This design comes from an exercise in tuning for small area, a short achievable clock period and few clock cycles on the open sky130 flow, not from production work. Where RTL was checked, it was by simulation tests only, not by an equivalence proof against the original. Not every run is shown, and edits may drop behaviour that the tests do not exercise. The RTL of runs 5 to 8 was laid out without a check of its function.

[flow/run.sh]
#!/bin/bash
# The standard layout (standard.sh, unchanged synthesis and steps),
# with repair_timing asked for more setup slack than the clock needs, so that
# it also buffers and sizes paths that already meet the 10 ns clock.
set -euo pipefail
bash standard.sh SETUP_SLACK_MARGIN=6.5 finish > run_standard.log 2>&1
[standard.sh]
#!/bin/bash
# synth_recipe.tcl (not shown) runs the flow's synth.tcl, then flattens the netlist and writes it again
# the make line also repeats each setting of config.mk as NAME=value (left out here)
make -C /OpenROAD-flow-scripts/flow DESIGN_CONFIG=/design/flow/config.mk WORK_HOME=/design/flow/orfs CLKGATE_MAP_FILE= SYNTH_SCRIPT=/design/flow/synth_recipe.tcl "${@:-finish}"
[config.mk]
export PLATFORM = sky130hd
export DESIGN_NAME = gemm_accelerator_top_nxnxn
export DESIGN_NICKNAME = gemm_accelerator_top_nxnxn
export VERILOG_FILES = /design/flow/design.v
export SDC_FILE = /design/flow/constraint.sdc
export NUM_CORES = 4
export LEC_CHECK = 0
export CAP_MARGIN = 50
export CORE_MARGIN = 2
export CORE_UTILIZATION = 60
export PLACE_DENSITY = 0.7
export SLEW_MARGIN = 70
[constraint.sdc]
create_clock -name core_clock -period 10.0 [get_ports {clk_i}]
set_input_delay 2.0000 -clock core_clock [delete_from_list [all_inputs] [get_ports {clk_i}]]
set_output_delay 2.0000 -clock core_clock [all_outputs]
set_load 0.01 [all_outputs]
[design.v]
module ceiling_counter #(
  parameter int Width      = 8,
  parameter int HasCeiling = 1
) (
  input  logic             clk_i,
  input  logic             rst_ni,        
  input  logic             tick_i,
  input  logic             clear_i,       
  input  logic [Width-1:0] ceiling_i,
  output logic [Width-1:0] count_o,
  output logic             last_value_o
);
  always_ff @(posedge clk_i or negedge rst_ni) begin
    if (!rst_ni) begin
      count_o <= '0;
    end else if (clear_i) begin
      count_o <= '0;
    end else if (tick_i) begin
      if (HasCeiling) begin
        if (count_o < (ceiling_i - 1'b1))
          count_o <= count_o + 1'b1;
        else count_o <= '0;
      end else begin
        count_o <= count_o + 1'b1;
      end
    end
  end
  always_comb begin
    if (HasCeiling) begin
      last_value_o = (count_o == (ceiling_i - 1'b1)) && tick_i;
    end else begin
      last_value_o = (&count_o) && tick_i;
    end
  end
endmodule
module register_chain #(
  parameter int Depth     = 3,
  parameter int DataWidth = 8
)(
  input  logic                     clk_i,
  input  logic                     rst_ni,
  input  logic [DataWidth-1:0]     data_in_i,
  output logic [DataWidth-1:0]     data_out_o
);
  logic [DataWidth-1:0] registers [0:Depth-1];
  always_ff @(posedge clk_i or negedge rst_ni) begin
    if (!rst_ni) begin
      for (int i = 0; i < Depth; i++) begin
        registers[i] <= '0;
      end
    end else begin
      registers[0] <= data_in_i;
      for (int i = 1; i < Depth; i++) begin
        registers[i] <= registers[i-1];
      end
    end
  end
  assign data_out_o = registers[Depth-1];
endmodule
module general_mac_pe #(
  parameter int unsigned AccWidth = 23
) (
  input  logic                clk_i,
  input  logic [3:0]          a_one_i,   
  input  logic [3:0]          a_two_i,
  input  logic [3:0]          a_neg_i,
  input  logic [7:0]          b_i,
  input  logic                clr_i,
  output logic [AccWidth-1:0] acc_o,    
  output logic [AccWidth-1:0] cy_o       
);
  logic [AccWidth-1:0] acc_q, acc_g, row0, row1, acc_d;
  logic [11:1] cy_q, cy_g, cy_d;
  assign acc_g = clr_i ? '0 : acc_q;
  assign cy_g  = clr_i ? '0 : cy_q;
  logic s1, c2, s3, c4, s5, c6, s7, c8, s9, c10, s11, c12, s13, c14, s15, c16, s17, c18, s19, c20, s21, c22, s23, c24, s25, c26, s27, c28, s29, c30, s31, c32, s33, c34, s35, c36, s37, c38, s39, c40, s41, c42, s43, c44, s45, c46, s47, c48, s49, c50, s51, c52, s53, c54, s55, c56, s57, c58, s59, c60, s61, c62, s63, c64, s65, c66, s67, c68, s69, c70, s71, c72, s73, c74, s75, c76, s77, c78, s79, c80, s81, c82, s83, c84, s85, c86, s87, c88, s89, c90, s91, c92, s93, c94;
  assign s1 = acc_g[4] ^ a_neg_i[2];
  assign c2 = acc_g[4] & a_neg_i[2];
  assign s3 = acc_g[5] ^ cy_g[3] ^ (((a_one_i[0] & b_i[5]) | (a_two_i[0] & b_i[4])) ^ a_neg_i[0]);
  assign c4 = (acc_g[5] & cy_g[3]) | (acc_g[5] & (((a_one_i[0] & b_i[5]) | (a_two_i[0] & b_i[4])) ^ a_neg_i[0])) | (cy_g[3] & (((a_one_i[0] & b_i[5]) | (a_two_i[0] & b_i[4])) ^ a_neg_i[0]));
  assign s5 = acc_g[6] ^ a_neg_i[3] ^ (((a_one_i[0] & b_i[6]) | (a_two_i[0] & b_i[5])) ^ a_neg_i[0]);
  assign c6 = (acc_g[6] & a_neg_i[3]) | (acc_g[6] & (((a_one_i[0] & b_i[6]) | (a_two_i[0] & b_i[5])) ^ a_neg_i[0])) | (a_neg_i[3] & (((a_one_i[0] & b_i[6]) | (a_two_i[0] & b_i[5])) ^ a_neg_i[0]));
  assign s7 = (((a_one_i[1] & b_i[4]) | (a_two_i[1] & b_i[3])) ^ a_neg_i[1]) ^ (((a_one_i[2] & b_i[2]) | (a_two_i[2] & b_i[1])) ^ a_neg_i[2]);
  assign c8 = (((a_one_i[1] & b_i[4]) | (a_two_i[1] & b_i[3])) ^ a_neg_i[1]) & (((a_one_i[2] & b_i[2]) | (a_two_i[2] & b_i[1])) ^ a_neg_i[2]);
  assign s9 = acc_g[7] ^ cy_g[4] ^ (((a_one_i[0] & b_i[7]) | (a_two_i[0] & b_i[6])) ^ a_neg_i[0]);
  assign c10 = (acc_g[7] & cy_g[4]) | (acc_g[7] & (((a_one_i[0] & b_i[7]) | (a_two_i[0] & b_i[6])) ^ a_neg_i[0])) | (cy_g[4] & (((a_one_i[0] & b_i[7]) | (a_two_i[0] & b_i[6])) ^ a_neg_i[0]));
  assign s11 = (((a_one_i[1] & b_i[5]) | (a_two_i[1] & b_i[4])) ^ a_neg_i[1]) ^ (((a_one_i[2] & b_i[3]) | (a_two_i[2] & b_i[2])) ^ a_neg_i[2]) ^ (((a_one_i[3] & b_i[1]) | (a_two_i[3] & b_i[0])) ^ a_neg_i[3]);
  assign c12 = ((((a_one_i[1] & b_i[5]) | (a_two_i[1] & b_i[4])) ^ a_neg_i[1]) & (((a_one_i[2] & b_i[3]) | (a_two_i[2] & b_i[2])) ^ a_neg_i[2])) | ((((a_one_i[1] & b_i[5]) | (a_two_i[1] & b_i[4])) ^ a_neg_i[1]) & (((a_one_i[3] & b_i[1]) | (a_two_i[3] & b_i[0])) ^ a_neg_i[3])) | ((((a_one_i[2] & b_i[3]) | (a_two_i[2] & b_i[2])) ^ a_neg_i[2]) & (((a_one_i[3] & b_i[1]) | (a_two_i[3] & b_i[0])) ^ a_neg_i[3]));
  assign s13 = 1'b1 ^ acc_g[8] ^ ~(((a_one_i[0] | a_two_i[0]) & b_i[7]) ^ a_neg_i[0]);
  assign c14 = (1'b1 & acc_g[8]) | (1'b1 & ~(((a_one_i[0] | a_two_i[0]) & b_i[7]) ^ a_neg_i[0])) | (acc_g[8] & ~(((a_one_i[0] | a_two_i[0]) & b_i[7]) ^ a_neg_i[0]));
  assign s15 = (((a_one_i[1] & b_i[6]) | (a_two_i[1] & b_i[5])) ^ a_neg_i[1]) ^ (((a_one_i[2] & b_i[4]) | (a_two_i[2] & b_i[3])) ^ a_neg_i[2]) ^ (((a_one_i[3] & b_i[2]) | (a_two_i[3] & b_i[1])) ^ a_neg_i[3]);
  assign c16 = ((((a_one_i[1] & b_i[6]) | (a_two_i[1] & b_i[5])) ^ a_neg_i[1]) & (((a_one_i[2] & b_i[4]) | (a_two_i[2] & b_i[3])) ^ a_neg_i[2])) | ((((a_one_i[1] & b_i[6]) | (a_two_i[1] & b_i[5])) ^ a_neg_i[1]) & (((a_one_i[3] & b_i[2]) | (a_two_i[3] & b_i[1])) ^ a_neg_i[3])) | ((((a_one_i[2] & b_i[4]) | (a_two_i[2] & b_i[3])) ^ a_neg_i[2]) & (((a_one_i[3] & b_i[2]) | (a_two_i[3] & b_i[1])) ^ a_neg_i[3]));
  assign s17 = 1'b1 ^ acc_g[9] ^ cy_g[5];
  assign c18 = (1'b1 & acc_g[9]) | (1'b1 & cy_g[5]) | (acc_g[9] & cy_g[5]);
  assign s19 = (((a_one_i[1] & b_i[7]) | (a_two_i[1] & b_i[6])) ^ a_neg_i[1]) ^ (((a_one_i[2] & b_i[5]) | (a_two_i[2] & b_i[4])) ^ a_neg_i[2]) ^ (((a_one_i[3] & b_i[3]) | (a_two_i[3] & b_i[2])) ^ a_neg_i[3]);
  assign c20 = ((((a_one_i[1] & b_i[7]) | (a_two_i[1] & b_i[6])) ^ a_neg_i[1]) & (((a_one_i[2] & b_i[5]) | (a_two_i[2] & b_i[4])) ^ a_neg_i[2])) | ((((a_one_i[1] & b_i[7]) | (a_two_i[1] & b_i[6])) ^ a_neg_i[1]) & (((a_one_i[3] & b_i[3]) | (a_two_i[3] & b_i[2])) ^ a_neg_i[3])) | ((((a_one_i[2] & b_i[5]) | (a_two_i[2] & b_i[4])) ^ a_neg_i[2]) & (((a_one_i[3] & b_i[3]) | (a_two_i[3] & b_i[2])) ^ a_neg_i[3]));
  assign s21 = acc_g[10] ^ ~(((a_one_i[1] | a_two_i[1]) & b_i[7]) ^ a_neg_i[1]) ^ (((a_one_i[2] & b_i[6]) | (a_two_i[2] & b_i[5])) ^ a_neg_i[2]);
  assign c22 = (acc_g[10] & ~(((a_one_i[1] | a_two_i[1]) & b_i[7]) ^ a_neg_i[1])) | (acc_g[10] & (((a_one_i[2] & b_i[6]) | (a_two_i[2] & b_i[5])) ^ a_neg_i[2])) | (~(((a_one_i[1] | a_two_i[1]) & b_i[7]) ^ a_neg_i[1]) & (((a_one_i[2] & b_i[6]) | (a_two_i[2] & b_i[5])) ^ a_neg_i[2]));
  assign s23 = 1'b1 ^ acc_g[11] ^ cy_g[6];
  assign c24 = (1'b1 & acc_g[11]) | (1'b1 & cy_g[6]) | (acc_g[11] & cy_g[6]);
  assign s25 = acc_g[2] ^ a_neg_i[1];
  assign c26 = acc_g[2] & a_neg_i[1];
  assign s27 = acc_g[3] ^ cy_g[2] ^ (((a_one_i[0] & b_i[3]) | (a_two_i[0] & b_i[2])) ^ a_neg_i[0]);
  assign c28 = (acc_g[3] & cy_g[2]) | (acc_g[3] & (((a_one_i[0] & b_i[3]) | (a_two_i[0] & b_i[2])) ^ a_neg_i[0])) | (cy_g[2] & (((a_one_i[0] & b_i[3]) | (a_two_i[0] & b_i[2])) ^ a_neg_i[0]));
  assign s29 = s1 ^ (((a_one_i[0] & b_i[4]) | (a_two_i[0] & b_i[3])) ^ a_neg_i[0]) ^ (((a_one_i[1] & b_i[2]) | (a_two_i[1] & b_i[1])) ^ a_neg_i[1]);
  assign c30 = (s1 & (((a_one_i[0] & b_i[4]) | (a_two_i[0] & b_i[3])) ^ a_neg_i[0])) | (s1 & (((a_one_i[1] & b_i[2]) | (a_two_i[1] & b_i[1])) ^ a_neg_i[1])) | ((((a_one_i[0] & b_i[4]) | (a_two_i[0] & b_i[3])) ^ a_neg_i[0]) & (((a_one_i[1] & b_i[2]) | (a_two_i[1] & b_i[1])) ^ a_neg_i[1]));
  assign s31 = c2 ^ (((a_one_i[1] & b_i[3]) | (a_two_i[1] & b_i[2])) ^ a_neg_i[1]) ^ (((a_one_i[2] & b_i[1]) | (a_two_i[2] & b_i[0])) ^ a_neg_i[2]);
  assign c32 = (c2 & (((a_one_i[1] & b_i[3]) | (a_two_i[1] & b_i[2])) ^ a_neg_i[1])) | (c2 & (((a_one_i[2] & b_i[1]) | (a_two_i[2] & b_i[0])) ^ a_neg_i[2])) | ((((a_one_i[1] & b_i[3]) | (a_two_i[1] & b_i[2])) ^ a_neg_i[1]) & (((a_one_i[2] & b_i[1]) | (a_two_i[2] & b_i[0])) ^ a_neg_i[2]));
  assign s33 = ((a_one_i[3] & b_i[0]) ^ a_neg_i[3]) ^ s7 ^ c4;
  assign c34 = (((a_one_i[3] & b_i[0]) ^ a_neg_i[3]) & s7) | (((a_one_i[3] & b_i[0]) ^ a_neg_i[3]) & c4) | (s7 & c4);
  assign s35 = c8 ^ c6 ^ s9;
  assign c36 = (c8 & c6) | (c8 & s9) | (c6 & s9);
  assign s37 = c10 ^ c12 ^ s13;
  assign c38 = (c10 & c12) | (c10 & s13) | (c12 & s13);
  assign s39 = s17 ^ c14 ^ c16;
  assign c40 = (s17 & c14) | (s17 & c16) | (c14 & c16);
  assign s41 = c18 ^ (((a_one_i[3] & b_i[4]) | (a_two_i[3] & b_i[3])) ^ a_neg_i[3]) ^ c20;
  assign c42 = (c18 & (((a_one_i[3] & b_i[4]) | (a_two_i[3] & b_i[3])) ^ a_neg_i[3])) | (c18 & c20) | ((((a_one_i[3] & b_i[4]) | (a_two_i[3] & b_i[3])) ^ a_neg_i[3]) & c20);
  assign s43 = s23 ^ (((a_one_i[2] & b_i[7]) | (a_two_i[2] & b_i[6])) ^ a_neg_i[2]) ^ (((a_one_i[3] & b_i[5]) | (a_two_i[3] & b_i[4])) ^ a_neg_i[3]);
  assign c44 = (s23 & (((a_one_i[2] & b_i[7]) | (a_two_i[2] & b_i[6])) ^ a_neg_i[2])) | (s23 & (((a_one_i[3] & b_i[5]) | (a_two_i[3] & b_i[4])) ^ a_neg_i[3])) | ((((a_one_i[2] & b_i[7]) | (a_two_i[2] & b_i[6])) ^ a_neg_i[2]) & (((a_one_i[3] & b_i[5]) | (a_two_i[3] & b_i[4])) ^ a_neg_i[3]));
  assign s45 = acc_g[12] ^ c24 ^ ~(((a_one_i[2] | a_two_i[2]) & b_i[7]) ^ a_neg_i[2]);
  assign c46 = (acc_g[12] & c24) | (acc_g[12] & ~(((a_one_i[2] | a_two_i[2]) & b_i[7]) ^ a_neg_i[2])) | (c24 & ~(((a_one_i[2] | a_two_i[2]) & b_i[7]) ^ a_neg_i[2]));
  assign s47 = 1'b1 ^ acc_g[13] ^ cy_g[7];
  assign c48 = (1'b1 & acc_g[13]) | (1'b1 & cy_g[7]) | (acc_g[13] & cy_g[7]);
  assign s49 = acc_g[0] ^ a_neg_i[0];
  assign c50 = acc_g[0] & a_neg_i[0];
  assign s51 = acc_g[1] ^ cy_g[1] ^ (((a_one_i[0] & b_i[1]) | (a_two_i[0] & b_i[0])) ^ a_neg_i[0]);
  assign c52 = (acc_g[1] & cy_g[1]) | (acc_g[1] & (((a_one_i[0] & b_i[1]) | (a_two_i[0] & b_i[0])) ^ a_neg_i[0])) | (cy_g[1] & (((a_one_i[0] & b_i[1]) | (a_two_i[0] & b_i[0])) ^ a_neg_i[0]));
  assign s53 = s25 ^ (((a_one_i[0] & b_i[2]) | (a_two_i[0] & b_i[1])) ^ a_neg_i[0]) ^ ((a_one_i[1] & b_i[0]) ^ a_neg_i[1]);
  assign c54 = (s25 & (((a_one_i[0] & b_i[2]) | (a_two_i[0] & b_i[1])) ^ a_neg_i[0])) | (s25 & ((a_one_i[1] & b_i[0]) ^ a_neg_i[1])) | ((((a_one_i[0] & b_i[2]) | (a_two_i[0] & b_i[1])) ^ a_neg_i[0]) & ((a_one_i[1] & b_i[0]) ^ a_neg_i[1]));
  assign s55 = c26 ^ (((a_one_i[1] & b_i[1]) | (a_two_i[1] & b_i[0])) ^ a_neg_i[1]) ^ s27;
  assign c56 = (c26 & (((a_one_i[1] & b_i[1]) | (a_two_i[1] & b_i[0])) ^ a_neg_i[1])) | (c26 & s27) | ((((a_one_i[1] & b_i[1]) | (a_two_i[1] & b_i[0])) ^ a_neg_i[1]) & s27);
  assign s57 = ((a_one_i[2] & b_i[0]) ^ a_neg_i[2]) ^ c28 ^ s29;
  assign c58 = (((a_one_i[2] & b_i[0]) ^ a_neg_i[2]) & c28) | (((a_one_i[2] & b_i[0]) ^ a_neg_i[2]) & s29) | (c28 & s29);
  assign s59 = c30 ^ s3 ^ s31;
  assign c60 = (c30 & s3) | (c30 & s31) | (s3 & s31);
  assign s61 = c32 ^ s5 ^ s33;
  assign c62 = (c32 & s5) | (c32 & s33) | (s5 & s33);
  assign s63 = s11 ^ c34 ^ s35;
  assign c64 = (s11 & c34) | (s11 & s35) | (c34 & s35);
  assign s65 = s15 ^ c36 ^ s37;
  assign c66 = (s15 & c36) | (s15 & s37) | (c36 & s37);
  assign s67 = s19 ^ s39 ^ c38;
  assign c68 = (s19 & s39) | (s19 & c38) | (s39 & c38);
  assign s69 = s21 ^ c40 ^ s41;
  assign c70 = (s21 & c40) | (s21 & s41) | (c40 & s41);
  assign s71 = c22 ^ s43 ^ c42;
  assign c72 = (c22 & s43) | (c22 & c42) | (s43 & c42);
  assign s73 = (((a_one_i[3] & b_i[6]) | (a_two_i[3] & b_i[5])) ^ a_neg_i[3]) ^ c44 ^ s45;
  assign c74 = ((((a_one_i[3] & b_i[6]) | (a_two_i[3] & b_i[5])) ^ a_neg_i[3]) & c44) | ((((a_one_i[3] & b_i[6]) | (a_two_i[3] & b_i[5])) ^ a_neg_i[3]) & s45) | (c44 & s45);
  assign s75 = s47 ^ (((a_one_i[3] & b_i[7]) | (a_two_i[3] & b_i[6])) ^ a_neg_i[3]) ^ c46;
  assign c76 = (s47 & (((a_one_i[3] & b_i[7]) | (a_two_i[3] & b_i[6])) ^ a_neg_i[3])) | (s47 & c46) | ((((a_one_i[3] & b_i[7]) | (a_two_i[3] & b_i[6])) ^ a_neg_i[3]) & c46);
  assign s77 = acc_g[14] ^ c48 ^ ~(((a_one_i[3] | a_two_i[3]) & b_i[7]) ^ a_neg_i[3]);
  assign c78 = (acc_g[14] & c48) | (acc_g[14] & ~(((a_one_i[3] | a_two_i[3]) & b_i[7]) ^ a_neg_i[3])) | (c48 & ~(((a_one_i[3] | a_two_i[3]) & b_i[7]) ^ a_neg_i[3]));
  assign s79 = 1'b1 ^ acc_g[15] ^ cy_g[8];
  assign c80 = (1'b1 & acc_g[15]) | (1'b1 & cy_g[8]) | (acc_g[15] & cy_g[8]);
  assign s81 = 1'b1 ^ acc_g[16];
  assign c82 = 1'b1 & acc_g[16];
  assign s83 = 1'b1 ^ acc_g[17] ^ cy_g[9];
  assign c84 = (1'b1 & acc_g[17]) | (1'b1 & cy_g[9]) | (acc_g[17] & cy_g[9]);
  assign s85 = 1'b1 ^ acc_g[18];
  assign c86 = 1'b1 & acc_g[18];
  assign s87 = 1'b1 ^ acc_g[19] ^ cy_g[10];
  assign c88 = (1'b1 & acc_g[19]) | (1'b1 & cy_g[10]) | (acc_g[19] & cy_g[10]);
  assign s89 = 1'b1 ^ acc_g[20];
  assign c90 = 1'b1 & acc_g[20];
  assign s91 = 1'b1 ^ acc_g[21] ^ cy_g[11];
  assign c92 = (1'b1 & acc_g[21]) | (1'b1 & cy_g[11]) | (acc_g[21] & cy_g[11]);
  assign s93 = 1'b1 ^ acc_g[22];
  assign c94 = 1'b1 & acc_g[22];
  assign row0 = {s93, s91, s89, s87, s85, s83, s81, s79, s77, s75, s73, s71, s69, s67, s65, s63, s61, s59, s57, s55, s53, s51, ((a_one_i[0] & b_i[0]) ^ a_neg_i[0])};
  assign row1 = {c92, c90, c88, c86, c84, c82, c80, c78, c76, c74, c72, c70, c68, c66, c64, c62, c60, c58, c56, c54, c52, c50, s49};
  logic k1, k3, k5, k7, k9, k11, k13, k15, k17, k19, k21;
  assign acc_d[0] = row0[0] ^ row1[0];
  assign cy_d[1] = (row0[0] & row1[0]);
  assign acc_d[1] = row0[1] ^ row1[1];
  assign k1 = (row0[1] & row1[1]);
  assign acc_d[2] = row0[2] ^ row1[2] ^ k1;
  assign cy_d[2] = ((row0[2] & row1[2]) | (row0[2] & k1) | (row1[2] & k1));
  assign acc_d[3] = row0[3] ^ row1[3];
  assign k3 = (row0[3] & row1[3]);
  assign acc_d[4] = row0[4] ^ row1[4] ^ k3;
  assign cy_d[3] = ((row0[4] & row1[4]) | (row0[4] & k3) | (row1[4] & k3));
  assign acc_d[5] = row0[5] ^ row1[5];
  assign k5 = (row0[5] & row1[5]);
  assign acc_d[6] = row0[6] ^ row1[6] ^ k5;
  assign cy_d[4] = ((row0[6] & row1[6]) | (row0[6] & k5) | (row1[6] & k5));
  assign acc_d[7] = row0[7] ^ row1[7];
  assign k7 = (row0[7] & row1[7]);
  assign acc_d[8] = row0[8] ^ row1[8] ^ k7;
  assign cy_d[5] = ((row0[8] & row1[8]) | (row0[8] & k7) | (row1[8] & k7));
  assign acc_d[9] = row0[9] ^ row1[9];
  assign k9 = (row0[9] & row1[9]);
  assign acc_d[10] = row0[10] ^ row1[10] ^ k9;
  assign cy_d[6] = ((row0[10] & row1[10]) | (row0[10] & k9) | (row1[10] & k9));
  assign acc_d[11] = row0[11] ^ row1[11];
  assign k11 = (row0[11] & row1[11]);
  assign acc_d[12] = row0[12] ^ row1[12] ^ k11;
  assign cy_d[7] = ((row0[12] & row1[12]) | (row0[12] & k11) | (row1[12] & k11));
  assign acc_d[13] = row0[13] ^ row1[13];
  assign k13 = (row0[13] & row1[13]);
  assign acc_d[14] = row0[14] ^ row1[14] ^ k13;
  assign cy_d[8] = ((row0[14] & row1[14]) | (row0[14] & k13) | (row1[14] & k13));
  assign acc_d[15] = row0[15] ^ row1[15];
  assign k15 = (row0[15] & row1[15]);
  assign acc_d[16] = row0[16] ^ row1[16] ^ k15;
  assign cy_d[9] = ((row0[16] & row1[16]) | (row0[16] & k15) | (row1[16] & k15));
  assign acc_d[17] = row0[17] ^ row1[17];
  assign k17 = (row0[17] & row1[17]);
  assign acc_d[18] = row0[18] ^ row1[18] ^ k17;
  assign cy_d[10] = ((row0[18] & row1[18]) | (row0[18] & k17) | (row1[18] & k17));
  assign acc_d[19] = row0[19] ^ row1[19];
  assign k19 = (row0[19] & row1[19]);
  assign acc_d[20] = row0[20] ^ row1[20] ^ k19;
  assign cy_d[11] = ((row0[20] & row1[20]) | (row0[20] & k19) | (row1[20] & k19));
  assign acc_d[21] = row0[21] ^ row1[21];
  assign k21 = (row0[21] & row1[21]);
  assign acc_d[22] = row0[22] ^ row1[22] ^ k21;
  always_ff @(posedge clk_i) begin
    acc_q <= acc_d;
    cy_q  <= cy_d;
  end
  assign acc_o = acc_q;
  always_comb begin
    cy_o = '0;
    cy_o[1] = cy_q[1];
    cy_o[3] = cy_q[2];
    cy_o[5] = cy_q[3];
    cy_o[7] = cy_q[4];
    cy_o[9] = cy_q[5];
    cy_o[11] = cy_q[6];
    cy_o[13] = cy_q[7];
    cy_o[15] = cy_q[8];
    cy_o[17] = cy_q[9];
    cy_o[19] = cy_q[10];
    cy_o[21] = cy_q[11];
  end
endmodule
module gemm_systolic_array_top #(
  parameter int unsigned NumRows     = 4,
  parameter int unsigned NumCols     = 8,
  parameter int unsigned InDataWidth = 8,
  parameter int unsigned AccWidth    = 23
) (
  input  logic                                          clk_i,
  input  logic [NumRows-1:0][3:0]                       a_one_i,
  input  logic [NumRows-1:0][3:0]                       a_two_i,
  input  logic [NumRows-1:0][3:0]                       a_neg_i,
  input  logic [NumCols-1:0][InDataWidth-1:0]           b_i,
  input  logic [NumRows-1:0]                            clr_i,
  output logic [NumRows-1:0][NumCols-1:0][AccWidth-1:0] acc_o,
  output logic [NumRows-1:0][NumCols-1:0][AccWidth-1:0] cy_o
);
  for (genvar r = 0; r < NumRows; r++) begin : gen_row
    for (genvar c = 0; c < NumCols; c++) begin : gen_col
      general_mac_pe #(
        .AccWidth ( AccWidth )
      ) i_pe (
        .clk_i   ( clk_i       ),
        .a_one_i ( a_one_i[r]  ),
        .a_two_i ( a_two_i[r]  ),
        .a_neg_i ( a_neg_i[r]  ),
        .b_i     ( b_i[c]      ),
        .clr_i   ( clr_i[r]    ),
        .acc_o   ( acc_o[r][c] ),
        .cy_o    ( cy_o[r][c]  )
      );
    end
  end
endmodule
module gemm_accelerator_top_nxnxn #(
  parameter int unsigned InDataWidth      = 8,
  parameter int unsigned OutDataWidth     = 32,
  parameter int unsigned AddrWidth        = 16,
  parameter int unsigned SizeAddrWidth    = 8,
  parameter int unsigned NumKernels       = 2,
  parameter int unsigned NumParallelLanes = 4
) (
  input  logic                            clk_i,
  input  logic                            rst_ni,
  input  logic                            start_i,
  output logic                            done_o,
  input  logic        [SizeAddrWidth-1:0] M_size_i,
  input  logic        [SizeAddrWidth-1:0] K_size_i,
  input  logic        [SizeAddrWidth-1:0] N_size_i,
  output logic        [    AddrWidth-1:0] sram_a_addr_o,
  output logic        [    AddrWidth-1:0] sram_b_addr_o,
  output logic        [    AddrWidth-1:0] sram_c_addr_o,
  input  logic signed [InDataWidth*NumParallelLanes-1:0]              sram_a_rdata_i,
  input  logic signed [InDataWidth*NumKernels*NumParallelLanes-1:0]   sram_b_rdata_i,
  output logic signed [OutDataWidth*NumKernels*NumParallelLanes-1:0]  sram_c_wdata_o,
  output logic                            sram_c_we_o
);
  localparam int unsigned NumRows  = NumParallelLanes;
  localparam int unsigned NumCols  = NumKernels * NumParallelLanes;
  localparam int unsigned AccWidth = 23;
  localparam int unsigned AW_A     = 14;   
  localparam int unsigned AW_B     = 13;   
  localparam int unsigned AW_C     = 13;   
  logic [5:0] mq_q;    
  logic [4:0] nq_q;    
  logic [7:0] k_q;
  always_ff @(posedge clk_i) begin
    mq_q <= M_size_i[7:2];
    nq_q <= N_size_i[7:3];
    k_q  <= K_size_i;
  end
  logic            issuing_q;    
  logic [1:0]      gap_q;        
  logic [7:0]      kc_q;         
  logic [5:0]      mb_q;         
  logic [4:0]      nb_q;         
  logic [AW_A-1:0] a_addr_q;
  logic [AW_B-1:0] b_addr_q;
  logic iv, ilast, tile_wrap, op_last;
  logic [5:0] mb_inc;
  logic [4:0] nb_inc;
  assign mb_inc    = mb_q + 6'd1;
  assign nb_inc    = nb_q + 5'd1;
  assign iv        = issuing_q && (gap_q == 2'd0);
  assign ilast     = iv && (kc_q == 8'd1);
  assign tile_wrap = (nb_inc == nq_q);
  assign op_last   = tile_wrap && (mb_inc == mq_q);
  always_ff @(posedge clk_i or negedge rst_ni) begin
    if (!rst_ni) begin
      issuing_q <= 1'b0;
      gap_q     <= 2'd0;
    end else begin
      if (start_i) begin
        issuing_q <= 1'b1;
        gap_q     <= 2'd0;
      end else if (issuing_q) begin
        if (gap_q != 2'd0) gap_q <= gap_q - 2'd1;
        else if (ilast) begin
          gap_q <= 2'd3;
          if (op_last) issuing_q <= 1'b0;
        end
      end
    end
  end
  always_ff @(posedge clk_i) begin
    if (start_i) begin
      kc_q     <= K_size_i;
      mb_q     <= '0;
      nb_q     <= '0;
      a_addr_q <= '0;
      b_addr_q <= '0;
    end else if (iv) begin
      if (ilast) begin
        kc_q <= k_q;
        if (tile_wrap) begin
          nb_q     <= '0;
          mb_q     <= mb_inc;
          a_addr_q <= AW_A'(mb_inc);
          b_addr_q <= '0;
        end else begin
          nb_q     <= nb_inc;
          a_addr_q <= AW_A'(mb_q);
          b_addr_q <= AW_B'(nb_inc);
        end
      end else begin
        kc_q     <= kc_q - 8'd1;
        a_addr_q <= a_addr_q + AW_A'(mq_q);
        b_addr_q <= b_addr_q + AW_B'(nq_q);
      end
    end
  end
  assign sram_a_addr_o = AddrWidth'(a_addr_q);
  assign sram_b_addr_o = AddrWidth'(b_addr_q);
  logic [NumRows-1:0][3:0] a_one, a_two, a_neg;
  always_comb begin
    for (int r = 0; r < NumRows; r++) begin
      for (int i = 0; i < 4; i++) begin
        logic x2, x1, x0;
        x2 = sram_a_rdata_i[8*r + 2*i + 1];
        x1 = sram_a_rdata_i[8*r + 2*i];
        x0 = (i == 0) ? 1'b0 : sram_a_rdata_i[8*r + 2*i - 1];
        a_one[r][i] = iv & (x1 ^ x0);
        a_two[r][i] = iv & ((x2 & ~x1 & ~x0) | (~x2 & x1 & x0));
        a_neg[r][i] = iv & x2;
      end
    end
  end
  logic [NumRows-1:0][3:0] op_one_q, op_two_q, op_neg_q;
  logic [NumCols-1:0][InDataWidth-1:0] op_b_q;
  always_ff @(posedge clk_i) begin
    op_one_q <= a_one;
    op_two_q <= a_two;
    op_neg_q <= a_neg;
    op_b_q   <= sram_b_rdata_i;
  end
  logic l1_q, w1_q, e1_q;
  always_ff @(posedge clk_i or negedge rst_ni) begin
    if (!rst_ni) begin
      l1_q <= 1'b0;
      w1_q <= 1'b0;
      e1_q <= 1'b0;
    end else begin
      l1_q <= ilast;
      w1_q <= ilast && tile_wrap;
      e1_q <= ilast && op_last;
    end
  end
  logic [NumRows-1:0] rsel_q;    
  logic [1:0]         row_q;
  logic               cap_q, cwrap_q, cend_q;
  logic               we_q, wlast_q, wrap_q, done_q;
  logic [AW_C-1:0]    c_addr_q, c_base_q;
  always_ff @(posedge clk_i or negedge rst_ni) begin
    if (!rst_ni) begin
      rsel_q  <= '0;
      row_q   <= 2'd0;
      cap_q   <= 1'b0;
      cwrap_q <= 1'b0;
      cend_q  <= 1'b0;
      we_q    <= 1'b0;
      wlast_q <= 1'b0;
      wrap_q  <= 1'b0;
      done_q  <= 1'b0;
    end else begin
      if (start_i) begin
        rsel_q <= '1;
      end else if (l1_q) begin
        rsel_q <= 4'b0001;
      end else if (cap_q) begin
        rsel_q <= {rsel_q[2:0], 1'b0};
      end else begin
        rsel_q <= '0;
      end
      if (l1_q) begin
        cap_q   <= 1'b1;
        row_q   <= 2'd0;
        cwrap_q <= w1_q;
        cend_q  <= e1_q;
      end else if (cap_q) begin
        row_q <= row_q + 2'd1;
        if (row_q == 2'd3) cap_q <= 1'b0;
      end
      we_q    <= cap_q;
      wlast_q <= cap_q && (row_q == 2'd3);
      wrap_q  <= cwrap_q;
      done_q  <= cap_q && (row_q == 2'd3) && cend_q;
    end
  end
  logic [NumRows-1:0][NumCols-1:0][AccWidth-1:0] acc, cy;
  gemm_systolic_array_top #(
    .NumRows     ( NumRows     ),
    .NumCols     ( NumCols     ),
    .InDataWidth ( InDataWidth ),
    .AccWidth    ( AccWidth    )
  ) i_array (
    .clk_i   ( clk_i    ),
    .a_one_i ( op_one_q ),
    .a_two_i ( op_two_q ),
    .a_neg_i ( op_neg_q ),
    .b_i     ( op_b_q   ),
    .clr_i   ( rsel_q   ),
    .acc_o   ( acc      ),
    .cy_o    ( cy       )
  );
  logic [NumRows-1:0] msel_q;
  always_ff @(posedge clk_i) begin
    if (l1_q)       msel_q <= 4'b0001;
    else if (cap_q) msel_q <= {msel_q[2:0], 1'b0};
  end
  logic [NumCols-1:0][AccWidth-1:0] acc_row, cy_row;
  always_comb begin
    acc_row = '0;
    cy_row  = '0;
    for (int r = 0; r < NumRows; r++) begin
      acc_row |= acc[r] & {(NumCols*AccWidth){msel_q[r]}};
      cy_row  |= cy[r]  & {(NumCols*AccWidth){msel_q[r]}};
    end
  end
  logic [NumCols-1:0][AccWidth-1:0] wd_q;
  always_ff @(posedge clk_i) begin
    for (int c = 0; c < NumCols; c++) begin
      wd_q[c] <= acc_row[c] + cy_row[c];
    end
  end
  always_ff @(posedge clk_i) begin
    if (start_i) begin
      c_addr_q <= '0;
      c_base_q <= '0;
    end else if (we_q) begin
      if (wlast_q) begin
        if (wrap_q) begin
          c_addr_q <= c_addr_q + AW_C'(1);
          c_base_q <= c_addr_q + AW_C'(1);
        end else begin
          c_addr_q <= c_base_q + AW_C'(1);
          c_base_q <= c_base_q + AW_C'(1);
        end
      end else begin
        c_addr_q <= c_addr_q + AW_C'(nq_q);
      end
    end
  end
  assign sram_c_we_o   = we_q;
  assign sram_c_addr_o = AddrWidth'(c_addr_q);
  assign done_o        = done_q;
  always_comb begin
    for (int c = 0; c < NumCols; c++) begin
      sram_c_wdata_o[c*OutDataWidth +: OutDataWidth] =
        OutDataWidth'($signed(wd_q[c]));
    end
  end
endmodule
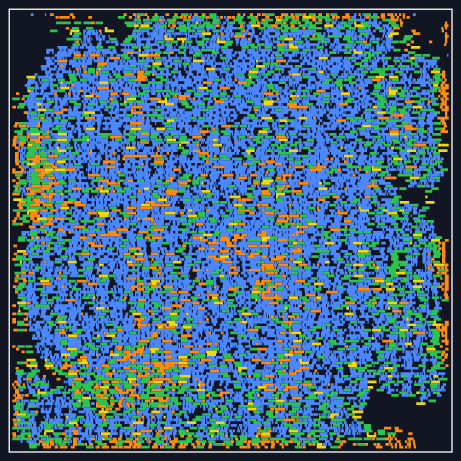
Run 1: cells coloured by class
Scale: 1 px per um.
[blue] combinational and other logic | cells: 9073 | share of their area: 61%
[yellow] clock drivers and dummy loads | cells: 317 | share of their area: 4.5%
[orange] other buffers and delay cells | cells: 1097 | share of their area: 11%
[green] flops | cells: 1498 | share of their area: 23%

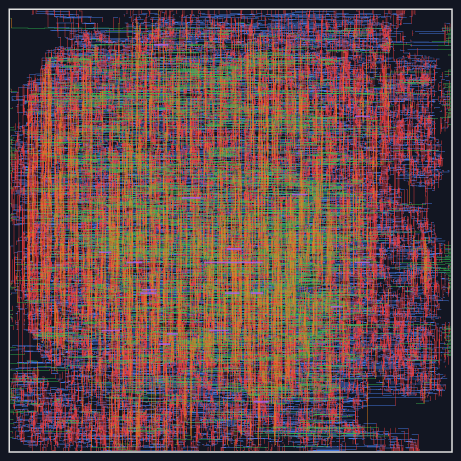
Run 1: signal wires by layer
Scale: 1 px per um.
[purple] metal 5 | wire length: 295 um
[green] metal 3 | wire length: 55.8 mm
[blue] metal 1 | wire length: 145 mm
[red] metal 2 | wire length: 173 mm
[orange] metal 4 | wire length: 35.6 mm
DR WL/cell: 28.1 um
routed via count: 90.8k

==> impl_results.md, run 1 <==
- CTS Hold Bufs: 0
- Vias in the first global route: ~94k
- Placed cells: 13.8k
- Dpl hpwl: 251000 um
- Routability Congestion: 0.913
- Die ar.: approximately 0.19 mm^2
- XOR/XNOR share of the synthesized area: 10.9%
- Setup Skew: about 50 ps
- Largest area contributor in the synthesized netlist: dfxtp_1
- Largest net degree at the start of global routing: around 70
- Synth top area cells: dfxtp_1 (26%), fa_1 (23%), ha_1 (9.7%)
- # setup viols final: 0
- Max_slew headroom: 61.4%
- Total clock sinks: approximately 1.5k
- Via density: 6.24
- Worst Setup SP: rsel_q[1]
- Asr flop ratio synth: about 1.3%
- Post-Synth Simple-Gate Area: under 10%
- Crit start category: flip-flop
- TritonRoute pass-1 iters: 7
- DP Area: approximately 0.12 mm^2
- CTS tree: done
- Clock Latency Late Sink: 880 ps
- Min-delay worst type: flip-flop to flip-flop
- Most common cell after layout, fill and taps aside: a22oi_1
- Synth Area per Inst: 10.0 um^2
- Mux contribution to synthesized area: 0.232%
- Core area: about 0.19 mm^2
- Commonest cells after routing, fill and taps aside: a22oi_1 (1403), inv_1 (1351), dfxtp_1 (1339)
- WL final: 409000 um
- Arr. time, crit path: 4430 ps
- Final Critical Period: 3670 ps
- Cell Rows: 160
- Tcrit/Tclk final: 36.7%
- Share of cells above drive strength 1: between 10 and 15%
- Synth cell types: 82
- Sequential fraction of the synthesis area: between 20% and 30%
- H-tree Lvls: 4
- Post-route ant nets: 0
- Fin util: just over 70%
- Status: complete, no violations
- Max cap viols: 0
- Setup CP Type: flip-flop to flip-flop
- Final TNS setup: 0 ps
- Worst R2R Setup Slack: 6330 ps
- RSZ-0062 raised after global routing: yes
- Starting density of the core: 60.4%
- Cts repair resizes: roughly 1.1k
- R2r worst-path depth: 13
- Fillers: 13.2k
Testbench counts for the RTL of run 1, summed over its fixed seeds: cycles 201,873.
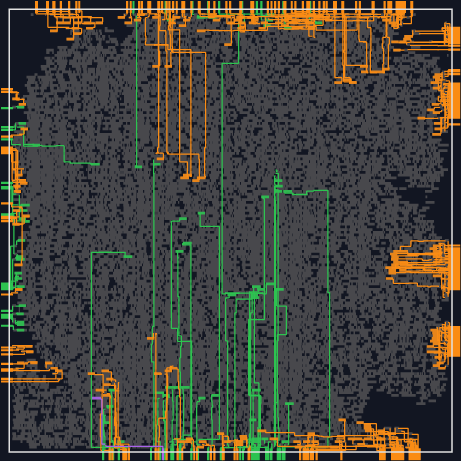
Run 1: nets reached from selected ports
Scale: 1 px per um.
[purple] `done_o` | bits: 1 | direction: output | edge: south | end cells: 1 | buffers: 1 | wire: 112 um
[orange] `sram_c_wdata_o` | bits: 256 | direction: output | edge: 98 east, 75 north, 62 south, 21 west | end cells: 184 | buffers: 274 | wire: 9380 um
[green] `sram_b_rdata_i` | bits: 64 | direction: input | edge: 35 south, 19 west, 10 north | end cells: 64 | buffers: 64 | wire: 6190 um
num ports: 429
port bufs: 415

## run 1: cells in the mapped netlist, types with 45 or more instances
library cell and n:
inv_1 1365, fa_1 1315, nand2b_1 746, nand2_1 698, xnor2_1 1061, a21oi_1 117, nor2b_1 366, buf_1 182
clkbuf_1 601, a22oi_1 1426, buf_4 88, xor2_1 364, nor2_1 159, o21ai_0 45, ha_1 887, dfxtp_1 1471
## run 1: per-stage QoR
stage / worst slack, ps / hold WS (ps)
after floorplan: 6430 / 350
after global placement: 4820 / 368
after detailed placement: 5740 / 374
after CTS: 6310 / 401
after global routing: 6270 / 406
final: 6330 / 398
## run 1: how the worst min path moves through the flow
stage	end	slack, ps	depth (start not counted)
after floorplan	wrap_q	350	0
after global placement	wrap_q	370	0
after detailed placement	wrap_q	370	0
after CTS	wrap_q	400	0
after global routing	wrap_q	410	0
final	wrap_q	400	0
## run 1: cell type report
type	instances	area (um^2)	share of cell area [%]
multi-input combinational	7702	77400	56.2
sequential	1498	30600	22.2
timing repair buffer	1097	15200	11.1
inverter	1370	5190	3.77
clock buffer	238	4940	3.59
tap	2511	3140	2.28
clock inverter	79	1100	0.798
antenna	45	113	0.0818
timing repair inverter	1	8.76	0.00636
## run 1: critical path, cell delays in order (launching register included)
cell and delay, ps:
dfrtp_4 500, buf_12 140, buf_12 120, buf_16 130, buf_16 140, buf_16 130, buf_16 130, nand2b_4 140
fa_2 570, fa_1 420, inv_1 90, fa_1 430, ha_2 190, fa_1 430
## run 1: flip-flops by register name, indices dropped and copies added (netlist names), 13 cells and up
name                                count
op_two_q                               16
c_addr_q                               13
a_addr_q                               14
op_b_q                                 64
op_neg_q                               16
i_array.gen_row.gen_col.i_pe.acc_q    736
i_array.gen_row.gen_col.i_pe.cy_q     352
b_addr_q                               13
wd_q                                  184
c_base_q                               13
op_one_q                               16
## run 1: metal layers
metal	routed length (um)	global-route usage (%)	vias up	part of all wire (%)
met2	173000	59.4	6247	42
li1	-	-	38023	-
met5	295	0	-	0.072
met4	35600	25.6	38	8.7
met3	55800	12.3	1687	14
met1	145000	49.2	44812	35
Run 1, power grid:
Scale: 1 px per um. Pins as bars on the die edge. Tap cells in grey.
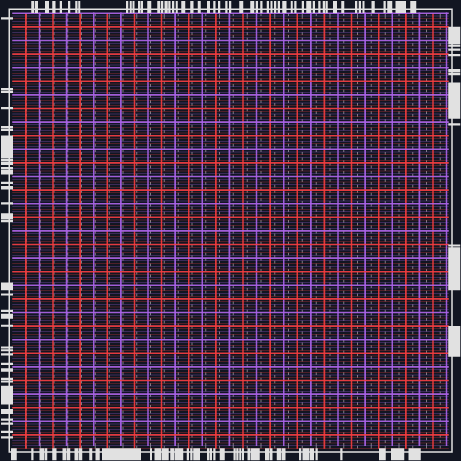

## Run 2: what changed since run 1
--- a/config.mk
+++ b/config.mk
@@ -6,7 +6,7 @@
 export NUM_CORES = 4
 export LEC_CHECK = 0
-export CAP_MARGIN = 50
+export CAP_MARGIN = 20
 export CORE_MARGIN = 2
-export CORE_UTILIZATION = 60
-export PLACE_DENSITY = 0.7
-export SLEW_MARGIN = 70
+export CORE_UTILIZATION = 55
+export PLACE_DENSITY = 0.65
+export SLEW_MARGIN = 20
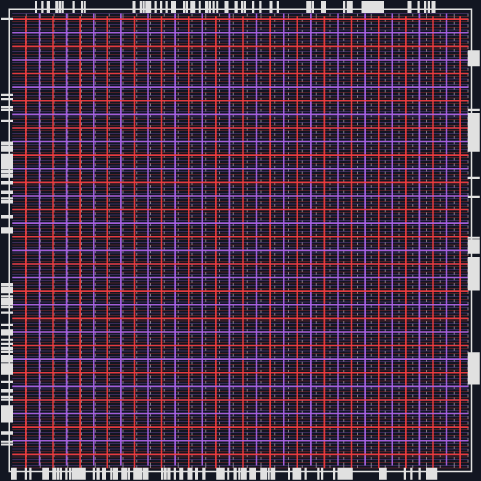
Run 2: power grid
Scale: 1 px per um. Pins as bars on the die edge. Tap cells in grey.
[red] VSS
[purple] VDD
rows: 167
tap cells: 2788
signal pins: 429
met4 straps: 33
chip height: 461 um
core area: 0.207 mm^2

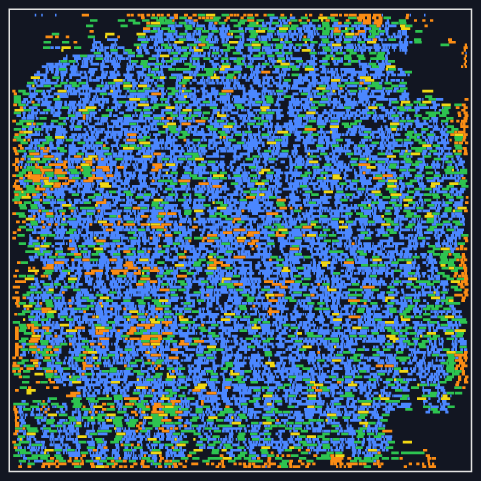
Run 2: cells coloured by class
Scale: 1 px per um.
[green] flops | cells: 1498 | share of their area: 24%
[yellow] clock drivers and dummy loads | cells: 325 | share of their area: 4.7%
[blue] combinational and other logic | cells: 9072 | share of their area: 63%
[orange] other buffers and delay cells | cells: 828 | share of their area: 7.9%

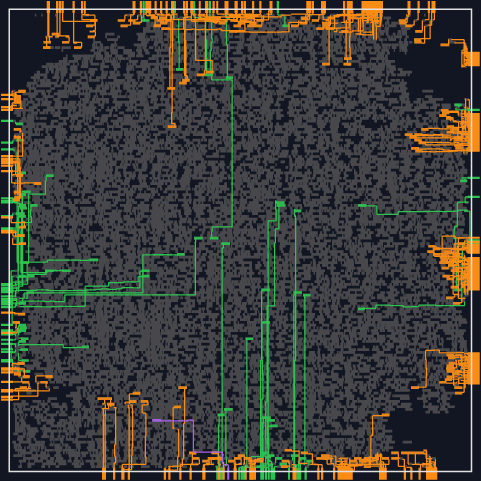
Run 2: nets reached from selected ports
Scale: 1 px per um.
[orange] `sram_c_wdata_o` | bits: 256 | direction: output | edge: 94 east, 78 north, 60 south, 24 west | end cells: 184 | buffers: 278 | wire: 7710 um
[purple] `done_o` | bits: 1 | direction: output | edge: south | end cells: 1 | buffers: 1 | wire: 116 um
[green] `sram_b_rdata_i` | bits: 64 | direction: input | edge: 32 west, 21 south, 6 north, 5 east | end cells: 64 | buffers: 64 | wire: 5450 um

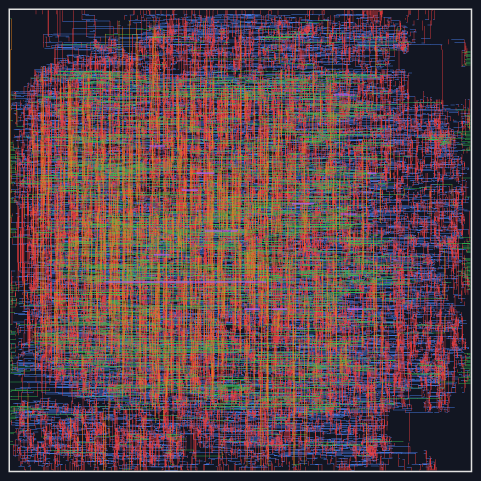
Run 2: signal wires by layer
Scale: 1 px per um.
[orange] metal 4 | wire length: 26.1 mm
[green] metal 3 | wire length: 49.3 mm
[purple] metal 5 | wire length: 352 um
[blue] metal 1 | wire length: 150 mm
[red] metal 2 | wire length: 166 mm

==> run 2 against run 1 <==
Utilization shrank 9.1 points. Still clean on timing, DRC and antenna. Flip-flop and latch count is the same. Critical path depth shrank 10. Final cell count is essentially flat. Via count shrank 3.9%.
==> impl_results.md, run 2 <==
- Most common cell after layout, fill and taps aside: a22oi_1
- Max reg flops: 736
- Tcrit/Tclk final: 35.7%
- Synth top area cells: dfxtp_1 (26%), fa_1 (23%), ha_1 (9.7%)
- Largest area contributor in the synthesized netlist: dfxtp_1
- Starting density of the core: a little under three fifths
- Setup Skew: 56.4 ps
- Arr. time, crit path: 1570 ps
- Num ports: 429
- Placed cells: around 14k
- Routed via count: 87.3k
- Port bufs: 415
- Final WS setup: 6430 ps
- Status: complete, no violations
- Setup WS pre-CTS: 5480 ps
- Largest net degree at the start of global routing: 89
- Final Critical Period: about 3600 ps
- DR WL/cell: 27.0 um
- Commonest cells post-synth: dfxtp_1 (1471), a22oi_1 (1426), inv_1 (1365)
- Min-delay worst type: flip-flop to flip-flop
- H-tree Lvls: 4
- Die ar.: 0.212 mm^2
- Total clock sinks: between 1k and 1.5k
- Hold Path Cell Cnt: 0
- Most flops, register: i_array.gen_row.gen_col.i_pe.acc_q
- Asr flop ratio synth: 1.27%
- Most frequent cell after synthesis: dfxtp_1
- Vias in the first global route: between 90k and 100k
- Setup CP Type: flip-flop to output port
- Final TNS setup: 0 ps
- Routability Congestion: approximately 0.9
- Max_slew headroom: 21.8%
- Sequential fraction of the synthesis area: a little over a quarter
- Via density: 6.01
- Dpl hpwl: ~240000 um
- R2r worst-path depth: 9
- Hold Slack: between 400 and 500 ps
- Largest regs: i_array.gen_row.gen_col.i_pe.acc_q (736), i_array.gen_row.gen_col.i_pe.cy_q (352), wd_q (184)
- # setup viols final: 0
- Crit start category: flip-flop
- TritonRoute pass-1 iters: 7
- Post-route ant nets: 0
- WL final: just under 400000 um
- CTS tree: done
- RSZ-0062 raised after global routing: yes
- Clock Latency Late Sink: 890 ps
[run 2: cell types whose count changed in the layout (fill, tap and decap cells not counted), sizes merged, moves of 5 or more]
cell,previous run,this run
inv,1382,1375
clkinvlp,5,11
diode,45,20
dlygate4sd2,105,95
buf,669,481
bufbuf,40,14
bufinv,19,12
clkbuf,300,278
clkinv,44,39
clkdlybuf4s15,107,102
[run 2: worst max-delay path: stages (launching register included)]
cell     delay [ps]
dfxtp_4         350
buf_12          130
buf_6           110
buf_6           110
[run 2: final timing paths]
kind | start | to | slack, ps
worst min register to register | cwrap_q | wrap_q | 400
worst max-delay path | wd_q[160] | sram_c_wdata_o[221] | 6430
worst max register to register | rsel_q[1] | i_array.gen_row[1].gen_col[7].i_pe.acc_q[8] | 6510
worst min-delay path | cwrap_q | wrap_q | 400
max in group asynchronous | rst_ni | rsel_q[0] | 7660
min in group asynchronous | rst_ni | rsel_q[2] | 1650
[run 2: area by class of cell]
cell class,count,area (um^2)
multi-input combinational,7702,75900
fill,16819,75800
sequential,1498,30600
timing repair buffer,828,10200
clock buffer,258,5210
inverter,1370,5170
tap,2788,3490
clock inverter,67,838
antenna,20,50.0
[run 2: per-layer routing]
| metal | share of wire [%] | vias to the layer above | global-route usage (%) |
|---|---|---|---|
| met1 | 38 | 43579 | 47.2 |
| met2 | 42 | 5090 | 54.1 |
| met4 | 6.7 | 26 | 19.0 |
| li1 | - | 37439 | - |
| met5 | 0.090 | - | 0.0459 |
| met3 | 13 | 1142 | 10.2 |
[run 2: timing repair]
action | CTS | global route
gates resized for setup | 1233 | 155
cloned | 14 | 19
endpoints found under the hold margin | 0 | 0
setup endpoints to repair | 1012 | 199
setup buffers | 155 | 73
pin swaps | 7 | 16
[run 2: kinds of logic after synthesis]
kind of cell / synth area share (%)
and+or+nand+nor: 9.99
other: 0.00327
muxes: 0.232
AOI/OAI and AO/OA: 12.1
xor gates and xnor gates: 10.9
buffers and inverters: 7.83
adders and majority gates: 32.6
DFF: 26.3
## Run 3: what changed since run 2
--- a/config.mk
+++ b/config.mk
@@ -9,4 +9,6 @@
 export CORE_MARGIN = 2
 export CORE_UTILIZATION = 55
+export CTS_CLUSTER_DIAMETER = 100
+export CTS_CLUSTER_SIZE = 20
 export PLACE_DENSITY = 0.65
 export SLEW_MARGIN = 20
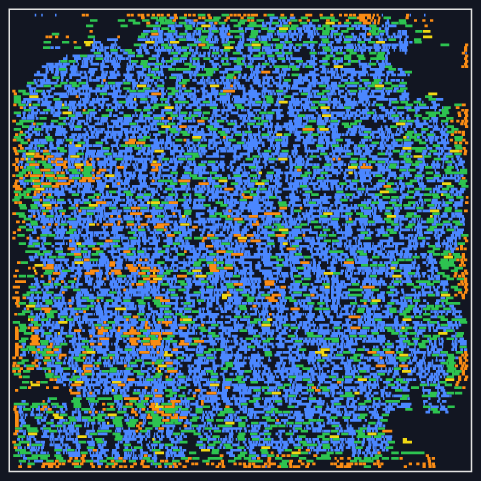
Run 3: cells coloured by class
Scale: 1 px per um.
[green] flops | cells: 1498 | share of their area: 25%
[yellow] clock drivers and dummy loads | cells: 139 | share of their area: 2.2%
[blue] combinational and other logic | cells: 9072 | share of their area: 65%
[orange] other buffers and delay cells | cells: 803 | share of their area: 7.7%
sequential cell area share: 23.9%
Cell Rows: 167

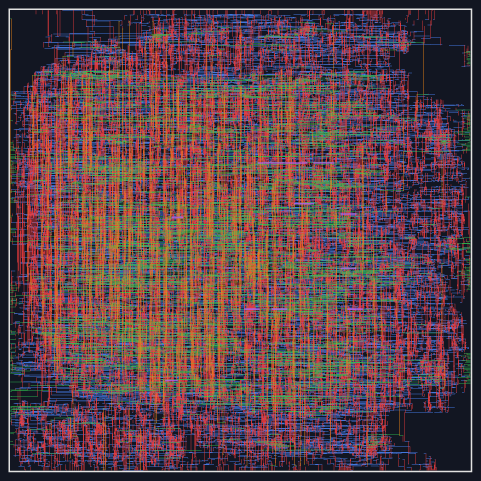
Run 3: signal wires by layer
Scale: 1 px per um.
[blue] metal 1 | wire length: 150 mm
[red] metal 2 | wire length: 165 mm
[orange] metal 4 | wire length: 25.5 mm
[green] metal 3 | wire length: 47.1 mm
[purple] metal 5 | wire length: 176 um
DR WL/cell: 27.1 um
Total GRT Usage: 35.3%
WL final: 388000 um
routed via count: 86.1k

==> run 3 against run 2 <==
Still clean on timing, DRC and antenna. Setup slack improved by 36 ps. Critical path depth increased by 5. First-iteration DRC count increased by 0.53%. Die area unchanged. Critical endpoint is now i_array.gen_row[2].gen_col[7].i_pe.acc_q[8].
==> impl_results.md, run 3 <==
- Status: complete, no violations
- Share of cells above drive strength 1: 6.92%
- Largest net degree at the start of global routing: 89
- # setup viols final: 0
- Routability Congestion: 0.887
- Asr flop ratio synth: 1.27%
- Post-Synth Simple-Gate Area: around 10%
- Synth cell types: 82
- Total clock sinks: 1498
- Tcrit/Tclk final: 35.3%
- Starting density of the core: 55.3%
- Hold Slack: between 300 and 400 ps
- CTS Hold Bufs: 0
- Core area: 0.207 mm^2
- Largest family of logic cells by synthesized area: adder cells
- Setup CP Type: flip-flop to flip-flop
- Slowest stage delay, CP: around 570 ps
- Most flops, register: i_array.gen_row.gen_col.i_pe.acc_q
- Dpl hpwl: about 240000 um
- H-tree Lvls: 3
- Clock Latency Late Sink: 820 ps
- Critical path's slowest cell: dfrtp_4
- Met3 usage: 8.95%
- Max cap viols: 0
- Synth top area cells: dfxtp_1 (26%), fa_1 (23%), ha_1 (9.7%)
- Min-delay worst type: flip-flop to flip-flop
- Die ar.: 0.212 mm^2
- Worst path cell trace: buf_16 > nand2b_1 > fa_1 > fa_1 > inv_1 > fa_1 > ha_1 > fa_1
- Final Critical Period: 3530 ps
- Most common cell after layout, fill and taps aside: a22oi_1
- Arr. time, crit path: 4240 ps
- Post-route ant nets: 0
- Largest area contributor in the synthesized netlist: dfxtp_1
- Top delay family on crit path: adder cells
- XOR/XNOR share of the synthesized area: 10.9%
- Routing usage on met1: between 40% and 50%
- Footprint of the multi-input gates: 0.0759 mm^2
- Max_slew headroom: a little under a quarter
- Most used routing layer: met2
- Compound-Gate Fraction of Synth Area: 12.1%
- Synth Area per Inst: 10.0 um^2
- Most used cell, CP: fa_1
- Commonest cells post-synth: dfxtp_1 (1471), a22oi_1 (1426), inv_1 (1365)
- Setup Skew: roughly 64 ps
- Commonest cells after routing, fill and taps aside: a22oi_1 (1414), inv_1 (1365), dfxtp_1 (1350)
- Num ports: roughly 430
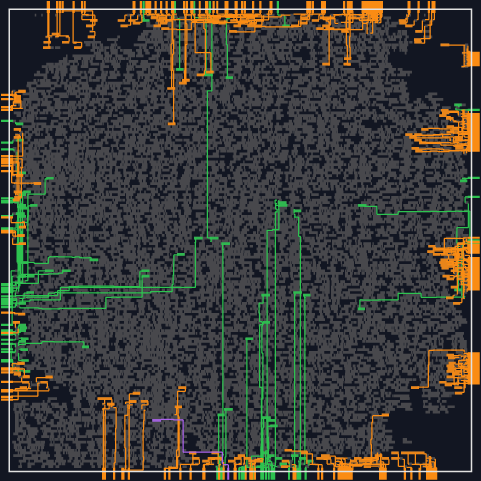
Run 3: nets reached from selected ports
Scale: 1 px per um.
[green] `sram_b_rdata_i` | bits: 64 | direction: input | edge: 32 west, 21 south, 6 north, 5 east | end cells: 64 | buffers: 64 | wire: 5420 um
[purple] `done_o` | bits: 1 | direction: output | edge: south | end cells: 1 | buffers: 1 | wire: 116 um
[orange] `sram_c_wdata_o` | bits: 256 | direction: output | edge: 94 east, 78 north, 60 south, 24 west | end cells: 184 | buffers: 256 | wire: 7210 um

## run 3: repair_timing
action | in CTS | in global routing
setup buffers | 106 | 97
cloned | 9 | 24
setup endpoints to repair | 1009 | 202
pin swaps | 4 | 16
resized for setup | 740 | 149
## run 3: metal layers
layer | wire, um | vias to the layer above
met2 | 165000 | 4931
li1 | - | 37111
met5 | 175 | -
met3 | 47100 | 1031
met1 | 150000 | 43056
met4 | 25500 | 20
## run 3: per-stage QoR
step           util (%)  setup slack (ps)
4_1_cts            60.5              6500
2_1_floorplan         -              6430
3_5_place_dp       57.8              5480
5_1_grt            61.5              6440
6_report           61.5              6470
3_3_place_gp       57.8              5510
## run 3: logic make-up after synthesis
kind of cell	Yosys count
AO/OA/AOI/OAI	1865
XOR/XNOR	1428
adder cells (fa/ha/maj)	2202
buffers and inverters	2280
flip-flops	1498
multiplexers	26
other	1
AND/OR/NAND/NOR	2173
## run 3: cell type report
type                            count  area share, %
Tap cell                         2788           2.74
Antenna cell                       23         0.0451
Timing Repair Buffer              803           7.53
Sequential cell                  1498           23.9
Inverter                         1370           4.05
Multi-Input combinational cell   7702           59.5
Clock inverter                     23          0.206
Clock buffer                      116           1.96
## run 3: final timing paths
kind / from / depth (start not counted) / slack [ps] / end
min reg2reg: cwrap_q / 0 / 400 / wrap_q
max in group asynchronous: rst_ni / 1 / 7550 / rsel_q[1]
max reg2reg: rsel_q[2] / 8 / 6470 / i_array.gen_row[2].gen_col[7].i_pe.acc_q[8]
min: cwrap_q / 0 / 400 / wrap_q
min in group asynchronous: rst_ni / 1 / 1740 / wlast_q
max: rsel_q[2] / 8 / 6470 / i_array.gen_row[2].gen_col[7].i_pe.acc_q[8]
## run 3: worst reg2reg max path, cell delays in order (launching register included)
cell and delay, ps:
dfrtp_4 570, buf_16 210, nand2b_1 490, fa_1 530, fa_1 510, inv_1 50, fa_1 430, ha_1 230
fa_1 440
## Run 4: what changed since run 3
==> flow/run.sh (replaced) <==
#!/bin/bash
# The standard layout (standard.sh, unchanged synthesis and steps),
# with repair_timing asked for more setup slack than the clock needs, so that
# it also buffers and sizes paths that already meet the 10 ns clock, and with
# small port buffers (repair_timing upsizes those on critical paths).
set -euo pipefail
bash standard.sh SETUP_SLACK_MARGIN=6.5 'BUFFER_PORTS_ARGS=-buffer_cell sky130_fd_sc_hd__buf_2' finish > run_standard.log 2>&1
--- a/config.mk
+++ b/config.mk
@@ -9,6 +9,5 @@
 export CORE_MARGIN = 2
 export CORE_UTILIZATION = 55
-export CTS_CLUSTER_DIAMETER = 100
-export CTS_CLUSTER_SIZE = 20
+export CTS_BUF_LIST = sky130_fd_sc_hd__clkbuf_4 sky130_fd_sc_hd__clkbuf_8
 export PLACE_DENSITY = 0.65
 export SLEW_MARGIN = 20
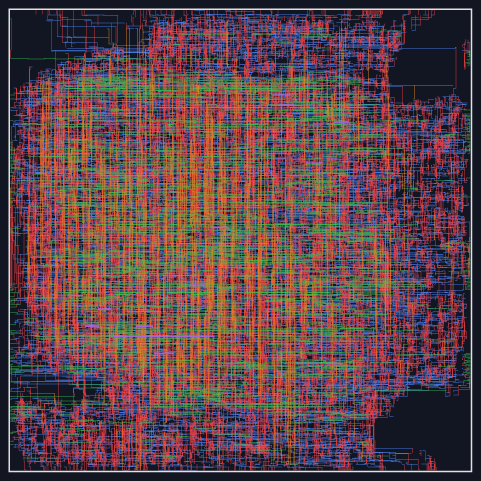
Run 4: signal wires by layer
Scale: 1 px per um.
[purple] metal 5 | wire length: 284 um
[green] metal 3 | wire length: 54.3 mm
[blue] metal 1 | wire length: 150 mm
[orange] metal 4 | wire length: 28.8 mm
[red] metal 2 | wire length: 169 mm

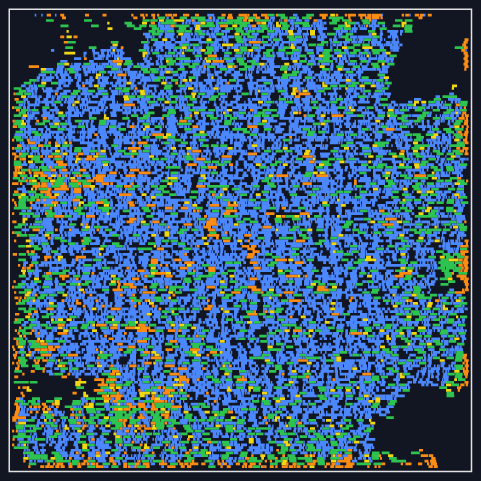
Run 4: cells coloured by class
Scale: 1 px per um.
[orange] other buffers and delay cells | cells: 896 | share of their area: 8.0%
[yellow] clock drivers and dummy loads | cells: 496 | share of their area: 4.7%
[blue] combinational and other logic | cells: 9072 | share of their area: 63%
[green] flops | cells: 1498 | share of their area: 24%

==> run 4 against run 3 <==
Still clean on timing, DRC and antenna. First-iteration DRC count is 3.9% higher. Die area stayed put. Global-route usage is 1.1 points higher. Worst hold slack worse by 17 ps. Clock skew is 23 ps higher. Synthesized cell count stayed put. Setup slack worse by 180 ps. Sequential share of layout area is 0.70 points lower. Highest routed layer unchanged.
==> impl_results.md, run 4 <==
- Fillers: 16.7k
- Largest net degree at the start of global routing: 88
- CTS Hold Bufs: 0
- Status: complete, no violations
- Chip height: 461 um
- Fin util: 63.7%
- Core area: 0.207 mm^2
- Placed cells: 13.9k
- Clock Latency Late Sink: 1120 ps
- Final Critical Period: approximately 3700 ps
- Commonest cells after routing, fill and taps aside: a22oi_1 (1412), inv_1 (1364), fa_1 (1307)
- Share of cells above drive strength 1: 14.9%
- Starting density of the core: 55.3%
- Register area: 0.0307 mm^2
- Critical path's slowest cell: dfrtp_4
- Synth Area per Inst: 10.0 um^2
- Cell Rows: approximately 170
- Hold Slack: 380 ps
- CP bufs+invs: 1
- Die ar.: roughly 0.21 mm^2
- # setup viols final: 0
- Largest area contributor in the synthesized netlist: dfxtp_1
- Max reg flops: about 740
- Max cap viols: 0
- Commonest cells post-synth: dfxtp_1 (1471), a22oi_1 (1426), inv_1 (1365)
- Arr. time, crit path: 1720 ps
- Worst path cell trace: buf_6
- Setup Skew: 86.7 ps
- Via density: roughly 6
- Footprint of the multi-input gates: 0.0761 mm^2
- Setup CP Type: flip-flop to output port
- Total clock sinks: 1498
- Num ports: 429
- Post-route ant nets: 0
- DP Area: between 0.1 and 0.15 mm^2
- Most flops, register: i_array.gen_row.gen_col.i_pe.acc_q
- Dpl hpwl: between 200000 and 250000 um
- TritonRoute pass-1 iters: 7
- Tcrit/Tclk final: a little under two fifths
- Vias in the first global route: 91.6k
- Setup WS pre-CTS: 5120 ps
- Synth top area cells: dfxtp_1 (26%), fa_1 (23%), ha_1 (9.7%)
- Most frequent cell after synthesis: dfxtp_1
- Largest regs: i_array.gen_row.gen_col.i_pe.acc_q (736), i_array.gen_row.gen_col.i_pe.cy_q (352), wd_q (184)
- Max_slew headroom: between 30% and 40%
- Total GRT Usage: 36.4%
- Top delay family on crit path: flip-flops
- Sequential fraction of the synthesis area: 26.3%
- CTS tree: done
- RSZ-0062 raised after global routing: yes
- Asr flop ratio synth: roughly 1.3%
- Min-delay worst type: flip-flop to flip-flop
- DR WL/cell: 27.2 um
- Crit start category: flip-flop
- Routability Congestion: 0.898
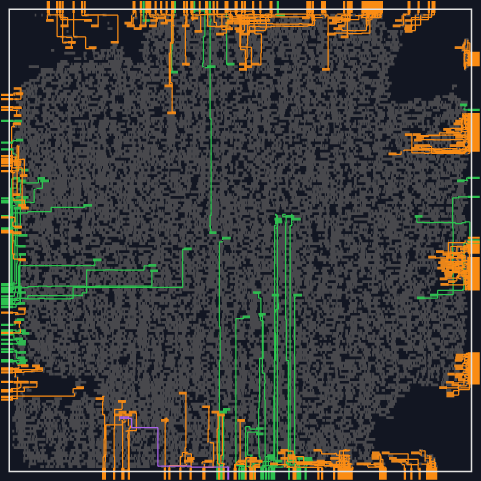
Run 4: nets reached from selected ports
Scale: 1 px per um.
[orange] `sram_c_wdata_o` | bits: 256 | direction: output | edge: 94 east, 78 north, 60 south, 24 west | end cells: 184 | buffers: 263 | wire: 7260 um
[green] `sram_b_rdata_i` | bits: 64 | direction: input | edge: 32 west, 21 south, 6 north, 5 east | end cells: 64 | buffers: 64 | wire: 5140 um
[purple] `done_o` | bits: 1 | direction: output | edge: south | end cells: 1 | buffers: 1 | wire: 152 um

## run 4: cell counts after synthesis
Identical to the previous run, type by type.
## run 4: metal layers
layer / part of all wire (%) / routed length (um) / vias to the layer above / GRT usage [%]
li1: - / - / 37830 / -
met1: 37 / 150000 / 43997 / 47.0
met2: 42 / 169000 / 5740 / 53.9
met3: 13 / 54300 / 1286 / 11.4
met4: 7.2 / 28800 / 28 / 21.0
met5: 0.071 / 284 / - / 0
## run 4: final timing paths
kind | startpoint | endpoint | slack [ps] | cells after the start
setup / recovery | we_q | sram_c_we_o | 6280 | 1
min in group asynchronous | rst_ni | rsel_q[2] | 850 | 1
hold / removal | cwrap_q | wrap_q | 380 | 0
setup reg to reg | op_neg_q[11] | i_array.gen_row[2].gen_col[2].i_pe.acc_q[12] | 6460 | 9
max in group asynchronous | rst_ni | we_q | 8760 | 1
hold reg to reg | cwrap_q | wrap_q | 380 | 0
## run 4: kinds of logic (layout without fill, tap and decap cells)
family / Yosys count / in the layout / share of synthesized area (%)
xor gates and xnor gates: 1428 / 1428 / 10.9
DFF: 1498 / 1498 / 26.3
AOI/OAI and AO/OA: 1865 / 1865 / 12.1
other: 1 / 50 / 0.00327
and+or+nand+nor: 2173 / 2173 / 9.99
adders and majority gates: 2202 / 2202 / 32.6
muxes: 26 / 26 / 0.232
buffers and inverters: 2280 / 2762 / 7.83
## run 4: cell type report
| cell class | instances | share of cell area [%] |
|---|---|---|
| tap | 2788 | 2.64 |
| antenna | 42 | 0.0796 |
| multi-input combinational | 7702 | 57.7 |
| clock inverter | 51 | 0.342 |
| clock buffer | 445 | 4.27 |
| inverter | 1370 | 3.94 |
| sequential | 1498 | 23.2 |
| timing repair buffer | 896 | 7.81 |
## run 4: what timing repair did
item | in CTS | in global routing
pin swaps | 13 | 29
endpoints found under the setup margin | 1021 | 475
cloned | 25 | 26
buffers inserted | 196 | 88
resized for setup | 640 | 241
==> run 5: a larger rewrite; changed files in full <==
removed: flow/run.sh
removed: standard.sh
==> design.v <==
module ceiling_counter #(
  parameter int Width      = 8,
  parameter int HasCeiling = 1
) (
  input  logic             clk_i,
  input  logic             rst_ni,        
  input  logic             tick_i,
  input  logic             clear_i,       
  input  logic [Width-1:0] ceiling_i,
  output logic [Width-1:0] count_o,
  output logic             last_value_o
);
  always_ff @(posedge clk_i or negedge rst_ni) begin
    if (!rst_ni) begin
      count_o <= '0;
    end else if (clear_i) begin
      count_o <= '0;
    end else if (tick_i) begin
      if (HasCeiling) begin
        if (count_o < (ceiling_i - 1'b1))
          count_o <= count_o + 1'b1;
        else count_o <= '0;
      end else begin
        count_o <= count_o + 1'b1;
      end
    end
  end
  always_comb begin
    if (HasCeiling) begin
      last_value_o = (count_o == (ceiling_i - 1'b1)) && tick_i;
    end else begin
      last_value_o = (&count_o) && tick_i;
    end
  end
endmodule
module register_chain #(
  parameter int Depth     = 3,
  parameter int DataWidth = 8
)(
  input  logic                     clk_i,
  input  logic                     rst_ni,
  input  logic [DataWidth-1:0]     data_in_i,
  output logic [DataWidth-1:0]     data_out_o
);
  logic [DataWidth-1:0] registers [0:Depth-1];
  always_ff @(posedge clk_i or negedge rst_ni) begin
    if (!rst_ni) begin
      for (int i = 0; i < Depth; i++) begin
        registers[i] <= '0;
      end
    end else begin
      registers[0] <= data_in_i;
      for (int i = 1; i < Depth; i++) begin
        registers[i] <= registers[i-1];
      end
    end
  end
  assign data_out_o = registers[Depth-1];
endmodule
module general_mac_pe #(
  parameter int unsigned AccWidth = 23
) (
  input  logic                clk_i,
  input  logic [3:0]          a_one_i,   
  input  logic [3:0]          a_two_i,
  input  logic [3:0]          a_neg_i,
  input  logic [7:0]          b_i,
  input  logic                clr_i,
  output logic [AccWidth-1:0] acc_o,    
  output logic [AccWidth-1:0] cy_o       
);
  logic [AccWidth-1:0] acc_q, acc_g, row0, row1, acc_d;
  logic [11:1] cy_q, cy_g, cy_d;
  assign acc_g = clr_i ? '0 : acc_q;
  assign cy_g  = clr_i ? '0 : cy_q;
  logic s1, c2, s3, c4, s5, c6, s7, c8, s9, c10, s11, c12, s13, c14, s15, c16, s17, c18, s19, c20, s21, c22, s23, c24, s25, c26, s27, c28, s29, c30, s31, c32, s33, c34, s35, c36, s37, c38, s39, c40, s41, c42, s43, c44, s45, c46, s47, c48, s49, c50, s51, c52, s53, c54, s55, c56, s57, c58, s59, c60, s61, c62, s63, c64, s65, c66, s67, c68, s69, c70, s71, c72, s73, c74, s75, c76, s77, c78, s79, c80, s81, c82, s83, c84, s85, c86, s87, c88, s89, c90, s91, c92, s93, c94;
  assign s1 = a_neg_i[2] ^ acc_g[4];
  assign c2 = a_neg_i[2] & acc_g[4];
  assign s3 = acc_g[5] ^ (((a_one_i[0] & b_i[5]) | (a_two_i[0] & b_i[4])) ^ a_neg_i[0]);
  assign c4 = acc_g[5] & (((a_one_i[0] & b_i[5]) | (a_two_i[0] & b_i[4])) ^ a_neg_i[0]);
  assign s5 = a_neg_i[3] ^ acc_g[6] ^ (((a_one_i[0] & b_i[6]) | (a_two_i[0] & b_i[5])) ^ a_neg_i[0]);
  assign c6 = (a_neg_i[3] & acc_g[6]) | (a_neg_i[3] & (((a_one_i[0] & b_i[6]) | (a_two_i[0] & b_i[5])) ^ a_neg_i[0])) | (acc_g[6] & (((a_one_i[0] & b_i[6]) | (a_two_i[0] & b_i[5])) ^ a_neg_i[0]));
  assign s7 = (((a_one_i[1] & b_i[4]) | (a_two_i[1] & b_i[3])) ^ a_neg_i[1]) ^ (((a_one_i[2] & b_i[2]) | (a_two_i[2] & b_i[1])) ^ a_neg_i[2]);
  assign c8 = (((a_one_i[1] & b_i[4]) | (a_two_i[1] & b_i[3])) ^ a_neg_i[1]) & (((a_one_i[2] & b_i[2]) | (a_two_i[2] & b_i[1])) ^ a_neg_i[2]);
  assign s9 = acc_g[7] ^ (((a_one_i[0] & b_i[7]) | (a_two_i[0] & b_i[6])) ^ a_neg_i[0]) ^ (((a_one_i[1] & b_i[5]) | (a_two_i[1] & b_i[4])) ^ a_neg_i[1]);
  assign c10 = (acc_g[7] & (((a_one_i[0] & b_i[7]) | (a_two_i[0] & b_i[6])) ^ a_neg_i[0])) | (acc_g[7] & (((a_one_i[1] & b_i[5]) | (a_two_i[1] & b_i[4])) ^ a_neg_i[1])) | ((((a_one_i[0] & b_i[7]) | (a_two_i[0] & b_i[6])) ^ a_neg_i[0]) & (((a_one_i[1] & b_i[5]) | (a_two_i[1] & b_i[4])) ^ a_neg_i[1]));
  assign s11 = (((a_one_i[2] & b_i[3]) | (a_two_i[2] & b_i[2])) ^ a_neg_i[2]) ^ (((a_one_i[3] & b_i[1]) | (a_two_i[3] & b_i[0])) ^ a_neg_i[3]);
  assign c12 = (((a_one_i[2] & b_i[3]) | (a_two_i[2] & b_i[2])) ^ a_neg_i[2]) & (((a_one_i[3] & b_i[1]) | (a_two_i[3] & b_i[0])) ^ a_neg_i[3]);
  assign s13 = 1'b1 ^ acc_g[8] ^ ~(((a_one_i[0] | a_two_i[0]) & b_i[7]) ^ a_neg_i[0]);
  assign c14 = (1'b1 & acc_g[8]) | (1'b1 & ~(((a_one_i[0] | a_two_i[0]) & b_i[7]) ^ a_neg_i[0])) | (acc_g[8] & ~(((a_one_i[0] | a_two_i[0]) & b_i[7]) ^ a_neg_i[0]));
  assign s15 = (((a_one_i[1] & b_i[6]) | (a_two_i[1] & b_i[5])) ^ a_neg_i[1]) ^ (((a_one_i[2] & b_i[4]) | (a_two_i[2] & b_i[3])) ^ a_neg_i[2]) ^ (((a_one_i[3] & b_i[2]) | (a_two_i[3] & b_i[1])) ^ a_neg_i[3]);
  assign c16 = ((((a_one_i[1] & b_i[6]) | (a_two_i[1] & b_i[5])) ^ a_neg_i[1]) & (((a_one_i[2] & b_i[4]) | (a_two_i[2] & b_i[3])) ^ a_neg_i[2])) | ((((a_one_i[1] & b_i[6]) | (a_two_i[1] & b_i[5])) ^ a_neg_i[1]) & (((a_one_i[3] & b_i[2]) | (a_two_i[3] & b_i[1])) ^ a_neg_i[3])) | ((((a_one_i[2] & b_i[4]) | (a_two_i[2] & b_i[3])) ^ a_neg_i[2]) & (((a_one_i[3] & b_i[2]) | (a_two_i[3] & b_i[1])) ^ a_neg_i[3]));
  assign s17 = 1'b1 ^ acc_g[9] ^ (((a_one_i[1] & b_i[7]) | (a_two_i[1] & b_i[6])) ^ a_neg_i[1]);
  assign c18 = (1'b1 & acc_g[9]) | (1'b1 & (((a_one_i[1] & b_i[7]) | (a_two_i[1] & b_i[6])) ^ a_neg_i[1])) | (acc_g[9] & (((a_one_i[1] & b_i[7]) | (a_two_i[1] & b_i[6])) ^ a_neg_i[1]));
  assign s19 = (((a_one_i[2] & b_i[5]) | (a_two_i[2] & b_i[4])) ^ a_neg_i[2]) ^ (((a_one_i[3] & b_i[3]) | (a_two_i[3] & b_i[2])) ^ a_neg_i[3]);
  assign c20 = (((a_one_i[2] & b_i[5]) | (a_two_i[2] & b_i[4])) ^ a_neg_i[2]) & (((a_one_i[3] & b_i[3]) | (a_two_i[3] & b_i[2])) ^ a_neg_i[3]);
  assign s21 = acc_g[10] ^ ~(((a_one_i[1] | a_two_i[1]) & b_i[7]) ^ a_neg_i[1]) ^ (((a_one_i[2] & b_i[6]) | (a_two_i[2] & b_i[5])) ^ a_neg_i[2]);
  assign c22 = (acc_g[10] & ~(((a_one_i[1] | a_two_i[1]) & b_i[7]) ^ a_neg_i[1])) | (acc_g[10] & (((a_one_i[2] & b_i[6]) | (a_two_i[2] & b_i[5])) ^ a_neg_i[2])) | (~(((a_one_i[1] | a_two_i[1]) & b_i[7]) ^ a_neg_i[1]) & (((a_one_i[2] & b_i[6]) | (a_two_i[2] & b_i[5])) ^ a_neg_i[2]));
  assign s23 = 1'b1 ^ acc_g[11];
  assign c24 = 1'b1 & acc_g[11];
  assign s25 = a_neg_i[1] ^ acc_g[2];
  assign c26 = a_neg_i[1] & acc_g[2];
  assign s27 = acc_g[3] ^ (((a_one_i[0] & b_i[3]) | (a_two_i[0] & b_i[2])) ^ a_neg_i[0]);
  assign c28 = acc_g[3] & (((a_one_i[0] & b_i[3]) | (a_two_i[0] & b_i[2])) ^ a_neg_i[0]);
  assign s29 = (((a_one_i[0] & b_i[4]) | (a_two_i[0] & b_i[3])) ^ a_neg_i[0]) ^ (((a_one_i[1] & b_i[2]) | (a_two_i[1] & b_i[1])) ^ a_neg_i[1]) ^ ((a_one_i[2] & b_i[0]) ^ a_neg_i[2]);
  assign c30 = ((((a_one_i[0] & b_i[4]) | (a_two_i[0] & b_i[3])) ^ a_neg_i[0]) & (((a_one_i[1] & b_i[2]) | (a_two_i[1] & b_i[1])) ^ a_neg_i[1])) | ((((a_one_i[0] & b_i[4]) | (a_two_i[0] & b_i[3])) ^ a_neg_i[0]) & ((a_one_i[2] & b_i[0]) ^ a_neg_i[2])) | ((((a_one_i[1] & b_i[2]) | (a_two_i[1] & b_i[1])) ^ a_neg_i[1]) & ((a_one_i[2] & b_i[0]) ^ a_neg_i[2]));
  assign s31 = (((a_one_i[1] & b_i[3]) | (a_two_i[1] & b_i[2])) ^ a_neg_i[1]) ^ (((a_one_i[2] & b_i[1]) | (a_two_i[2] & b_i[0])) ^ a_neg_i[2]) ^ c2;
  assign c32 = ((((a_one_i[1] & b_i[3]) | (a_two_i[1] & b_i[2])) ^ a_neg_i[1]) & (((a_one_i[2] & b_i[1]) | (a_two_i[2] & b_i[0])) ^ a_neg_i[2])) | ((((a_one_i[1] & b_i[3]) | (a_two_i[1] & b_i[2])) ^ a_neg_i[1]) & c2) | ((((a_one_i[2] & b_i[1]) | (a_two_i[2] & b_i[0])) ^ a_neg_i[2]) & c2);
  assign s33 = ((a_one_i[3] & b_i[0]) ^ a_neg_i[3]) ^ s7 ^ c4;
  assign c34 = (((a_one_i[3] & b_i[0]) ^ a_neg_i[3]) & s7) | (((a_one_i[3] & b_i[0]) ^ a_neg_i[3]) & c4) | (s7 & c4);
  assign s35 = s11 ^ c8 ^ c6;
  assign c36 = (s11 & c8) | (s11 & c6) | (c8 & c6);
  assign s37 = c12 ^ c10 ^ s13;
  assign c38 = (c12 & c10) | (c12 & s13) | (c10 & s13);
  assign s39 = s19 ^ c14 ^ c16;
  assign c40 = (s19 & c14) | (s19 & c16) | (c14 & c16);
  assign s41 = (((a_one_i[3] & b_i[4]) | (a_two_i[3] & b_i[3])) ^ a_neg_i[3]) ^ c20 ^ c18;
  assign c42 = ((((a_one_i[3] & b_i[4]) | (a_two_i[3] & b_i[3])) ^ a_neg_i[3]) & c20) | ((((a_one_i[3] & b_i[4]) | (a_two_i[3] & b_i[3])) ^ a_neg_i[3]) & c18) | (c20 & c18);
  assign s43 = (((a_one_i[2] & b_i[7]) | (a_two_i[2] & b_i[6])) ^ a_neg_i[2]) ^ (((a_one_i[3] & b_i[5]) | (a_two_i[3] & b_i[4])) ^ a_neg_i[3]) ^ s23;
  assign c44 = ((((a_one_i[2] & b_i[7]) | (a_two_i[2] & b_i[6])) ^ a_neg_i[2]) & (((a_one_i[3] & b_i[5]) | (a_two_i[3] & b_i[4])) ^ a_neg_i[3])) | ((((a_one_i[2] & b_i[7]) | (a_two_i[2] & b_i[6])) ^ a_neg_i[2]) & s23) | ((((a_one_i[3] & b_i[5]) | (a_two_i[3] & b_i[4])) ^ a_neg_i[3]) & s23);
  assign s45 = acc_g[12] ^ ~(((a_one_i[2] | a_two_i[2]) & b_i[7]) ^ a_neg_i[2]) ^ (((a_one_i[3] & b_i[6]) | (a_two_i[3] & b_i[5])) ^ a_neg_i[3]);
  assign c46 = (acc_g[12] & ~(((a_one_i[2] | a_two_i[2]) & b_i[7]) ^ a_neg_i[2])) | (acc_g[12] & (((a_one_i[3] & b_i[6]) | (a_two_i[3] & b_i[5])) ^ a_neg_i[3])) | (~(((a_one_i[2] | a_two_i[2]) & b_i[7]) ^ a_neg_i[2]) & (((a_one_i[3] & b_i[6]) | (a_two_i[3] & b_i[5])) ^ a_neg_i[3]));
  assign s47 = 1'b1 ^ acc_g[13];
  assign c48 = 1'b1 & acc_g[13];
  assign s49 = a_neg_i[0] ^ acc_g[0];
  assign c50 = a_neg_i[0] & acc_g[0];
  assign s51 = acc_g[1] ^ (((a_one_i[0] & b_i[1]) | (a_two_i[0] & b_i[0])) ^ a_neg_i[0]);
  assign c52 = acc_g[1] & (((a_one_i[0] & b_i[1]) | (a_two_i[0] & b_i[0])) ^ a_neg_i[0]);
  assign s53 = (((a_one_i[0] & b_i[2]) | (a_two_i[0] & b_i[1])) ^ a_neg_i[0]) ^ ((a_one_i[1] & b_i[0]) ^ a_neg_i[1]) ^ s25;
  assign c54 = ((((a_one_i[0] & b_i[2]) | (a_two_i[0] & b_i[1])) ^ a_neg_i[0]) & ((a_one_i[1] & b_i[0]) ^ a_neg_i[1])) | ((((a_one_i[0] & b_i[2]) | (a_two_i[0] & b_i[1])) ^ a_neg_i[0]) & s25) | (((a_one_i[1] & b_i[0]) ^ a_neg_i[1]) & s25);
  assign s55 = (((a_one_i[1] & b_i[1]) | (a_two_i[1] & b_i[0])) ^ a_neg_i[1]) ^ c26 ^ s27;
  assign c56 = ((((a_one_i[1] & b_i[1]) | (a_two_i[1] & b_i[0])) ^ a_neg_i[1]) & c26) | ((((a_one_i[1] & b_i[1]) | (a_two_i[1] & b_i[0])) ^ a_neg_i[1]) & s27) | (c26 & s27);
  assign s57 = s1 ^ c28 ^ s29;
  assign c58 = (s1 & c28) | (s1 & s29) | (c28 & s29);
  assign s59 = s3 ^ c30 ^ s31;
  assign c60 = (s3 & c30) | (s3 & s31) | (c30 & s31);
  assign s61 = s5 ^ c32 ^ s33;
  assign c62 = (s5 & c32) | (s5 & s33) | (c32 & s33);
  assign s63 = s9 ^ c34 ^ s35;
  assign c64 = (s9 & c34) | (s9 & s35) | (c34 & s35);
  assign s65 = s15 ^ c36 ^ s37;
  assign c66 = (s15 & c36) | (s15 & s37) | (c36 & s37);
  assign s67 = s17 ^ s39 ^ c38;
  assign c68 = (s17 & s39) | (s17 & c38) | (s39 & c38);
  assign s69 = s21 ^ c40 ^ s41;
  assign c70 = (s21 & c40) | (s21 & s41) | (c40 & s41);
  assign s71 = c22 ^ s43 ^ c42;
  assign c72 = (c22 & s43) | (c22 & c42) | (s43 & c42);
  assign s73 = c24 ^ s45 ^ c44;
  assign c74 = (c24 & s45) | (c24 & c44) | (s45 & c44);
  assign s75 = (((a_one_i[3] & b_i[7]) | (a_two_i[3] & b_i[6])) ^ a_neg_i[3]) ^ s47 ^ c46;
  assign c76 = ((((a_one_i[3] & b_i[7]) | (a_two_i[3] & b_i[6])) ^ a_neg_i[3]) & s47) | ((((a_one_i[3] & b_i[7]) | (a_two_i[3] & b_i[6])) ^ a_neg_i[3]) & c46) | (s47 & c46);
  assign s77 = acc_g[14] ^ ~(((a_one_i[3] | a_two_i[3]) & b_i[7]) ^ a_neg_i[3]) ^ c48;
  assign c78 = (acc_g[14] & ~(((a_one_i[3] | a_two_i[3]) & b_i[7]) ^ a_neg_i[3])) | (acc_g[14] & c48) | (~(((a_one_i[3] | a_two_i[3]) & b_i[7]) ^ a_neg_i[3]) & c48);
  assign s79 = 1'b1 ^ acc_g[15];
  assign c80 = 1'b1 & acc_g[15];
  assign s81 = 1'b1 ^ acc_g[16];
  assign c82 = 1'b1 & acc_g[16];
  assign s83 = 1'b1 ^ acc_g[17];
  assign c84 = 1'b1 & acc_g[17];
  assign s85 = 1'b1 ^ acc_g[18];
  assign c86 = 1'b1 & acc_g[18];
  assign s87 = 1'b1 ^ acc_g[19];
  assign c88 = 1'b1 & acc_g[19];
  assign s89 = 1'b1 ^ acc_g[20];
  assign c90 = 1'b1 & acc_g[20];
  assign s91 = 1'b1 ^ acc_g[21];
  assign c92 = 1'b1 & acc_g[21];
  assign s93 = 1'b1 ^ acc_g[22];
  assign c94 = 1'b1 & acc_g[22];
  assign row0 = {s93, s91, s89, s87, s85, s83, s81, s79, s77, s75, s73, s71, s69, s67, s65, s63, s61, s59, s57, s55, s53, s51, ((a_one_i[0] & b_i[0]) ^ a_neg_i[0])};
  assign row1 = {c92, c90, c88, c86, c84, c82, c80, c78, c76, c74, c72, c70, c68, c66, c64, c62, c60, c58, c56, c54, c52, c50, s49};
  logic k0, k2, k4, k6, k8, k10, k12, k14, k16, k18, k20;
  assign acc_d[0] = row0[0] ^ row1[0];
  assign k0 = (row0[0] & row1[0]);
  assign acc_d[1] = row0[1] ^ row1[1] ^ k0;
  assign cy_d[1] = ((row0[1] & row1[1]) | (row0[1] & k0) | (row1[1] & k0));
  assign acc_d[2] = row0[2] ^ row1[2] ^ cy_g[1];
  assign k2 = ((row0[2] & row1[2]) | (row0[2] & cy_g[1]) | (row1[2] & cy_g[1]));
  assign acc_d[3] = row0[3] ^ row1[3] ^ k2;
  assign cy_d[2] = ((row0[3] & row1[3]) | (row0[3] & k2) | (row1[3] & k2));
  assign acc_d[4] = row0[4] ^ row1[4] ^ cy_g[2];
  assign k4 = ((row0[4] & row1[4]) | (row0[4] & cy_g[2]) | (row1[4] & cy_g[2]));
  assign acc_d[5] = row0[5] ^ row1[5] ^ k4;
  assign cy_d[3] = ((row0[5] & row1[5]) | (row0[5] & k4) | (row1[5] & k4));
  assign acc_d[6] = row0[6] ^ row1[6] ^ cy_g[3];
  assign k6 = ((row0[6] & row1[6]) | (row0[6] & cy_g[3]) | (row1[6] & cy_g[3]));
  assign acc_d[7] = row0[7] ^ row1[7] ^ k6;
  assign cy_d[4] = ((row0[7] & row1[7]) | (row0[7] & k6) | (row1[7] & k6));
  assign acc_d[8] = row0[8] ^ row1[8] ^ cy_g[4];
  assign k8 = ((row0[8] & row1[8]) | (row0[8] & cy_g[4]) | (row1[8] & cy_g[4]));
  assign acc_d[9] = row0[9] ^ row1[9] ^ k8;
  assign cy_d[5] = ((row0[9] & row1[9]) | (row0[9] & k8) | (row1[9] & k8));
  assign acc_d[10] = row0[10] ^ row1[10] ^ cy_g[5];
  assign k10 = ((row0[10] & row1[10]) | (row0[10] & cy_g[5]) | (row1[10] & cy_g[5]));
  assign acc_d[11] = row0[11] ^ row1[11] ^ k10;
  assign cy_d[6] = ((row0[11] & row1[11]) | (row0[11] & k10) | (row1[11] & k10));
  assign acc_d[12] = row0[12] ^ row1[12] ^ cy_g[6];
  assign k12 = ((row0[12] & row1[12]) | (row0[12] & cy_g[6]) | (row1[12] & cy_g[6]));
  assign acc_d[13] = row0[13] ^ row1[13] ^ k12;
  assign cy_d[7] = ((row0[13] & row1[13]) | (row0[13] & k12) | (row1[13] & k12));
  assign acc_d[14] = row0[14] ^ row1[14] ^ cy_g[7];
  assign k14 = ((row0[14] & row1[14]) | (row0[14] & cy_g[7]) | (row1[14] & cy_g[7]));
  assign acc_d[15] = row0[15] ^ row1[15] ^ k14;
  assign cy_d[8] = ((row0[15] & row1[15]) | (row0[15] & k14) | (row1[15] & k14));
  assign acc_d[16] = row0[16] ^ row1[16] ^ cy_g[8];
  assign k16 = ((row0[16] & row1[16]) | (row0[16] & cy_g[8]) | (row1[16] & cy_g[8]));
  assign acc_d[17] = row0[17] ^ row1[17] ^ k16;
  assign cy_d[9] = ((row0[17] & row1[17]) | (row0[17] & k16) | (row1[17] & k16));
  assign acc_d[18] = row0[18] ^ row1[18] ^ cy_g[9];
  assign k18 = ((row0[18] & row1[18]) | (row0[18] & cy_g[9]) | (row1[18] & cy_g[9]));
  assign acc_d[19] = row0[19] ^ row1[19] ^ k18;
  assign cy_d[10] = ((row0[19] & row1[19]) | (row0[19] & k18) | (row1[19] & k18));
  assign acc_d[20] = row0[20] ^ row1[20] ^ cy_g[10];
  assign k20 = ((row0[20] & row1[20]) | (row0[20] & cy_g[10]) | (row1[20] & cy_g[10]));
  assign acc_d[21] = row0[21] ^ row1[21] ^ k20;
  assign cy_d[11] = ((row0[21] & row1[21]) | (row0[21] & k20) | (row1[21] & k20));
  assign acc_d[22] = row0[22] ^ row1[22] ^ cy_g[11];
  always_ff @(posedge clk_i) begin
    acc_q <= acc_d;
    cy_q  <= cy_d;
  end
  assign acc_o = acc_q;
  always_comb begin
    cy_o = '0;
    for (int j = 1; j < 12; j++) cy_o[2*j] = cy_q[j];
  end
endmodule
module gemm_systolic_array_top #(
  parameter int unsigned NumRows     = 4,
  parameter int unsigned NumCols     = 8,
  parameter int unsigned InDataWidth = 8,
  parameter int unsigned AccWidth    = 23
) (
  input  logic                                          clk_i,
  input  logic [NumRows-1:0][3:0]                       a_one_i,
  input  logic [NumRows-1:0][3:0]                       a_two_i,
  input  logic [NumRows-1:0][3:0]                       a_neg_i,
  input  logic [NumCols-1:0][InDataWidth-1:0]           b_i,
  input  logic [NumRows-1:0]                            clr_i,
  output logic [NumRows-1:0][NumCols-1:0][AccWidth-1:0] acc_o,
  output logic [NumRows-1:0][NumCols-1:0][AccWidth-1:0] cy_o
);
  for (genvar r = 0; r < NumRows; r++) begin : gen_row
    for (genvar c = 0; c < NumCols; c++) begin : gen_col
      general_mac_pe #(
        .AccWidth ( AccWidth )
      ) i_pe (
        .clk_i   ( clk_i       ),
        .a_one_i ( a_one_i[r]  ),
        .a_two_i ( a_two_i[r]  ),
        .a_neg_i ( a_neg_i[r]  ),
        .b_i     ( b_i[c]      ),
        .clr_i   ( clr_i[r]    ),
        .acc_o   ( acc_o[r][c] ),
        .cy_o    ( cy_o[r][c]  )
      );
    end
  end
endmodule
module gemm_accelerator_top_nxnxn #(
  parameter int unsigned InDataWidth      = 8,
  parameter int unsigned OutDataWidth     = 32,
  parameter int unsigned AddrWidth        = 16,
  parameter int unsigned SizeAddrWidth    = 8,
  parameter int unsigned NumKernels       = 2,
  parameter int unsigned NumParallelLanes = 4
) (
  input  logic                            clk_i,
  input  logic                            rst_ni,
  input  logic                            start_i,
  output logic                            done_o,
  input  logic        [SizeAddrWidth-1:0] M_size_i,
  input  logic        [SizeAddrWidth-1:0] K_size_i,
  input  logic        [SizeAddrWidth-1:0] N_size_i,
  output logic        [    AddrWidth-1:0] sram_a_addr_o,
  output logic        [    AddrWidth-1:0] sram_b_addr_o,
  output logic        [    AddrWidth-1:0] sram_c_addr_o,
  input  logic signed [InDataWidth*NumParallelLanes-1:0]              sram_a_rdata_i,
  input  logic signed [InDataWidth*NumKernels*NumParallelLanes-1:0]   sram_b_rdata_i,
  output logic signed [OutDataWidth*NumKernels*NumParallelLanes-1:0]  sram_c_wdata_o,
  output logic                            sram_c_we_o
);
  localparam int unsigned NumRows  = NumParallelLanes;
  localparam int unsigned NumCols  = NumKernels * NumParallelLanes;
  localparam int unsigned AccWidth = 23;
  localparam int unsigned AW_A     = 14;   
  localparam int unsigned AW_B     = 13;   
  localparam int unsigned AW_C     = 13;   
  logic [5:0] mq_q;    
  logic [4:0] nq_q;    
  logic [7:0] k_q;
  always_ff @(posedge clk_i) begin
    mq_q <= M_size_i[7:2];
    nq_q <= N_size_i[7:3];
    k_q  <= K_size_i;
  end
  logic            issuing_q;    
  logic [1:0]      gap_q;        
  logic [7:0]      kc_q;         
  logic [5:0]      mb_q;         
  logic [4:0]      nb_q;         
  logic [AW_A-1:0] a_addr_q;
  logic [AW_B-1:0] b_addr_q;
  logic iv, ilast, tile_wrap, op_last;
  logic [5:0] mb_inc;
  logic [4:0] nb_inc;
  assign mb_inc    = mb_q + 6'd1;
  assign nb_inc    = nb_q + 5'd1;
  assign iv        = issuing_q && (gap_q == 2'd0);
  assign ilast     = iv && (kc_q == 8'd1);
  assign tile_wrap = (nb_inc == nq_q);
  assign op_last   = tile_wrap && (mb_inc == mq_q);
  always_ff @(posedge clk_i or negedge rst_ni) begin
    if (!rst_ni) begin
      issuing_q <= 1'b0;
      gap_q     <= 2'd0;
    end else begin
      if (start_i) begin
        issuing_q <= 1'b1;
        gap_q     <= 2'd0;
      end else if (issuing_q) begin
        if (gap_q != 2'd0) gap_q <= gap_q - 2'd1;
        else if (ilast) begin
          gap_q <= 2'd3;
          if (op_last) issuing_q <= 1'b0;
        end
      end
    end
  end
  always_ff @(posedge clk_i) begin
    if (start_i) begin
      kc_q     <= K_size_i;
      mb_q     <= '0;
      nb_q     <= '0;
      a_addr_q <= '0;
      b_addr_q <= '0;
    end else if (iv) begin
      if (ilast) begin
        kc_q <= k_q;
        if (tile_wrap) begin
          nb_q     <= '0;
          mb_q     <= mb_inc;
          a_addr_q <= AW_A'(mb_inc);
          b_addr_q <= '0;
        end else begin
          nb_q     <= nb_inc;
          a_addr_q <= AW_A'(mb_q);
          b_addr_q <= AW_B'(nb_inc);
        end
      end else begin
        kc_q     <= kc_q - 8'd1;
        a_addr_q <= a_addr_q + AW_A'(mq_q);
        b_addr_q <= b_addr_q + AW_B'(nq_q);
      end
    end
  end
  assign sram_a_addr_o = AddrWidth'(a_addr_q);
  assign sram_b_addr_o = AddrWidth'(b_addr_q);
  logic [NumRows-1:0][3:0] a_one, a_two, a_neg;
  always_comb begin
    for (int r = 0; r < NumRows; r++) begin
      for (int i = 0; i < 4; i++) begin
        logic x2, x1, x0;
        x2 = sram_a_rdata_i[8*r + 2*i + 1];
        x1 = sram_a_rdata_i[8*r + 2*i];
        x0 = (i == 0) ? 1'b0 : sram_a_rdata_i[8*r + 2*i - 1];
        a_one[r][i] = iv & (x1 ^ x0);
        a_two[r][i] = iv & ((x2 & ~x1 & ~x0) | (~x2 & x1 & x0));
        a_neg[r][i] = iv & x2;
      end
    end
  end
  logic [NumRows-1:0][3:0] op_one_q, op_two_q, op_neg_q;
  logic [NumCols-1:0][InDataWidth-1:0] op_b_q;
  always_ff @(posedge clk_i) begin
    op_one_q <= a_one;
    op_two_q <= a_two;
    op_neg_q <= a_neg;
    op_b_q   <= sram_b_rdata_i;
  end
  logic l1_q, w1_q, e1_q;
  always_ff @(posedge clk_i or negedge rst_ni) begin
    if (!rst_ni) begin
      l1_q <= 1'b0;
      w1_q <= 1'b0;
      e1_q <= 1'b0;
    end else begin
      l1_q <= ilast;
      w1_q <= ilast && tile_wrap;
      e1_q <= ilast && op_last;
    end
  end
  logic [NumRows-1:0] rsel_q;    
  logic [1:0]         row_q;
  logic               cap_q, cwrap_q, cend_q;
  logic               we_q, wlast_q, wrap_q, done_q;
  logic [AW_C-1:0]    c_addr_q, c_base_q;
  always_ff @(posedge clk_i or negedge rst_ni) begin
    if (!rst_ni) begin
      rsel_q  <= '0;
      row_q   <= 2'd0;
      cap_q   <= 1'b0;
      cwrap_q <= 1'b0;
      cend_q  <= 1'b0;
      we_q    <= 1'b0;
      wlast_q <= 1'b0;
      wrap_q  <= 1'b0;
      done_q  <= 1'b0;
    end else begin
      if (start_i) begin
        rsel_q <= '1;
      end else if (l1_q) begin
        rsel_q <= 4'b0001;
      end else if (cap_q) begin
        rsel_q <= {rsel_q[2:0], 1'b0};
      end else begin
        rsel_q <= '0;
      end
      if (l1_q) begin
        cap_q   <= 1'b1;
        row_q   <= 2'd0;
        cwrap_q <= w1_q;
        cend_q  <= e1_q;
      end else if (cap_q) begin
        row_q <= row_q + 2'd1;
        if (row_q == 2'd3) cap_q <= 1'b0;
      end
      we_q    <= cap_q;
      wlast_q <= cap_q && (row_q == 2'd3);
      wrap_q  <= cwrap_q;
      done_q  <= cap_q && (row_q == 2'd3) && cend_q;
    end
  end
  logic [NumRows-1:0][NumCols-1:0][AccWidth-1:0] acc, cy;
  gemm_systolic_array_top #(
    .NumRows     ( NumRows     ),
    .NumCols     ( NumCols     ),
    .InDataWidth ( InDataWidth ),
    .AccWidth    ( AccWidth    )
  ) i_array (
    .clk_i   ( clk_i    ),
    .a_one_i ( op_one_q ),
    .a_two_i ( op_two_q ),
    .a_neg_i ( op_neg_q ),
    .b_i     ( op_b_q   ),
    .clr_i   ( rsel_q   ),
    .acc_o   ( acc      ),
    .cy_o    ( cy       )
  );
  logic [NumRows-1:0] msel_q;
  always_ff @(posedge clk_i) begin
    if (l1_q)       msel_q <= 4'b0001;
    else if (cap_q) msel_q <= {msel_q[2:0], 1'b0};
  end
  logic [NumCols-1:0][AccWidth-1:0] acc_row, cy_row;
  always_comb begin
    acc_row = '0;
    cy_row  = '0;
    for (int r = 0; r < NumRows; r++) begin
      acc_row |= acc[r] & {(NumCols*AccWidth){msel_q[r]}};
      cy_row  |= cy[r]  & {(NumCols*AccWidth){msel_q[r]}};
    end
  end
  logic [NumCols-1:0][AccWidth-1:0] wd_q;
  always_ff @(posedge clk_i) begin
    for (int c = 0; c < NumCols; c++) begin
      wd_q[c] <= acc_row[c] + cy_row[c];
    end
  end
  always_ff @(posedge clk_i) begin
    if (start_i) begin
      c_addr_q <= '0;
      c_base_q <= '0;
    end else if (we_q) begin
      if (wlast_q) begin
        if (wrap_q) begin
          c_addr_q <= c_addr_q + AW_C'(1);
          c_base_q <= c_addr_q + AW_C'(1);
        end else begin
          c_addr_q <= c_base_q + AW_C'(1);
          c_base_q <= c_base_q + AW_C'(1);
        end
      end else begin
        c_addr_q <= c_addr_q + AW_C'(nq_q);
      end
    end
  end
  assign sram_c_we_o   = we_q;
  assign sram_c_addr_o = AddrWidth'(c_addr_q);
  assign done_o        = done_q;
  always_comb begin
    for (int c = 0; c < NumCols; c++) begin
      sram_c_wdata_o[c*OutDataWidth +: OutDataWidth] =
        OutDataWidth'($signed(wd_q[c]));
    end
  end
endmodule
==> run.sh <==
#!/bin/bash
# synth_recipe.tcl (not shown) runs the flow's synth.tcl, then flattens the netlist and writes it again
# the make line also repeats each setting of config.mk as NAME=value (left out here)
make -C /OpenROAD-flow-scripts/flow DESIGN_CONFIG=/design/flow/config.mk WORK_HOME=/design/flow/orfs CLKGATE_MAP_FILE= SYNTH_SCRIPT=/design/flow/synth_recipe.tcl finish
==> config.mk <==
export PLATFORM = sky130hd
export DESIGN_NAME = gemm_accelerator_top_nxnxn
export DESIGN_NICKNAME = gemm_accelerator_top_nxnxn
export VERILOG_FILES = /design/flow/design.v
export SDC_FILE = /design/flow/constraint.sdc
export NUM_CORES = 4
export LEC_CHECK = 0
export CAP_MARGIN = 20
export CORE_MARGIN = 2
export CORE_UTILIZATION = 60
export PLACE_DENSITY = 0.7
export SLEW_MARGIN = 20
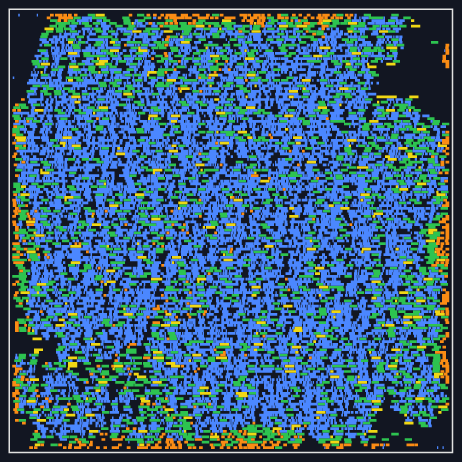
Run 5: cells coloured by class
Scale: 1 px per um.
[yellow] clock drivers and dummy loads | cells: 318 | share of their area: 4.7%
[blue] combinational and other logic | cells: 9325 | share of their area: 66%
[green] flops | cells: 1498 | share of their area: 25%
[orange] other buffers and delay cells | cells: 565 | share of their area: 4.4%

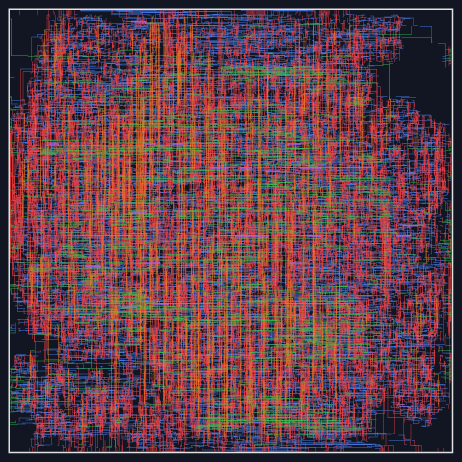
Run 5: signal wires by layer
Scale: 1 px per um.
[orange] metal 4 | wire length: 24.0 mm
[purple] metal 5 | wire length: 264 um
[red] metal 2 | wire length: 159 mm
[green] metal 3 | wire length: 32.3 mm
[blue] metal 1 | wire length: 132 mm
DR WL/cell: 24.4 um
routed via count: 84.4k
Total GRT Usage: 35.9%

==> run 5 against run 4 <==
Register-to-register slack lost 1600 ps. Via count down 5.1%. Maximum frequency fell by 28%. Worst hold slack got worse by 5.7 ps. Utilization up 2.4 points. Synthesized area is 0.25% higher. Clock-buffer cell count down 195. Design area decreased by 4.8%. Setup slack worse by 1400 ps. Largest cell class unchanged.
==> impl_results.md, run 5 <==
- Sequential fraction of the synthesis area: 26.2%
- Worst path cell trace: buf_4 > or2_2 > nand2_1 > xnor2_1 > fa_1 > inv_1 > fa_1 > fa_1 > fa_1
- Routing usage on met1: 44.8%
- Tcrit/Tclk final: 51.7%
- Die ar.: 0.195 mm^2
- Cts repair resizes: 0
- Largest regs: i_array.gen_row.gen_col.i_pe.acc_q (736), i_array.gen_row.gen_col.i_pe.cy_q (352), wd_q (184)
- DP Area: between 0.1 and 0.15 mm^2
- Commonest cells post-synth: inv_1 (1881), fa_1 (1507), dfxtp_1 (1471)
- Post-CTS setup buffers: 0
- Final Critical Period: a little over 5000 ps
- Critical path's slowest cell: dfxtp_2
- Crit start category: flip-flop
- Max_slew headroom: 12.5%
- Status: complete, no violations
- R2r worst-path depth: 9
- Synth Area per Inst: 9.81 um^2
- Core area: 0.190 mm^2
- Post-route ant nets: 0
- Most used cell, CP: fa_1
- Final TNS setup: 0 ps
- Met3 usage: 7.97%
- Most used routing layer: met2
- TritonRoute pass-1 iters: 8
- Final WS setup: 4830 ps
- Most frequent cell after synthesis: inv_1
- Largest net degree at the start of global routing: 166
- Worst R2R Start: op_two_q[6]
- WL final: 347000 um
- CTS Hold Bufs: 0
- Min-delay worst type: flip-flop to flip-flop
- Setup CP Type: flip-flop to flip-flop
- Synth top area cells: fa_1 (26%), dfxtp_1 (26%), a22oi_1 (9.1%)
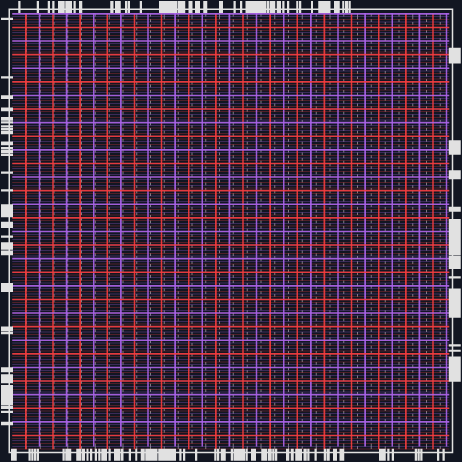
Run 5: power grid
Scale: 1 px per um. Pins as bars on the die edge. Tap cells in grey.
[red] VSS
[purple] VDD
met1 rails: 161
tap cells: 2511
chip width: 442 um

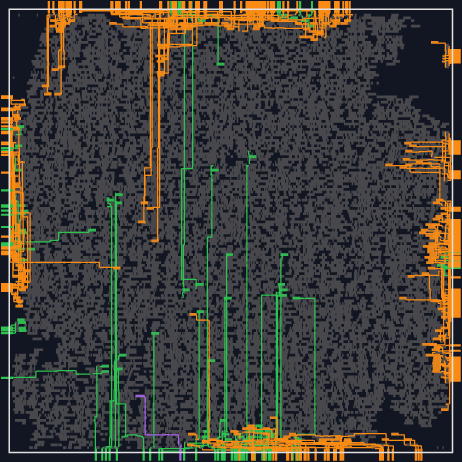
Run 5: nets reached from selected ports
Scale: 1 px per um.
[orange] `sram_c_wdata_o` | bits: 256 | direction: output | edge: 103 east, 92 north, 34 south, 27 west | end cells: 184 | buffers: 256 | wire: 11000 um
[purple] `done_o` | bits: 1 | direction: output | edge: south | end cells: 1 | buffers: 1 | wire: 89.6 um
[green] `sram_b_rdata_i` | bits: 64 | direction: input | edge: 36 south, 17 west, 8 north, 3 east | end cells: 64 | buffers: 64 | wire: 5270 um

run 5: cell type report:
cell class	count	area, um^2	share of cell area, %
Clock inverter	68	741	0.589
Multi-Input combinational cell	7441	74000	58.8
Timing Repair Buffer	565	5350	4.26
Tap cell	2511	3140	2.50
Sequential cell	1498	30300	24.1
Antenna cell	34	85.1	0.0677
Clock buffer	250	5000	3.98
Inverter	1884	7070	5.62
run 5: kinds of logic after synthesis:
logic type,share of synthesized area (%)
xor+xnor,11.0
flops,26.2
fa+ha+maj,31.6
mux,0.215
other cells,0.00326
compound gates,11.8
buf+inv,9.44
simple gates,9.60
run 5: worst max-delay path, delay by kind of cell (launching register included):
family                   cells  cell delay, ps
AND/OR/NAND/NOR              2             920
XOR/XNOR                     1             200
flip-flops                   1            1200
buffers and inverters        2             650
adder cells (fa/ha/maj)      4            1990
run 5: how the worst max path moves through the flow:
stage               slack, ps   startpoint                                      endpoint  cells past startpoint
floorplan                6170    msel_q[1]                                     wd_q[160]                     18
global placement         5070  op_two_q[5]  i_array.gen_row[1].gen_col[5].i_pe.acc_q[11]                      9
detailed placement       5000  op_one_q[6]  i_array.gen_row[1].gen_col[5].i_pe.acc_q[13]                      9
CTS                      4960  op_one_q[6]  i_array.gen_row[1].gen_col[5].i_pe.acc_q[13]                      9
global route             4880  op_two_q[6]  i_array.gen_row[1].gen_col[5].i_pe.acc_q[13]                      9
finish                   4830  op_two_q[6]  i_array.gen_row[1].gen_col[5].i_pe.acc_q[13]                      9
run 5: layer usage:
layer  share of wire [%]  up-vias
li1                    -    36641
met1                  38    42529
met2                  46     4140
met3                 9.3     1010
met4                 6.9       38
met5               0.076        -
run 5: stage by stage:
stage          hold slack [ps]  utilization [%]
2_1_floorplan              350                -
3_3_place_gp               360             63.0
3_5_place_dp               363             63.0
4_1_cts                    375             66.1
5_1_grt                    384             66.1
6_report                   375             66.1
## Run 6: what changed since run 5
==> flow/run.sh (new file) <==
#!/bin/bash
# The standard layout (standard.sh, unchanged synthesis and steps),
# with repair_timing asked for more setup slack than the clock needs, so that
# it also buffers and sizes paths that already meet the 10 ns clock.
set -euo pipefail
bash standard.sh SETUP_SLACK_MARGIN=6.5 finish > run_standard.log 2>&1
==> standard.sh (new file) <==
#!/bin/bash
# synth_recipe.tcl (not shown) runs the flow's synth.tcl, then flattens the netlist and writes it again
# the make line also repeats each setting of config.mk as NAME=value (left out here)
make -C /OpenROAD-flow-scripts/flow DESIGN_CONFIG=/design/flow/config.mk WORK_HOME=/design/flow/orfs CLKGATE_MAP_FILE= SYNTH_SCRIPT=/design/flow/synth_recipe.tcl "${@:-finish}"
--- a/config.mk
+++ b/config.mk
@@ -6,7 +6,7 @@
 export NUM_CORES = 4
 export LEC_CHECK = 0
-export CAP_MARGIN = 20
+export CAP_MARGIN = 50
 export CORE_MARGIN = 2
 export CORE_UTILIZATION = 60
 export PLACE_DENSITY = 0.7
-export SLEW_MARGIN = 20
+export SLEW_MARGIN = 70
removed: run.sh
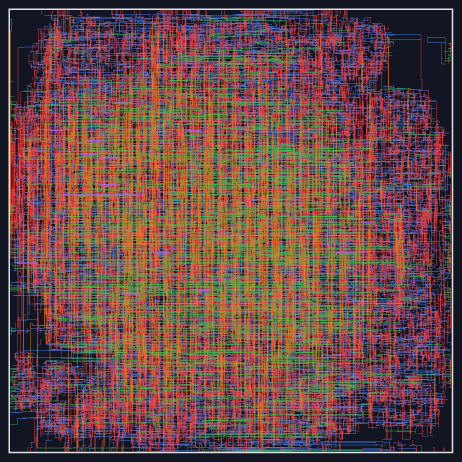
Run 6: signal wires by layer
Scale: 1 px per um.
[blue] metal 1 | wire length: 145 mm
[green] metal 3 | wire length: 60.0 mm
[orange] metal 4 | wire length: 42.2 mm
[red] metal 2 | wire length: 180 mm
[purple] metal 5 | wire length: 266 um

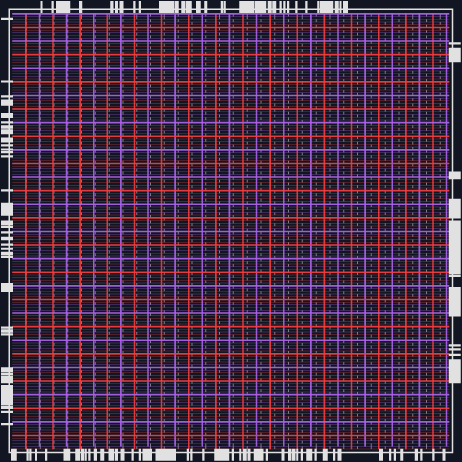
Run 6: power grid
Scale: 1 px per um. Pins as bars on the die edge. Tap cells in grey.
[purple] VDD
[red] VSS
rows: 160
met4 straps: 32
signal pins: 429
tap cells: 2511
met5 straps: 32

==> run 6 against run 5 <==
Worst hold slack got worse by 43 ps. Setup slack improved by 1400 ps. Wire length increased by 23%. Global-route usage grew 5.9 points. Clock-buffer cell count grew 7. Final cell count is 4.8% higher. Critical endpoint is now wd_q[158]. Largest cell class unchanged.
==> impl_results.md, run 6 <==
- Status: complete, no violations
- Min-delay worst type: flip-flop to flip-flop
- Post-route ant nets: 0
- CTS tree: done
- Chip width: 442 um
- Grt met2 use: 62.5%
- Setup CP Type: flip-flop to flip-flop
- Tcrit/Tclk final: 37.6%
- H-tree Lvls: 4
- Asr flop ratio synth: under 10%
- Max_slew headroom: 50.7%
- Worst R2R Setup Slack: 6240 ps
- Share of cells above drive strength 1: 17.1%
- Via density: 6.21
- # setup viols final: 0
- Routing usage on met1: 49.6%
- Synth Area per Inst: 9.81 um^2
- Most common cell after layout, fill and taps aside: inv_1
- DR WL/cell: 28.6 um
- WL final: between 400000 and 500000 um
- Setup Skew: 93.1 ps
- Top delay family on crit path: buffers and inverters
- Routed via count: 92.7k
- Max reg flops: 736
- Sequential fraction of the synthesis area: between 20% and 30%
- Most used routing layer: met2
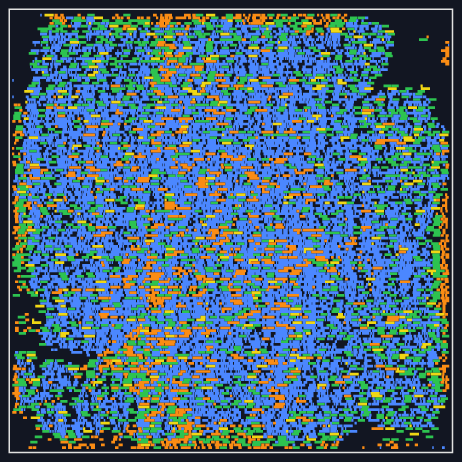
Run 6: cells coloured by class
Scale: 1 px per um.
[orange] other buffers and delay cells | cells: 1226 | share of their area: 13%
[blue] combinational and other logic | cells: 9325 | share of their area: 61%
[green] flops | cells: 1498 | share of their area: 22%
[yellow] clock drivers and dummy loads | cells: 327 | share of their area: 4.3%

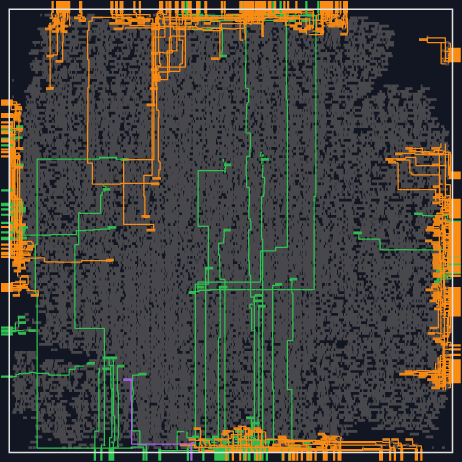
Run 6: nets reached from selected ports
Scale: 1 px per um.
[green] `sram_b_rdata_i` | bits: 64 | direction: input | edge: 33 south, 17 west, 9 north, 5 east | end cells: 64 | buffers: 64 | wire: 6090 um
[orange] `sram_c_wdata_o` | bits: 256 | direction: output | edge: 105 east, 89 north, 33 south, 29 west | end cells: 184 | buffers: 273 | wire: 11100 um
[purple] `done_o` | bits: 1 | direction: output | edge: south | end cells: 1 | buffers: 1 | wire: 140 um

==> run 6: per-stage QoR <==
stage          worst slack, ps  utilization (%)  cell area, um^2  cells
6_report                  6240             74.3           141000  14938
5_1_grt                   6220             74.3           141000  14912
4_1_cts                   6380             71.9           137000  14699
3_5_place_dp              5800             65.4           124000  14060
3_3_place_gp              4680             63.0           120000  13897
2_1_floorplan             6470                -           115000  11725
==> run 6: cells by family (layout without fill, tap and decap cells) <==
family / count (synthesis) / in the layout / share of synthesized area (%)
multiplexers: 24 / 24 / 0.215
other: 1 / 59 / 0.00326
AO/OA/AOI/OAI: 1869 / 1869 / 11.8
AND/OR/NAND/NOR: 2093 / 2093 / 9.60
flip-flops: 1498 / 1498 / 26.2
buffers and inverters: 2786 / 3437 / 9.44
adder cells (fa/ha/maj): 2002 / 2002 / 31.6
XOR/XNOR: 1445 / 1445 / 11.0
==> run 6: layout make-up <==
type / instances / share of cell area (%)
Timing Repair Buffer: 1226 / 12.4
Tap cell: 2511 / 2.22
Sequential cell: 1498 / 21.7
Inverter: 1884 / 5.01
Clock buffer: 257 / 3.61
Clock inverter: 70 / 0.548
Multi-Input combinational cell: 7441 / 54.5
Antenna cell: 51 / 0.0903
==> run 6: what timing repair did <==
item                                     CTS  global route
endpoints found under the hold margin      0             0
endpoints found under the setup margin   611           324
buffers inserted                         236           138
hold buffers                               0             0
gates resized for setup                 1231           598
pin swaps                                111           309
cloned                                    76            28
==> run 6: metal layers <==
layer | up-vias | share of wire (%)
met5 | - | 0.062
li1 | 38130 | -
met3 | 2093 | 14
met4 | 30 | 9.9
met2 | 6459 | 42
met1 | 46037 | 34
==> run 6: worst paths after layout <==
path,startpoint,to,depth (start not counted)
setup / recovery,msel_q[1],wd_q[158],16
hold / removal,cwrap_q,wrap_q,0
setup reg to reg,msel_q[1],wd_q[158],16
hold reg to reg,cwrap_q,wrap_q,0
max in group asynchronous,rst_ni,gap_q[0],1
min in group asynchronous,rst_ni,l1_q,1
--- run 7: outline of the changes from run 6 ---
design.v: 498 -> 501 lines; modules unchanged: 2
  general_mac_pe: edited, 169 -> 165 lines
  gemm_systolic_array_top: edited, 32 -> 32 lines
  gemm_accelerator_top_nxnxn: edited, 238 -> 245 lines
==> module gemm_systolic_array_top as of run 7 <==
module gemm_systolic_array_top #(
  parameter int unsigned NumRows     = 4,
  parameter int unsigned NumCols     = 8,
  parameter int unsigned InDataWidth = 8,
  parameter int unsigned AccWidth    = 23
) (
  input  logic                                        clk_i,
  input  logic [NumRows-1:0][3:0]                     a_one_i,   
  input  logic [NumRows-1:0][3:0]                     a_two_i,
  input  logic [NumRows-1:0][3:0]                     a_neg_i,
  input  logic [NumCols-1:0][InDataWidth-1:0]         b_i,
  input  logic                                        clr_i,
  output logic [NumRows-1:0][NumCols-1:0][AccWidth-1:0] acc_s_o,
  output logic [NumRows-1:0][NumCols-1:0][AccWidth-1:0] acc_c_o
);
  for (genvar r = 0; r < NumRows; r++) begin : gen_row
    for (genvar c = 0; c < NumCols; c++) begin : gen_col
      general_mac_pe #(
        .AccWidth ( AccWidth )
      ) i_pe (
        .clk_i ( clk_i       ),
        .a_one_i ( a_one_i[r] ),
        .a_two_i ( a_two_i[r] ),
        .a_neg_i ( a_neg_i[r] ),
        .b_i   ( b_i[c]      ),
        .clr_i ( clr_i       ),
        .acc_s_o ( acc_s_o[r][c] ),
        .acc_c_o ( acc_c_o[r][c] )
      );
    end
  end
endmodule
==> run.sh (new file) <==
#!/bin/bash
# synth_recipe.tcl (not shown) runs the flow's synth.tcl, then flattens the netlist and writes it again
# the make line also repeats each setting of config.mk as NAME=value (left out here)
make -C /OpenROAD-flow-scripts/flow DESIGN_CONFIG=/design/flow/config.mk WORK_HOME=/design/flow/orfs CLKGATE_MAP_FILE= SYNTH_SCRIPT=/design/flow/synth_recipe.tcl finish
--- a/config.mk
+++ b/config.mk
@@ -6,7 +6,7 @@
 export NUM_CORES = 4
 export LEC_CHECK = 0
-export CAP_MARGIN = 50
+export CAP_MARGIN = 20
 export CORE_MARGIN = 2
 export CORE_UTILIZATION = 60
 export PLACE_DENSITY = 0.7
-export SLEW_MARGIN = 70
+export SLEW_MARGIN = 20
removed: flow/run.sh
removed: standard.sh
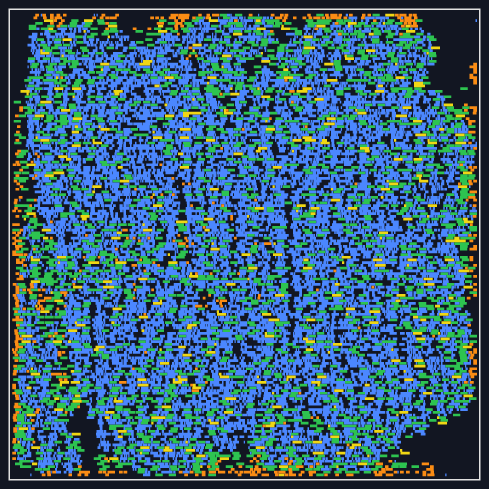
Run 7: cells coloured by class
Scale: 1 px per um.
[yellow] clock drivers and dummy loads | cells: 386 | share of their area: 5.2%
[green] flops | cells: 1881 | share of their area: 28%
[orange] other buffers and delay cells | cells: 542 | share of their area: 3.8%
[blue] combinational and other logic | cells: 10236 | share of their area: 64%
core area: 0.215 mm^2
fin util: 66.0%
post-route design area: 0.142 mm^2

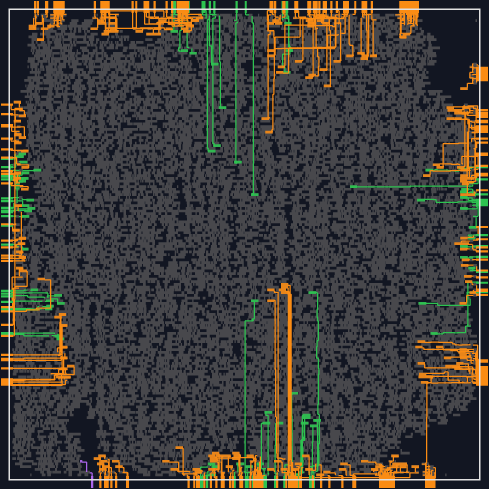
Run 7: nets reached from selected ports
Scale: 1 px per um.
[orange] `sram_c_wdata_o` | bits: 256 | direction: output | edge: 92 north, 79 south, 56 east, 29 west | end cells: 184 | buffers: 256 | wire: 9050 um
[green] `sram_b_rdata_i` | bits: 64 | direction: input | edge: 21 west, 17 south, 14 east, 12 north | end cells: 64 | buffers: 64 | wire: 3420 um
[purple] `done_o` | bits: 1 | direction: output | edge: south | end cells: 1 | buffers: 1 | wire: 22.4 um

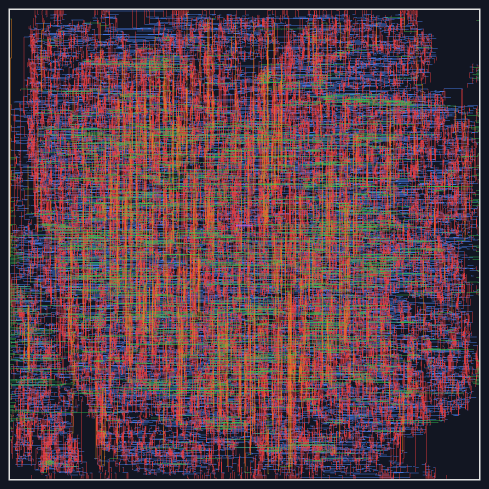
Run 7: signal wires by layer
Scale: 1 px per um.
[purple] metal 5 | wire length: 14.7 um
[green] metal 3 | wire length: 36.5 mm
[orange] metal 4 | wire length: 18200 um
[red] metal 2 | wire length: 170 mm
[blue] metal 1 | wire length: 148 mm
DR WL/cell: 23.4 um
Total GRT Usage: 34.1%

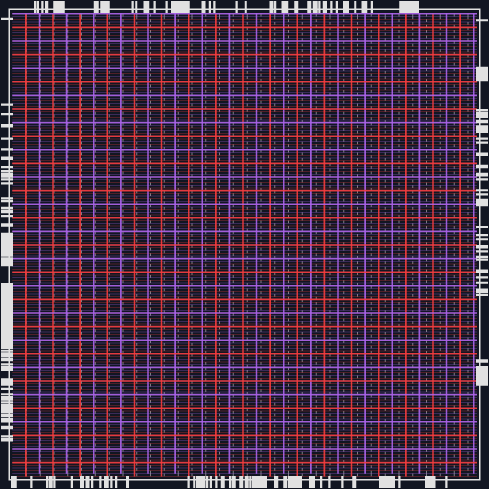
Run 7: power grid
Scale: 1 px per um. Pins as bars on the die edge. Tap cells in grey.
[red] VSS
[purple] VDD
rows: 170
signal pins: 429
met4 straps: 34
met1 rails: 171

==> run 7 against run 6 <==
Setup slack worse by 1400 ps. Clock skew is 53 ps lower. Wire length is 13% lower. Utilization is 8.3 points lower. Register-to-register slack worse by 1400 ps. Critical path depth is 4 lower. Flip-flop and latch count is 383 higher. Via count is 1.3% higher. Global-route usage is 7.8 points lower. Worst hold slack better by 49 ps.
==> impl_results.md, run 7 <==
- H-tree Lvls: 4
- Arr. time, crit path: 5920 ps
- Port bufs: about 420
- CTS Hold Bufs: 0
- Setup Skew: 40.5 ps
- Vias in the first global route: around 100k
- Asr flop ratio synth: 0.957%
- Cts repair resizes: 0
- Grt met2 use: approximately 54%
- Hold Path Cell Cnt: 0
- CP bufs+invs: 2
- Num ports: 429
- Synth top area cells: dfxtp_1 (29%), fa_1 (23%), a22oi_1 (9.3%)
- Min-delay worst type: flip-flop to flip-flop
- Most common cell after layout, fill and taps aside: dfxtp_1
- Synth cell types: 92
- Largest area contributor in the synthesized netlist: dfxtp_1
- Routability Congestion: 0.884
- TritonRoute pass-1 iters: 8
- RSZ-0062 raised after global routing: no
- Max cap viols: 0
- Routing usage on met1: between 40% and 50%
- Reg2reg end: wd_q[137]
- Clock Latency Late Sink: around 900 ps
- Worst R2R Setup Slack: 4870 ps
- WL final: 372000 um
- Status: complete, no violations
- Worst R2R Start: rsel_q[2]
run 7: cell count changes after synthesis, moves of 59 or more:
cell      before   now
dfxtp_1     1471  1855
xor2_1       620   320
xnor2_1      822  1112
nand2b_1     516   759
a22oi_1     1387  1601
inv_1       1881  1699
nor2b_1      559   732
nand2_1      642   793
clkbuf_1     590   716
ha_1         495   583
a21o_1        24    86
a21oi_1      143   202
run 7: metal layers:
layer	routed length [um]	part of all wire (%)
met4	18200	4.9
met3	36500	9.8
met2	170000	46
met1	148000	40
met5	14	0.0038
run 7: cell type report:
| class | count | area, um^2 |
|---|---|---|
| Multi-Input combinational cell | 8532 | 81400 |
| Fill cell | 17001 | 73100 |
| Sequential cell | 1881 | 38000 |
| Inverter | 1704 | 6400 |
| Clock buffer | 294 | 5930 |
| Timing Repair Buffer | 542 | 5200 |
| Tap cell | 2838 | 3550 |
| Clock inverter | 92 | 1200 |
| Antenna cell | 7 | 17.5 |
run 7: metrics by stage:
step	hold slack, ps	cells	instance area (um^2)	utilization (%)	worst slack [ps]
finish	381	15890	142000	66.0	4870
global route	392	15884	142000	66.0	4730
floorplan	348	13115	130000	-	6290
CTS	384	15883	142000	66.0	4990
global placement	364	15497	135000	62.6	5090
detailed placement	365	15497	135000	62.6	5060
run 7: cell families (layout without fill, tap and decap cells):
group	count (synthesis)	in the layout	synth area share, %
AOI/OAI and AO/OA	2268	2268	12.7
DFF	1881	1881	29.2
other	1	15	0.00289
buffers and inverters	2702	2632	8.09
muxes	25	25	0.197
and+or+nand+nor	2699	2699	11.2
xor gates and xnor gates	1434	1434	9.71
adders and majority gates	2098	2098	29.0
run 7: worst max-delay path by stage:
stage	endpoint	slack, ps	depth (start not counted)
after CTS	wd_q[137]	4990	12
after global routing	wd_q[137]	4730	12
after detailed placement	wd_q[137]	5060	12
after global placement	wd_q[137]	5090	12
final	wd_q[137]	4870	12
after floorplan	wd_q[112]	6290	17
run 7: worst register-to-register path, cell delays in order, from the launching register on:
cell and delay [ps]:
dfxtp_4 780, buf_4 730, buf_4 1000, a22oi_1 280, nand2_1 140, ha_1 340, and3_1 270, o211ai_1 90
o21ba_2 250, o41ai_4 510, nand2_2 140, a311oi_2 390, xnor2_1 150
--- run 8: outline of the changes from run 7 ---
design.v: 501 -> 520 lines; modules unchanged: 2
  general_mac_pe: edited, 165 -> 94 lines
  gemm_systolic_array_top: edited, 32 -> 101 lines
  gemm_accelerator_top_nxnxn: edited, 245 -> 266 lines
--- a/config.mk
+++ b/config.mk
@@ -8,5 +8,4 @@
 export CAP_MARGIN = 20
 export CORE_MARGIN = 2
-export CORE_UTILIZATION = 60
-export PLACE_DENSITY = 0.7
+export CORE_UTILIZATION = 40
 export SLEW_MARGIN = 20
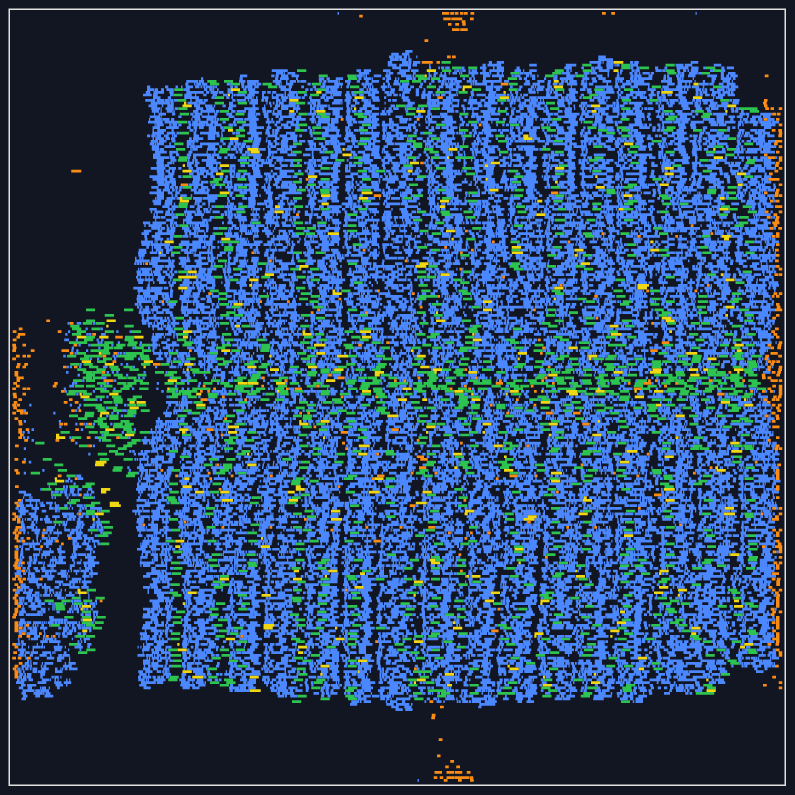
Run 8: cells coloured by class
Scale: 1 px per um.
[yellow] clock drivers and dummy loads | cells: 387 | share of their area: 3.0%
[green] flops | cells: 1600 | share of their area: 16%
[blue] combinational and other logic | cells: 20331 | share of their area: 78%
[orange] other buffers and delay cells | cells: 626 | share of their area: 2.5%
post-route design area: 0.258 mm^2
Cell Rows: 283
sequential cell area share: 15.5%
core area: 0.593 mm^2

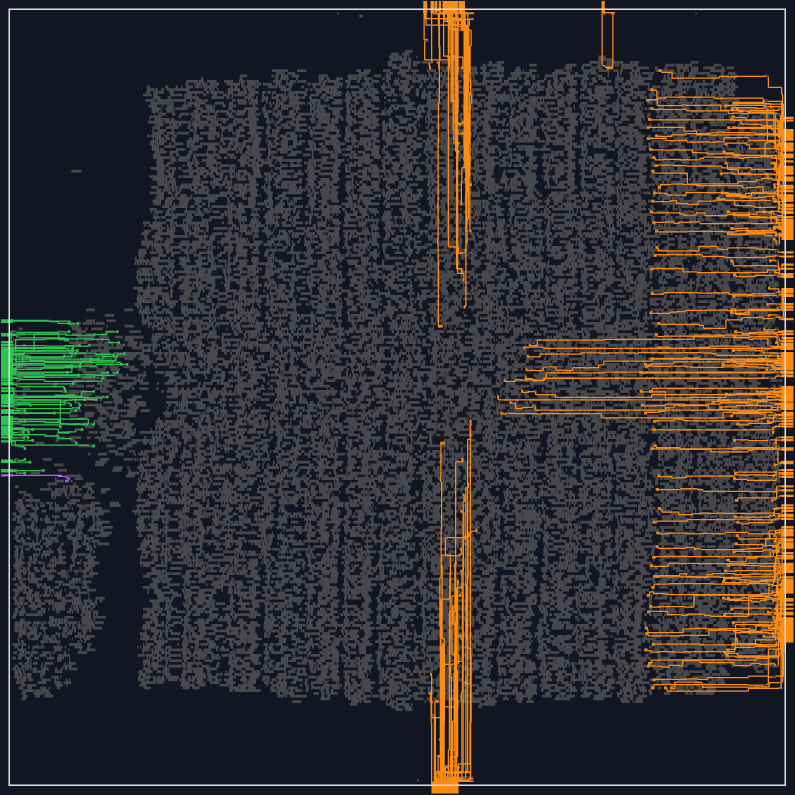
Run 8: nets reached from selected ports
Scale: 1 px per um.
[purple] `done_o` | bits: 1 | direction: output | edge: west | end cells: 1 | buffers: 1 | wire: 67.8 um
[orange] `sram_c_wdata_o` | bits: 256 | direction: output | edge: 200 east, 28 south, 28 north | end cells: 256 | buffers: 274 | wire: 28.1 mm
[green] `sram_b_rdata_i` | bits: 64 | direction: input | edge: west | end cells: 64 | buffers: 64 | wire: 4110 um
port bufs: 420

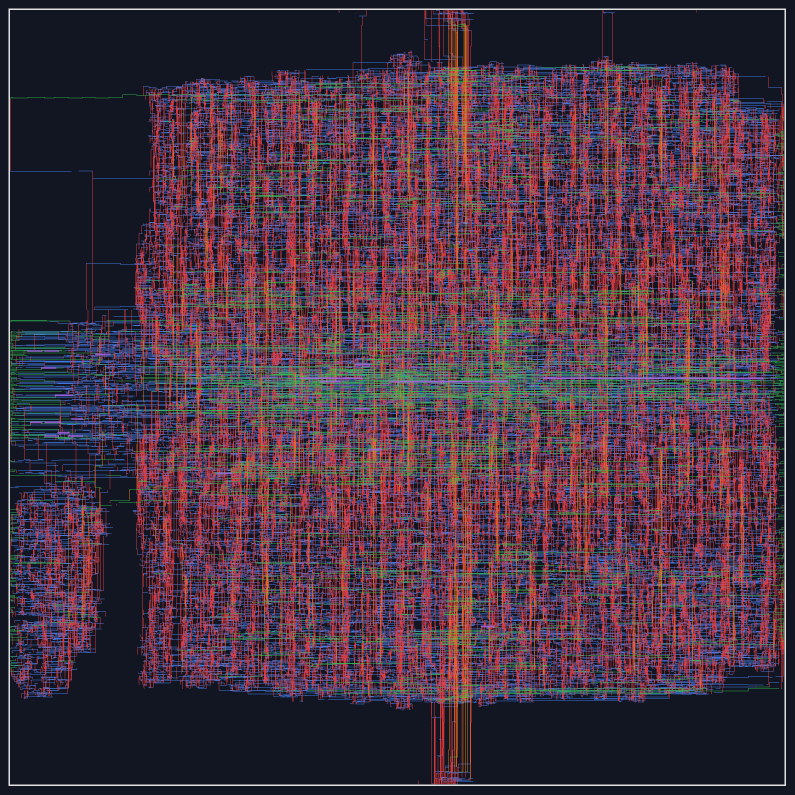
Run 8: signal wires by layer
Scale: 1 px per um.
[orange] metal 4 | wire length: 21.5 mm
[red] metal 2 | wire length: 323 mm
[green] metal 3 | wire length: 58.9 mm
[purple] metal 5 | wire length: 625 um
[blue] metal 1 | wire length: 299 mm
DR WL/cell: 22.8 um
WL final: 703000 um
Total GRT Usage: 23.9%

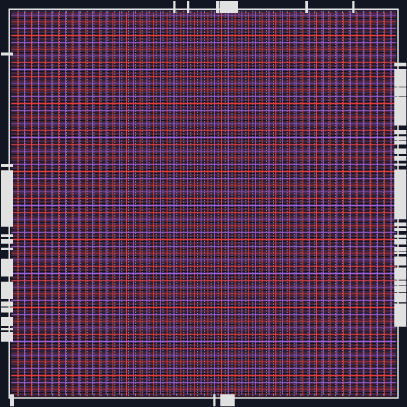
Run 8: power grid
Scale: 0.5 px per um. Pins as bars on the die edge. Tap cells in grey.
[purple] VDD
[red] VSS
met5 straps: 56
met4 straps: 56
met1 rails: 284
signal pins: 429

==> run 8 against run 7 <==
Still clean. Die area grew to 2.7 times the previous value. Wire length up 89%. First-iteration DRC count rose by 33%. Design area increased by 82%. Non-clock buffer count grew 84. Clock-buffer cell count fell by 3. Register-to-register slack got worse by 2800 ps. Sequential share of layout area decreased by 11 points. Critical path type is now input port to output port.
==> impl_results.md, run 8 <==
- Status: complete, no violations
- Most common cell after layout, fill and taps aside: fa_1
- Commonest cells after routing, fill and taps aside: fa_1 (4436), inv_1 (3227), ha_1 (2365)
- TritonRoute pass-1 iters: 6
- Largest area contributor in the synthesized netlist: fa_1
- CP bufs+invs: 4
- Compound-Gate Fraction of Synth Area: about an eighth
- Max_slew headroom: approximately 16%
- CTS tree: done
- Crit start category: input port
- Via density: 5.50
- Min-delay worst type: flip-flop to flip-flop
==> run 8: path summary, 6_finish.rpt <==
check / endpoint / cells past startpoint / slack (ps)
max: sram_a_addr_o[14] / 18 / 560
min reg2reg: flip-flop / 0 / 330
max in group asynchronous: asynchronous set/reset pin / 3 / 6790
min in group asynchronous: asynchronous set/reset pin / 1 / 1060
max reg2reg: flip-flop / 20 / 2100
min: flip-flop / 0 / 330
==> run 8: area by class of cell <==
class | count | area [um^2]
clock inverter | 96 | 1410
fill | 56243 | 335000
tap | 7837 | 9810
clock buffer | 291 | 6130
inverter | 3262 | 12300
timing repair buffer | 626 | 6180
antenna | 38 | 95.1
multi-input combinational | 17069 | 182000
sequential | 1600 | 40000

-- what the ideal ports hide --
The results above use ideal ports. As a check the final layouts listed here were re-extracted and re-timed, cells and wires unchanged. Step 1, drivers: a clkbuf_16 drives clk_i and a buf_2 each remaining input, both assumed. Step 2 also shifts input and output timing later by t, the mid clock arrival at the registers, as if the neighbouring blocks saw the same clock. Three values: ideal, step 1, step 2; two values: the first two.
| run | shift t [ns] | setup slack, ns | worst setup path at the end |
|---|---|---|---|
| run 1 | 0.952 | 6.331 / 6.331 / 6.331 | register to register |
| run 2 | 0.951 | 6.429 / 6.335 / 6.235 | input to register |
| run 3 | 0.878 | 6.465 / 6.452 / 6.233 | input to register |
| run 4 | 1.163 | 6.282 / 6.188 / 6.269 | input to register |
| run 5 | 0.922 | 4.834 / 4.834 / 4.834 | register to register |
| run 6 | 0.967 | 6.242 / 6.242 / 6.242 | register to register |
| run 7 | 0.966 | 4.872 / 4.872 / 4.872 | register to register |
| run 8 | 1.093 | 0.560 / 0.534 / 0.534 | input to output |
After both steps setup and hold are still met in every run listed. For run 3, which loses most, drivers alone change the setup slack by -0.013 ns; drivers and shift together by -0.232 ns.
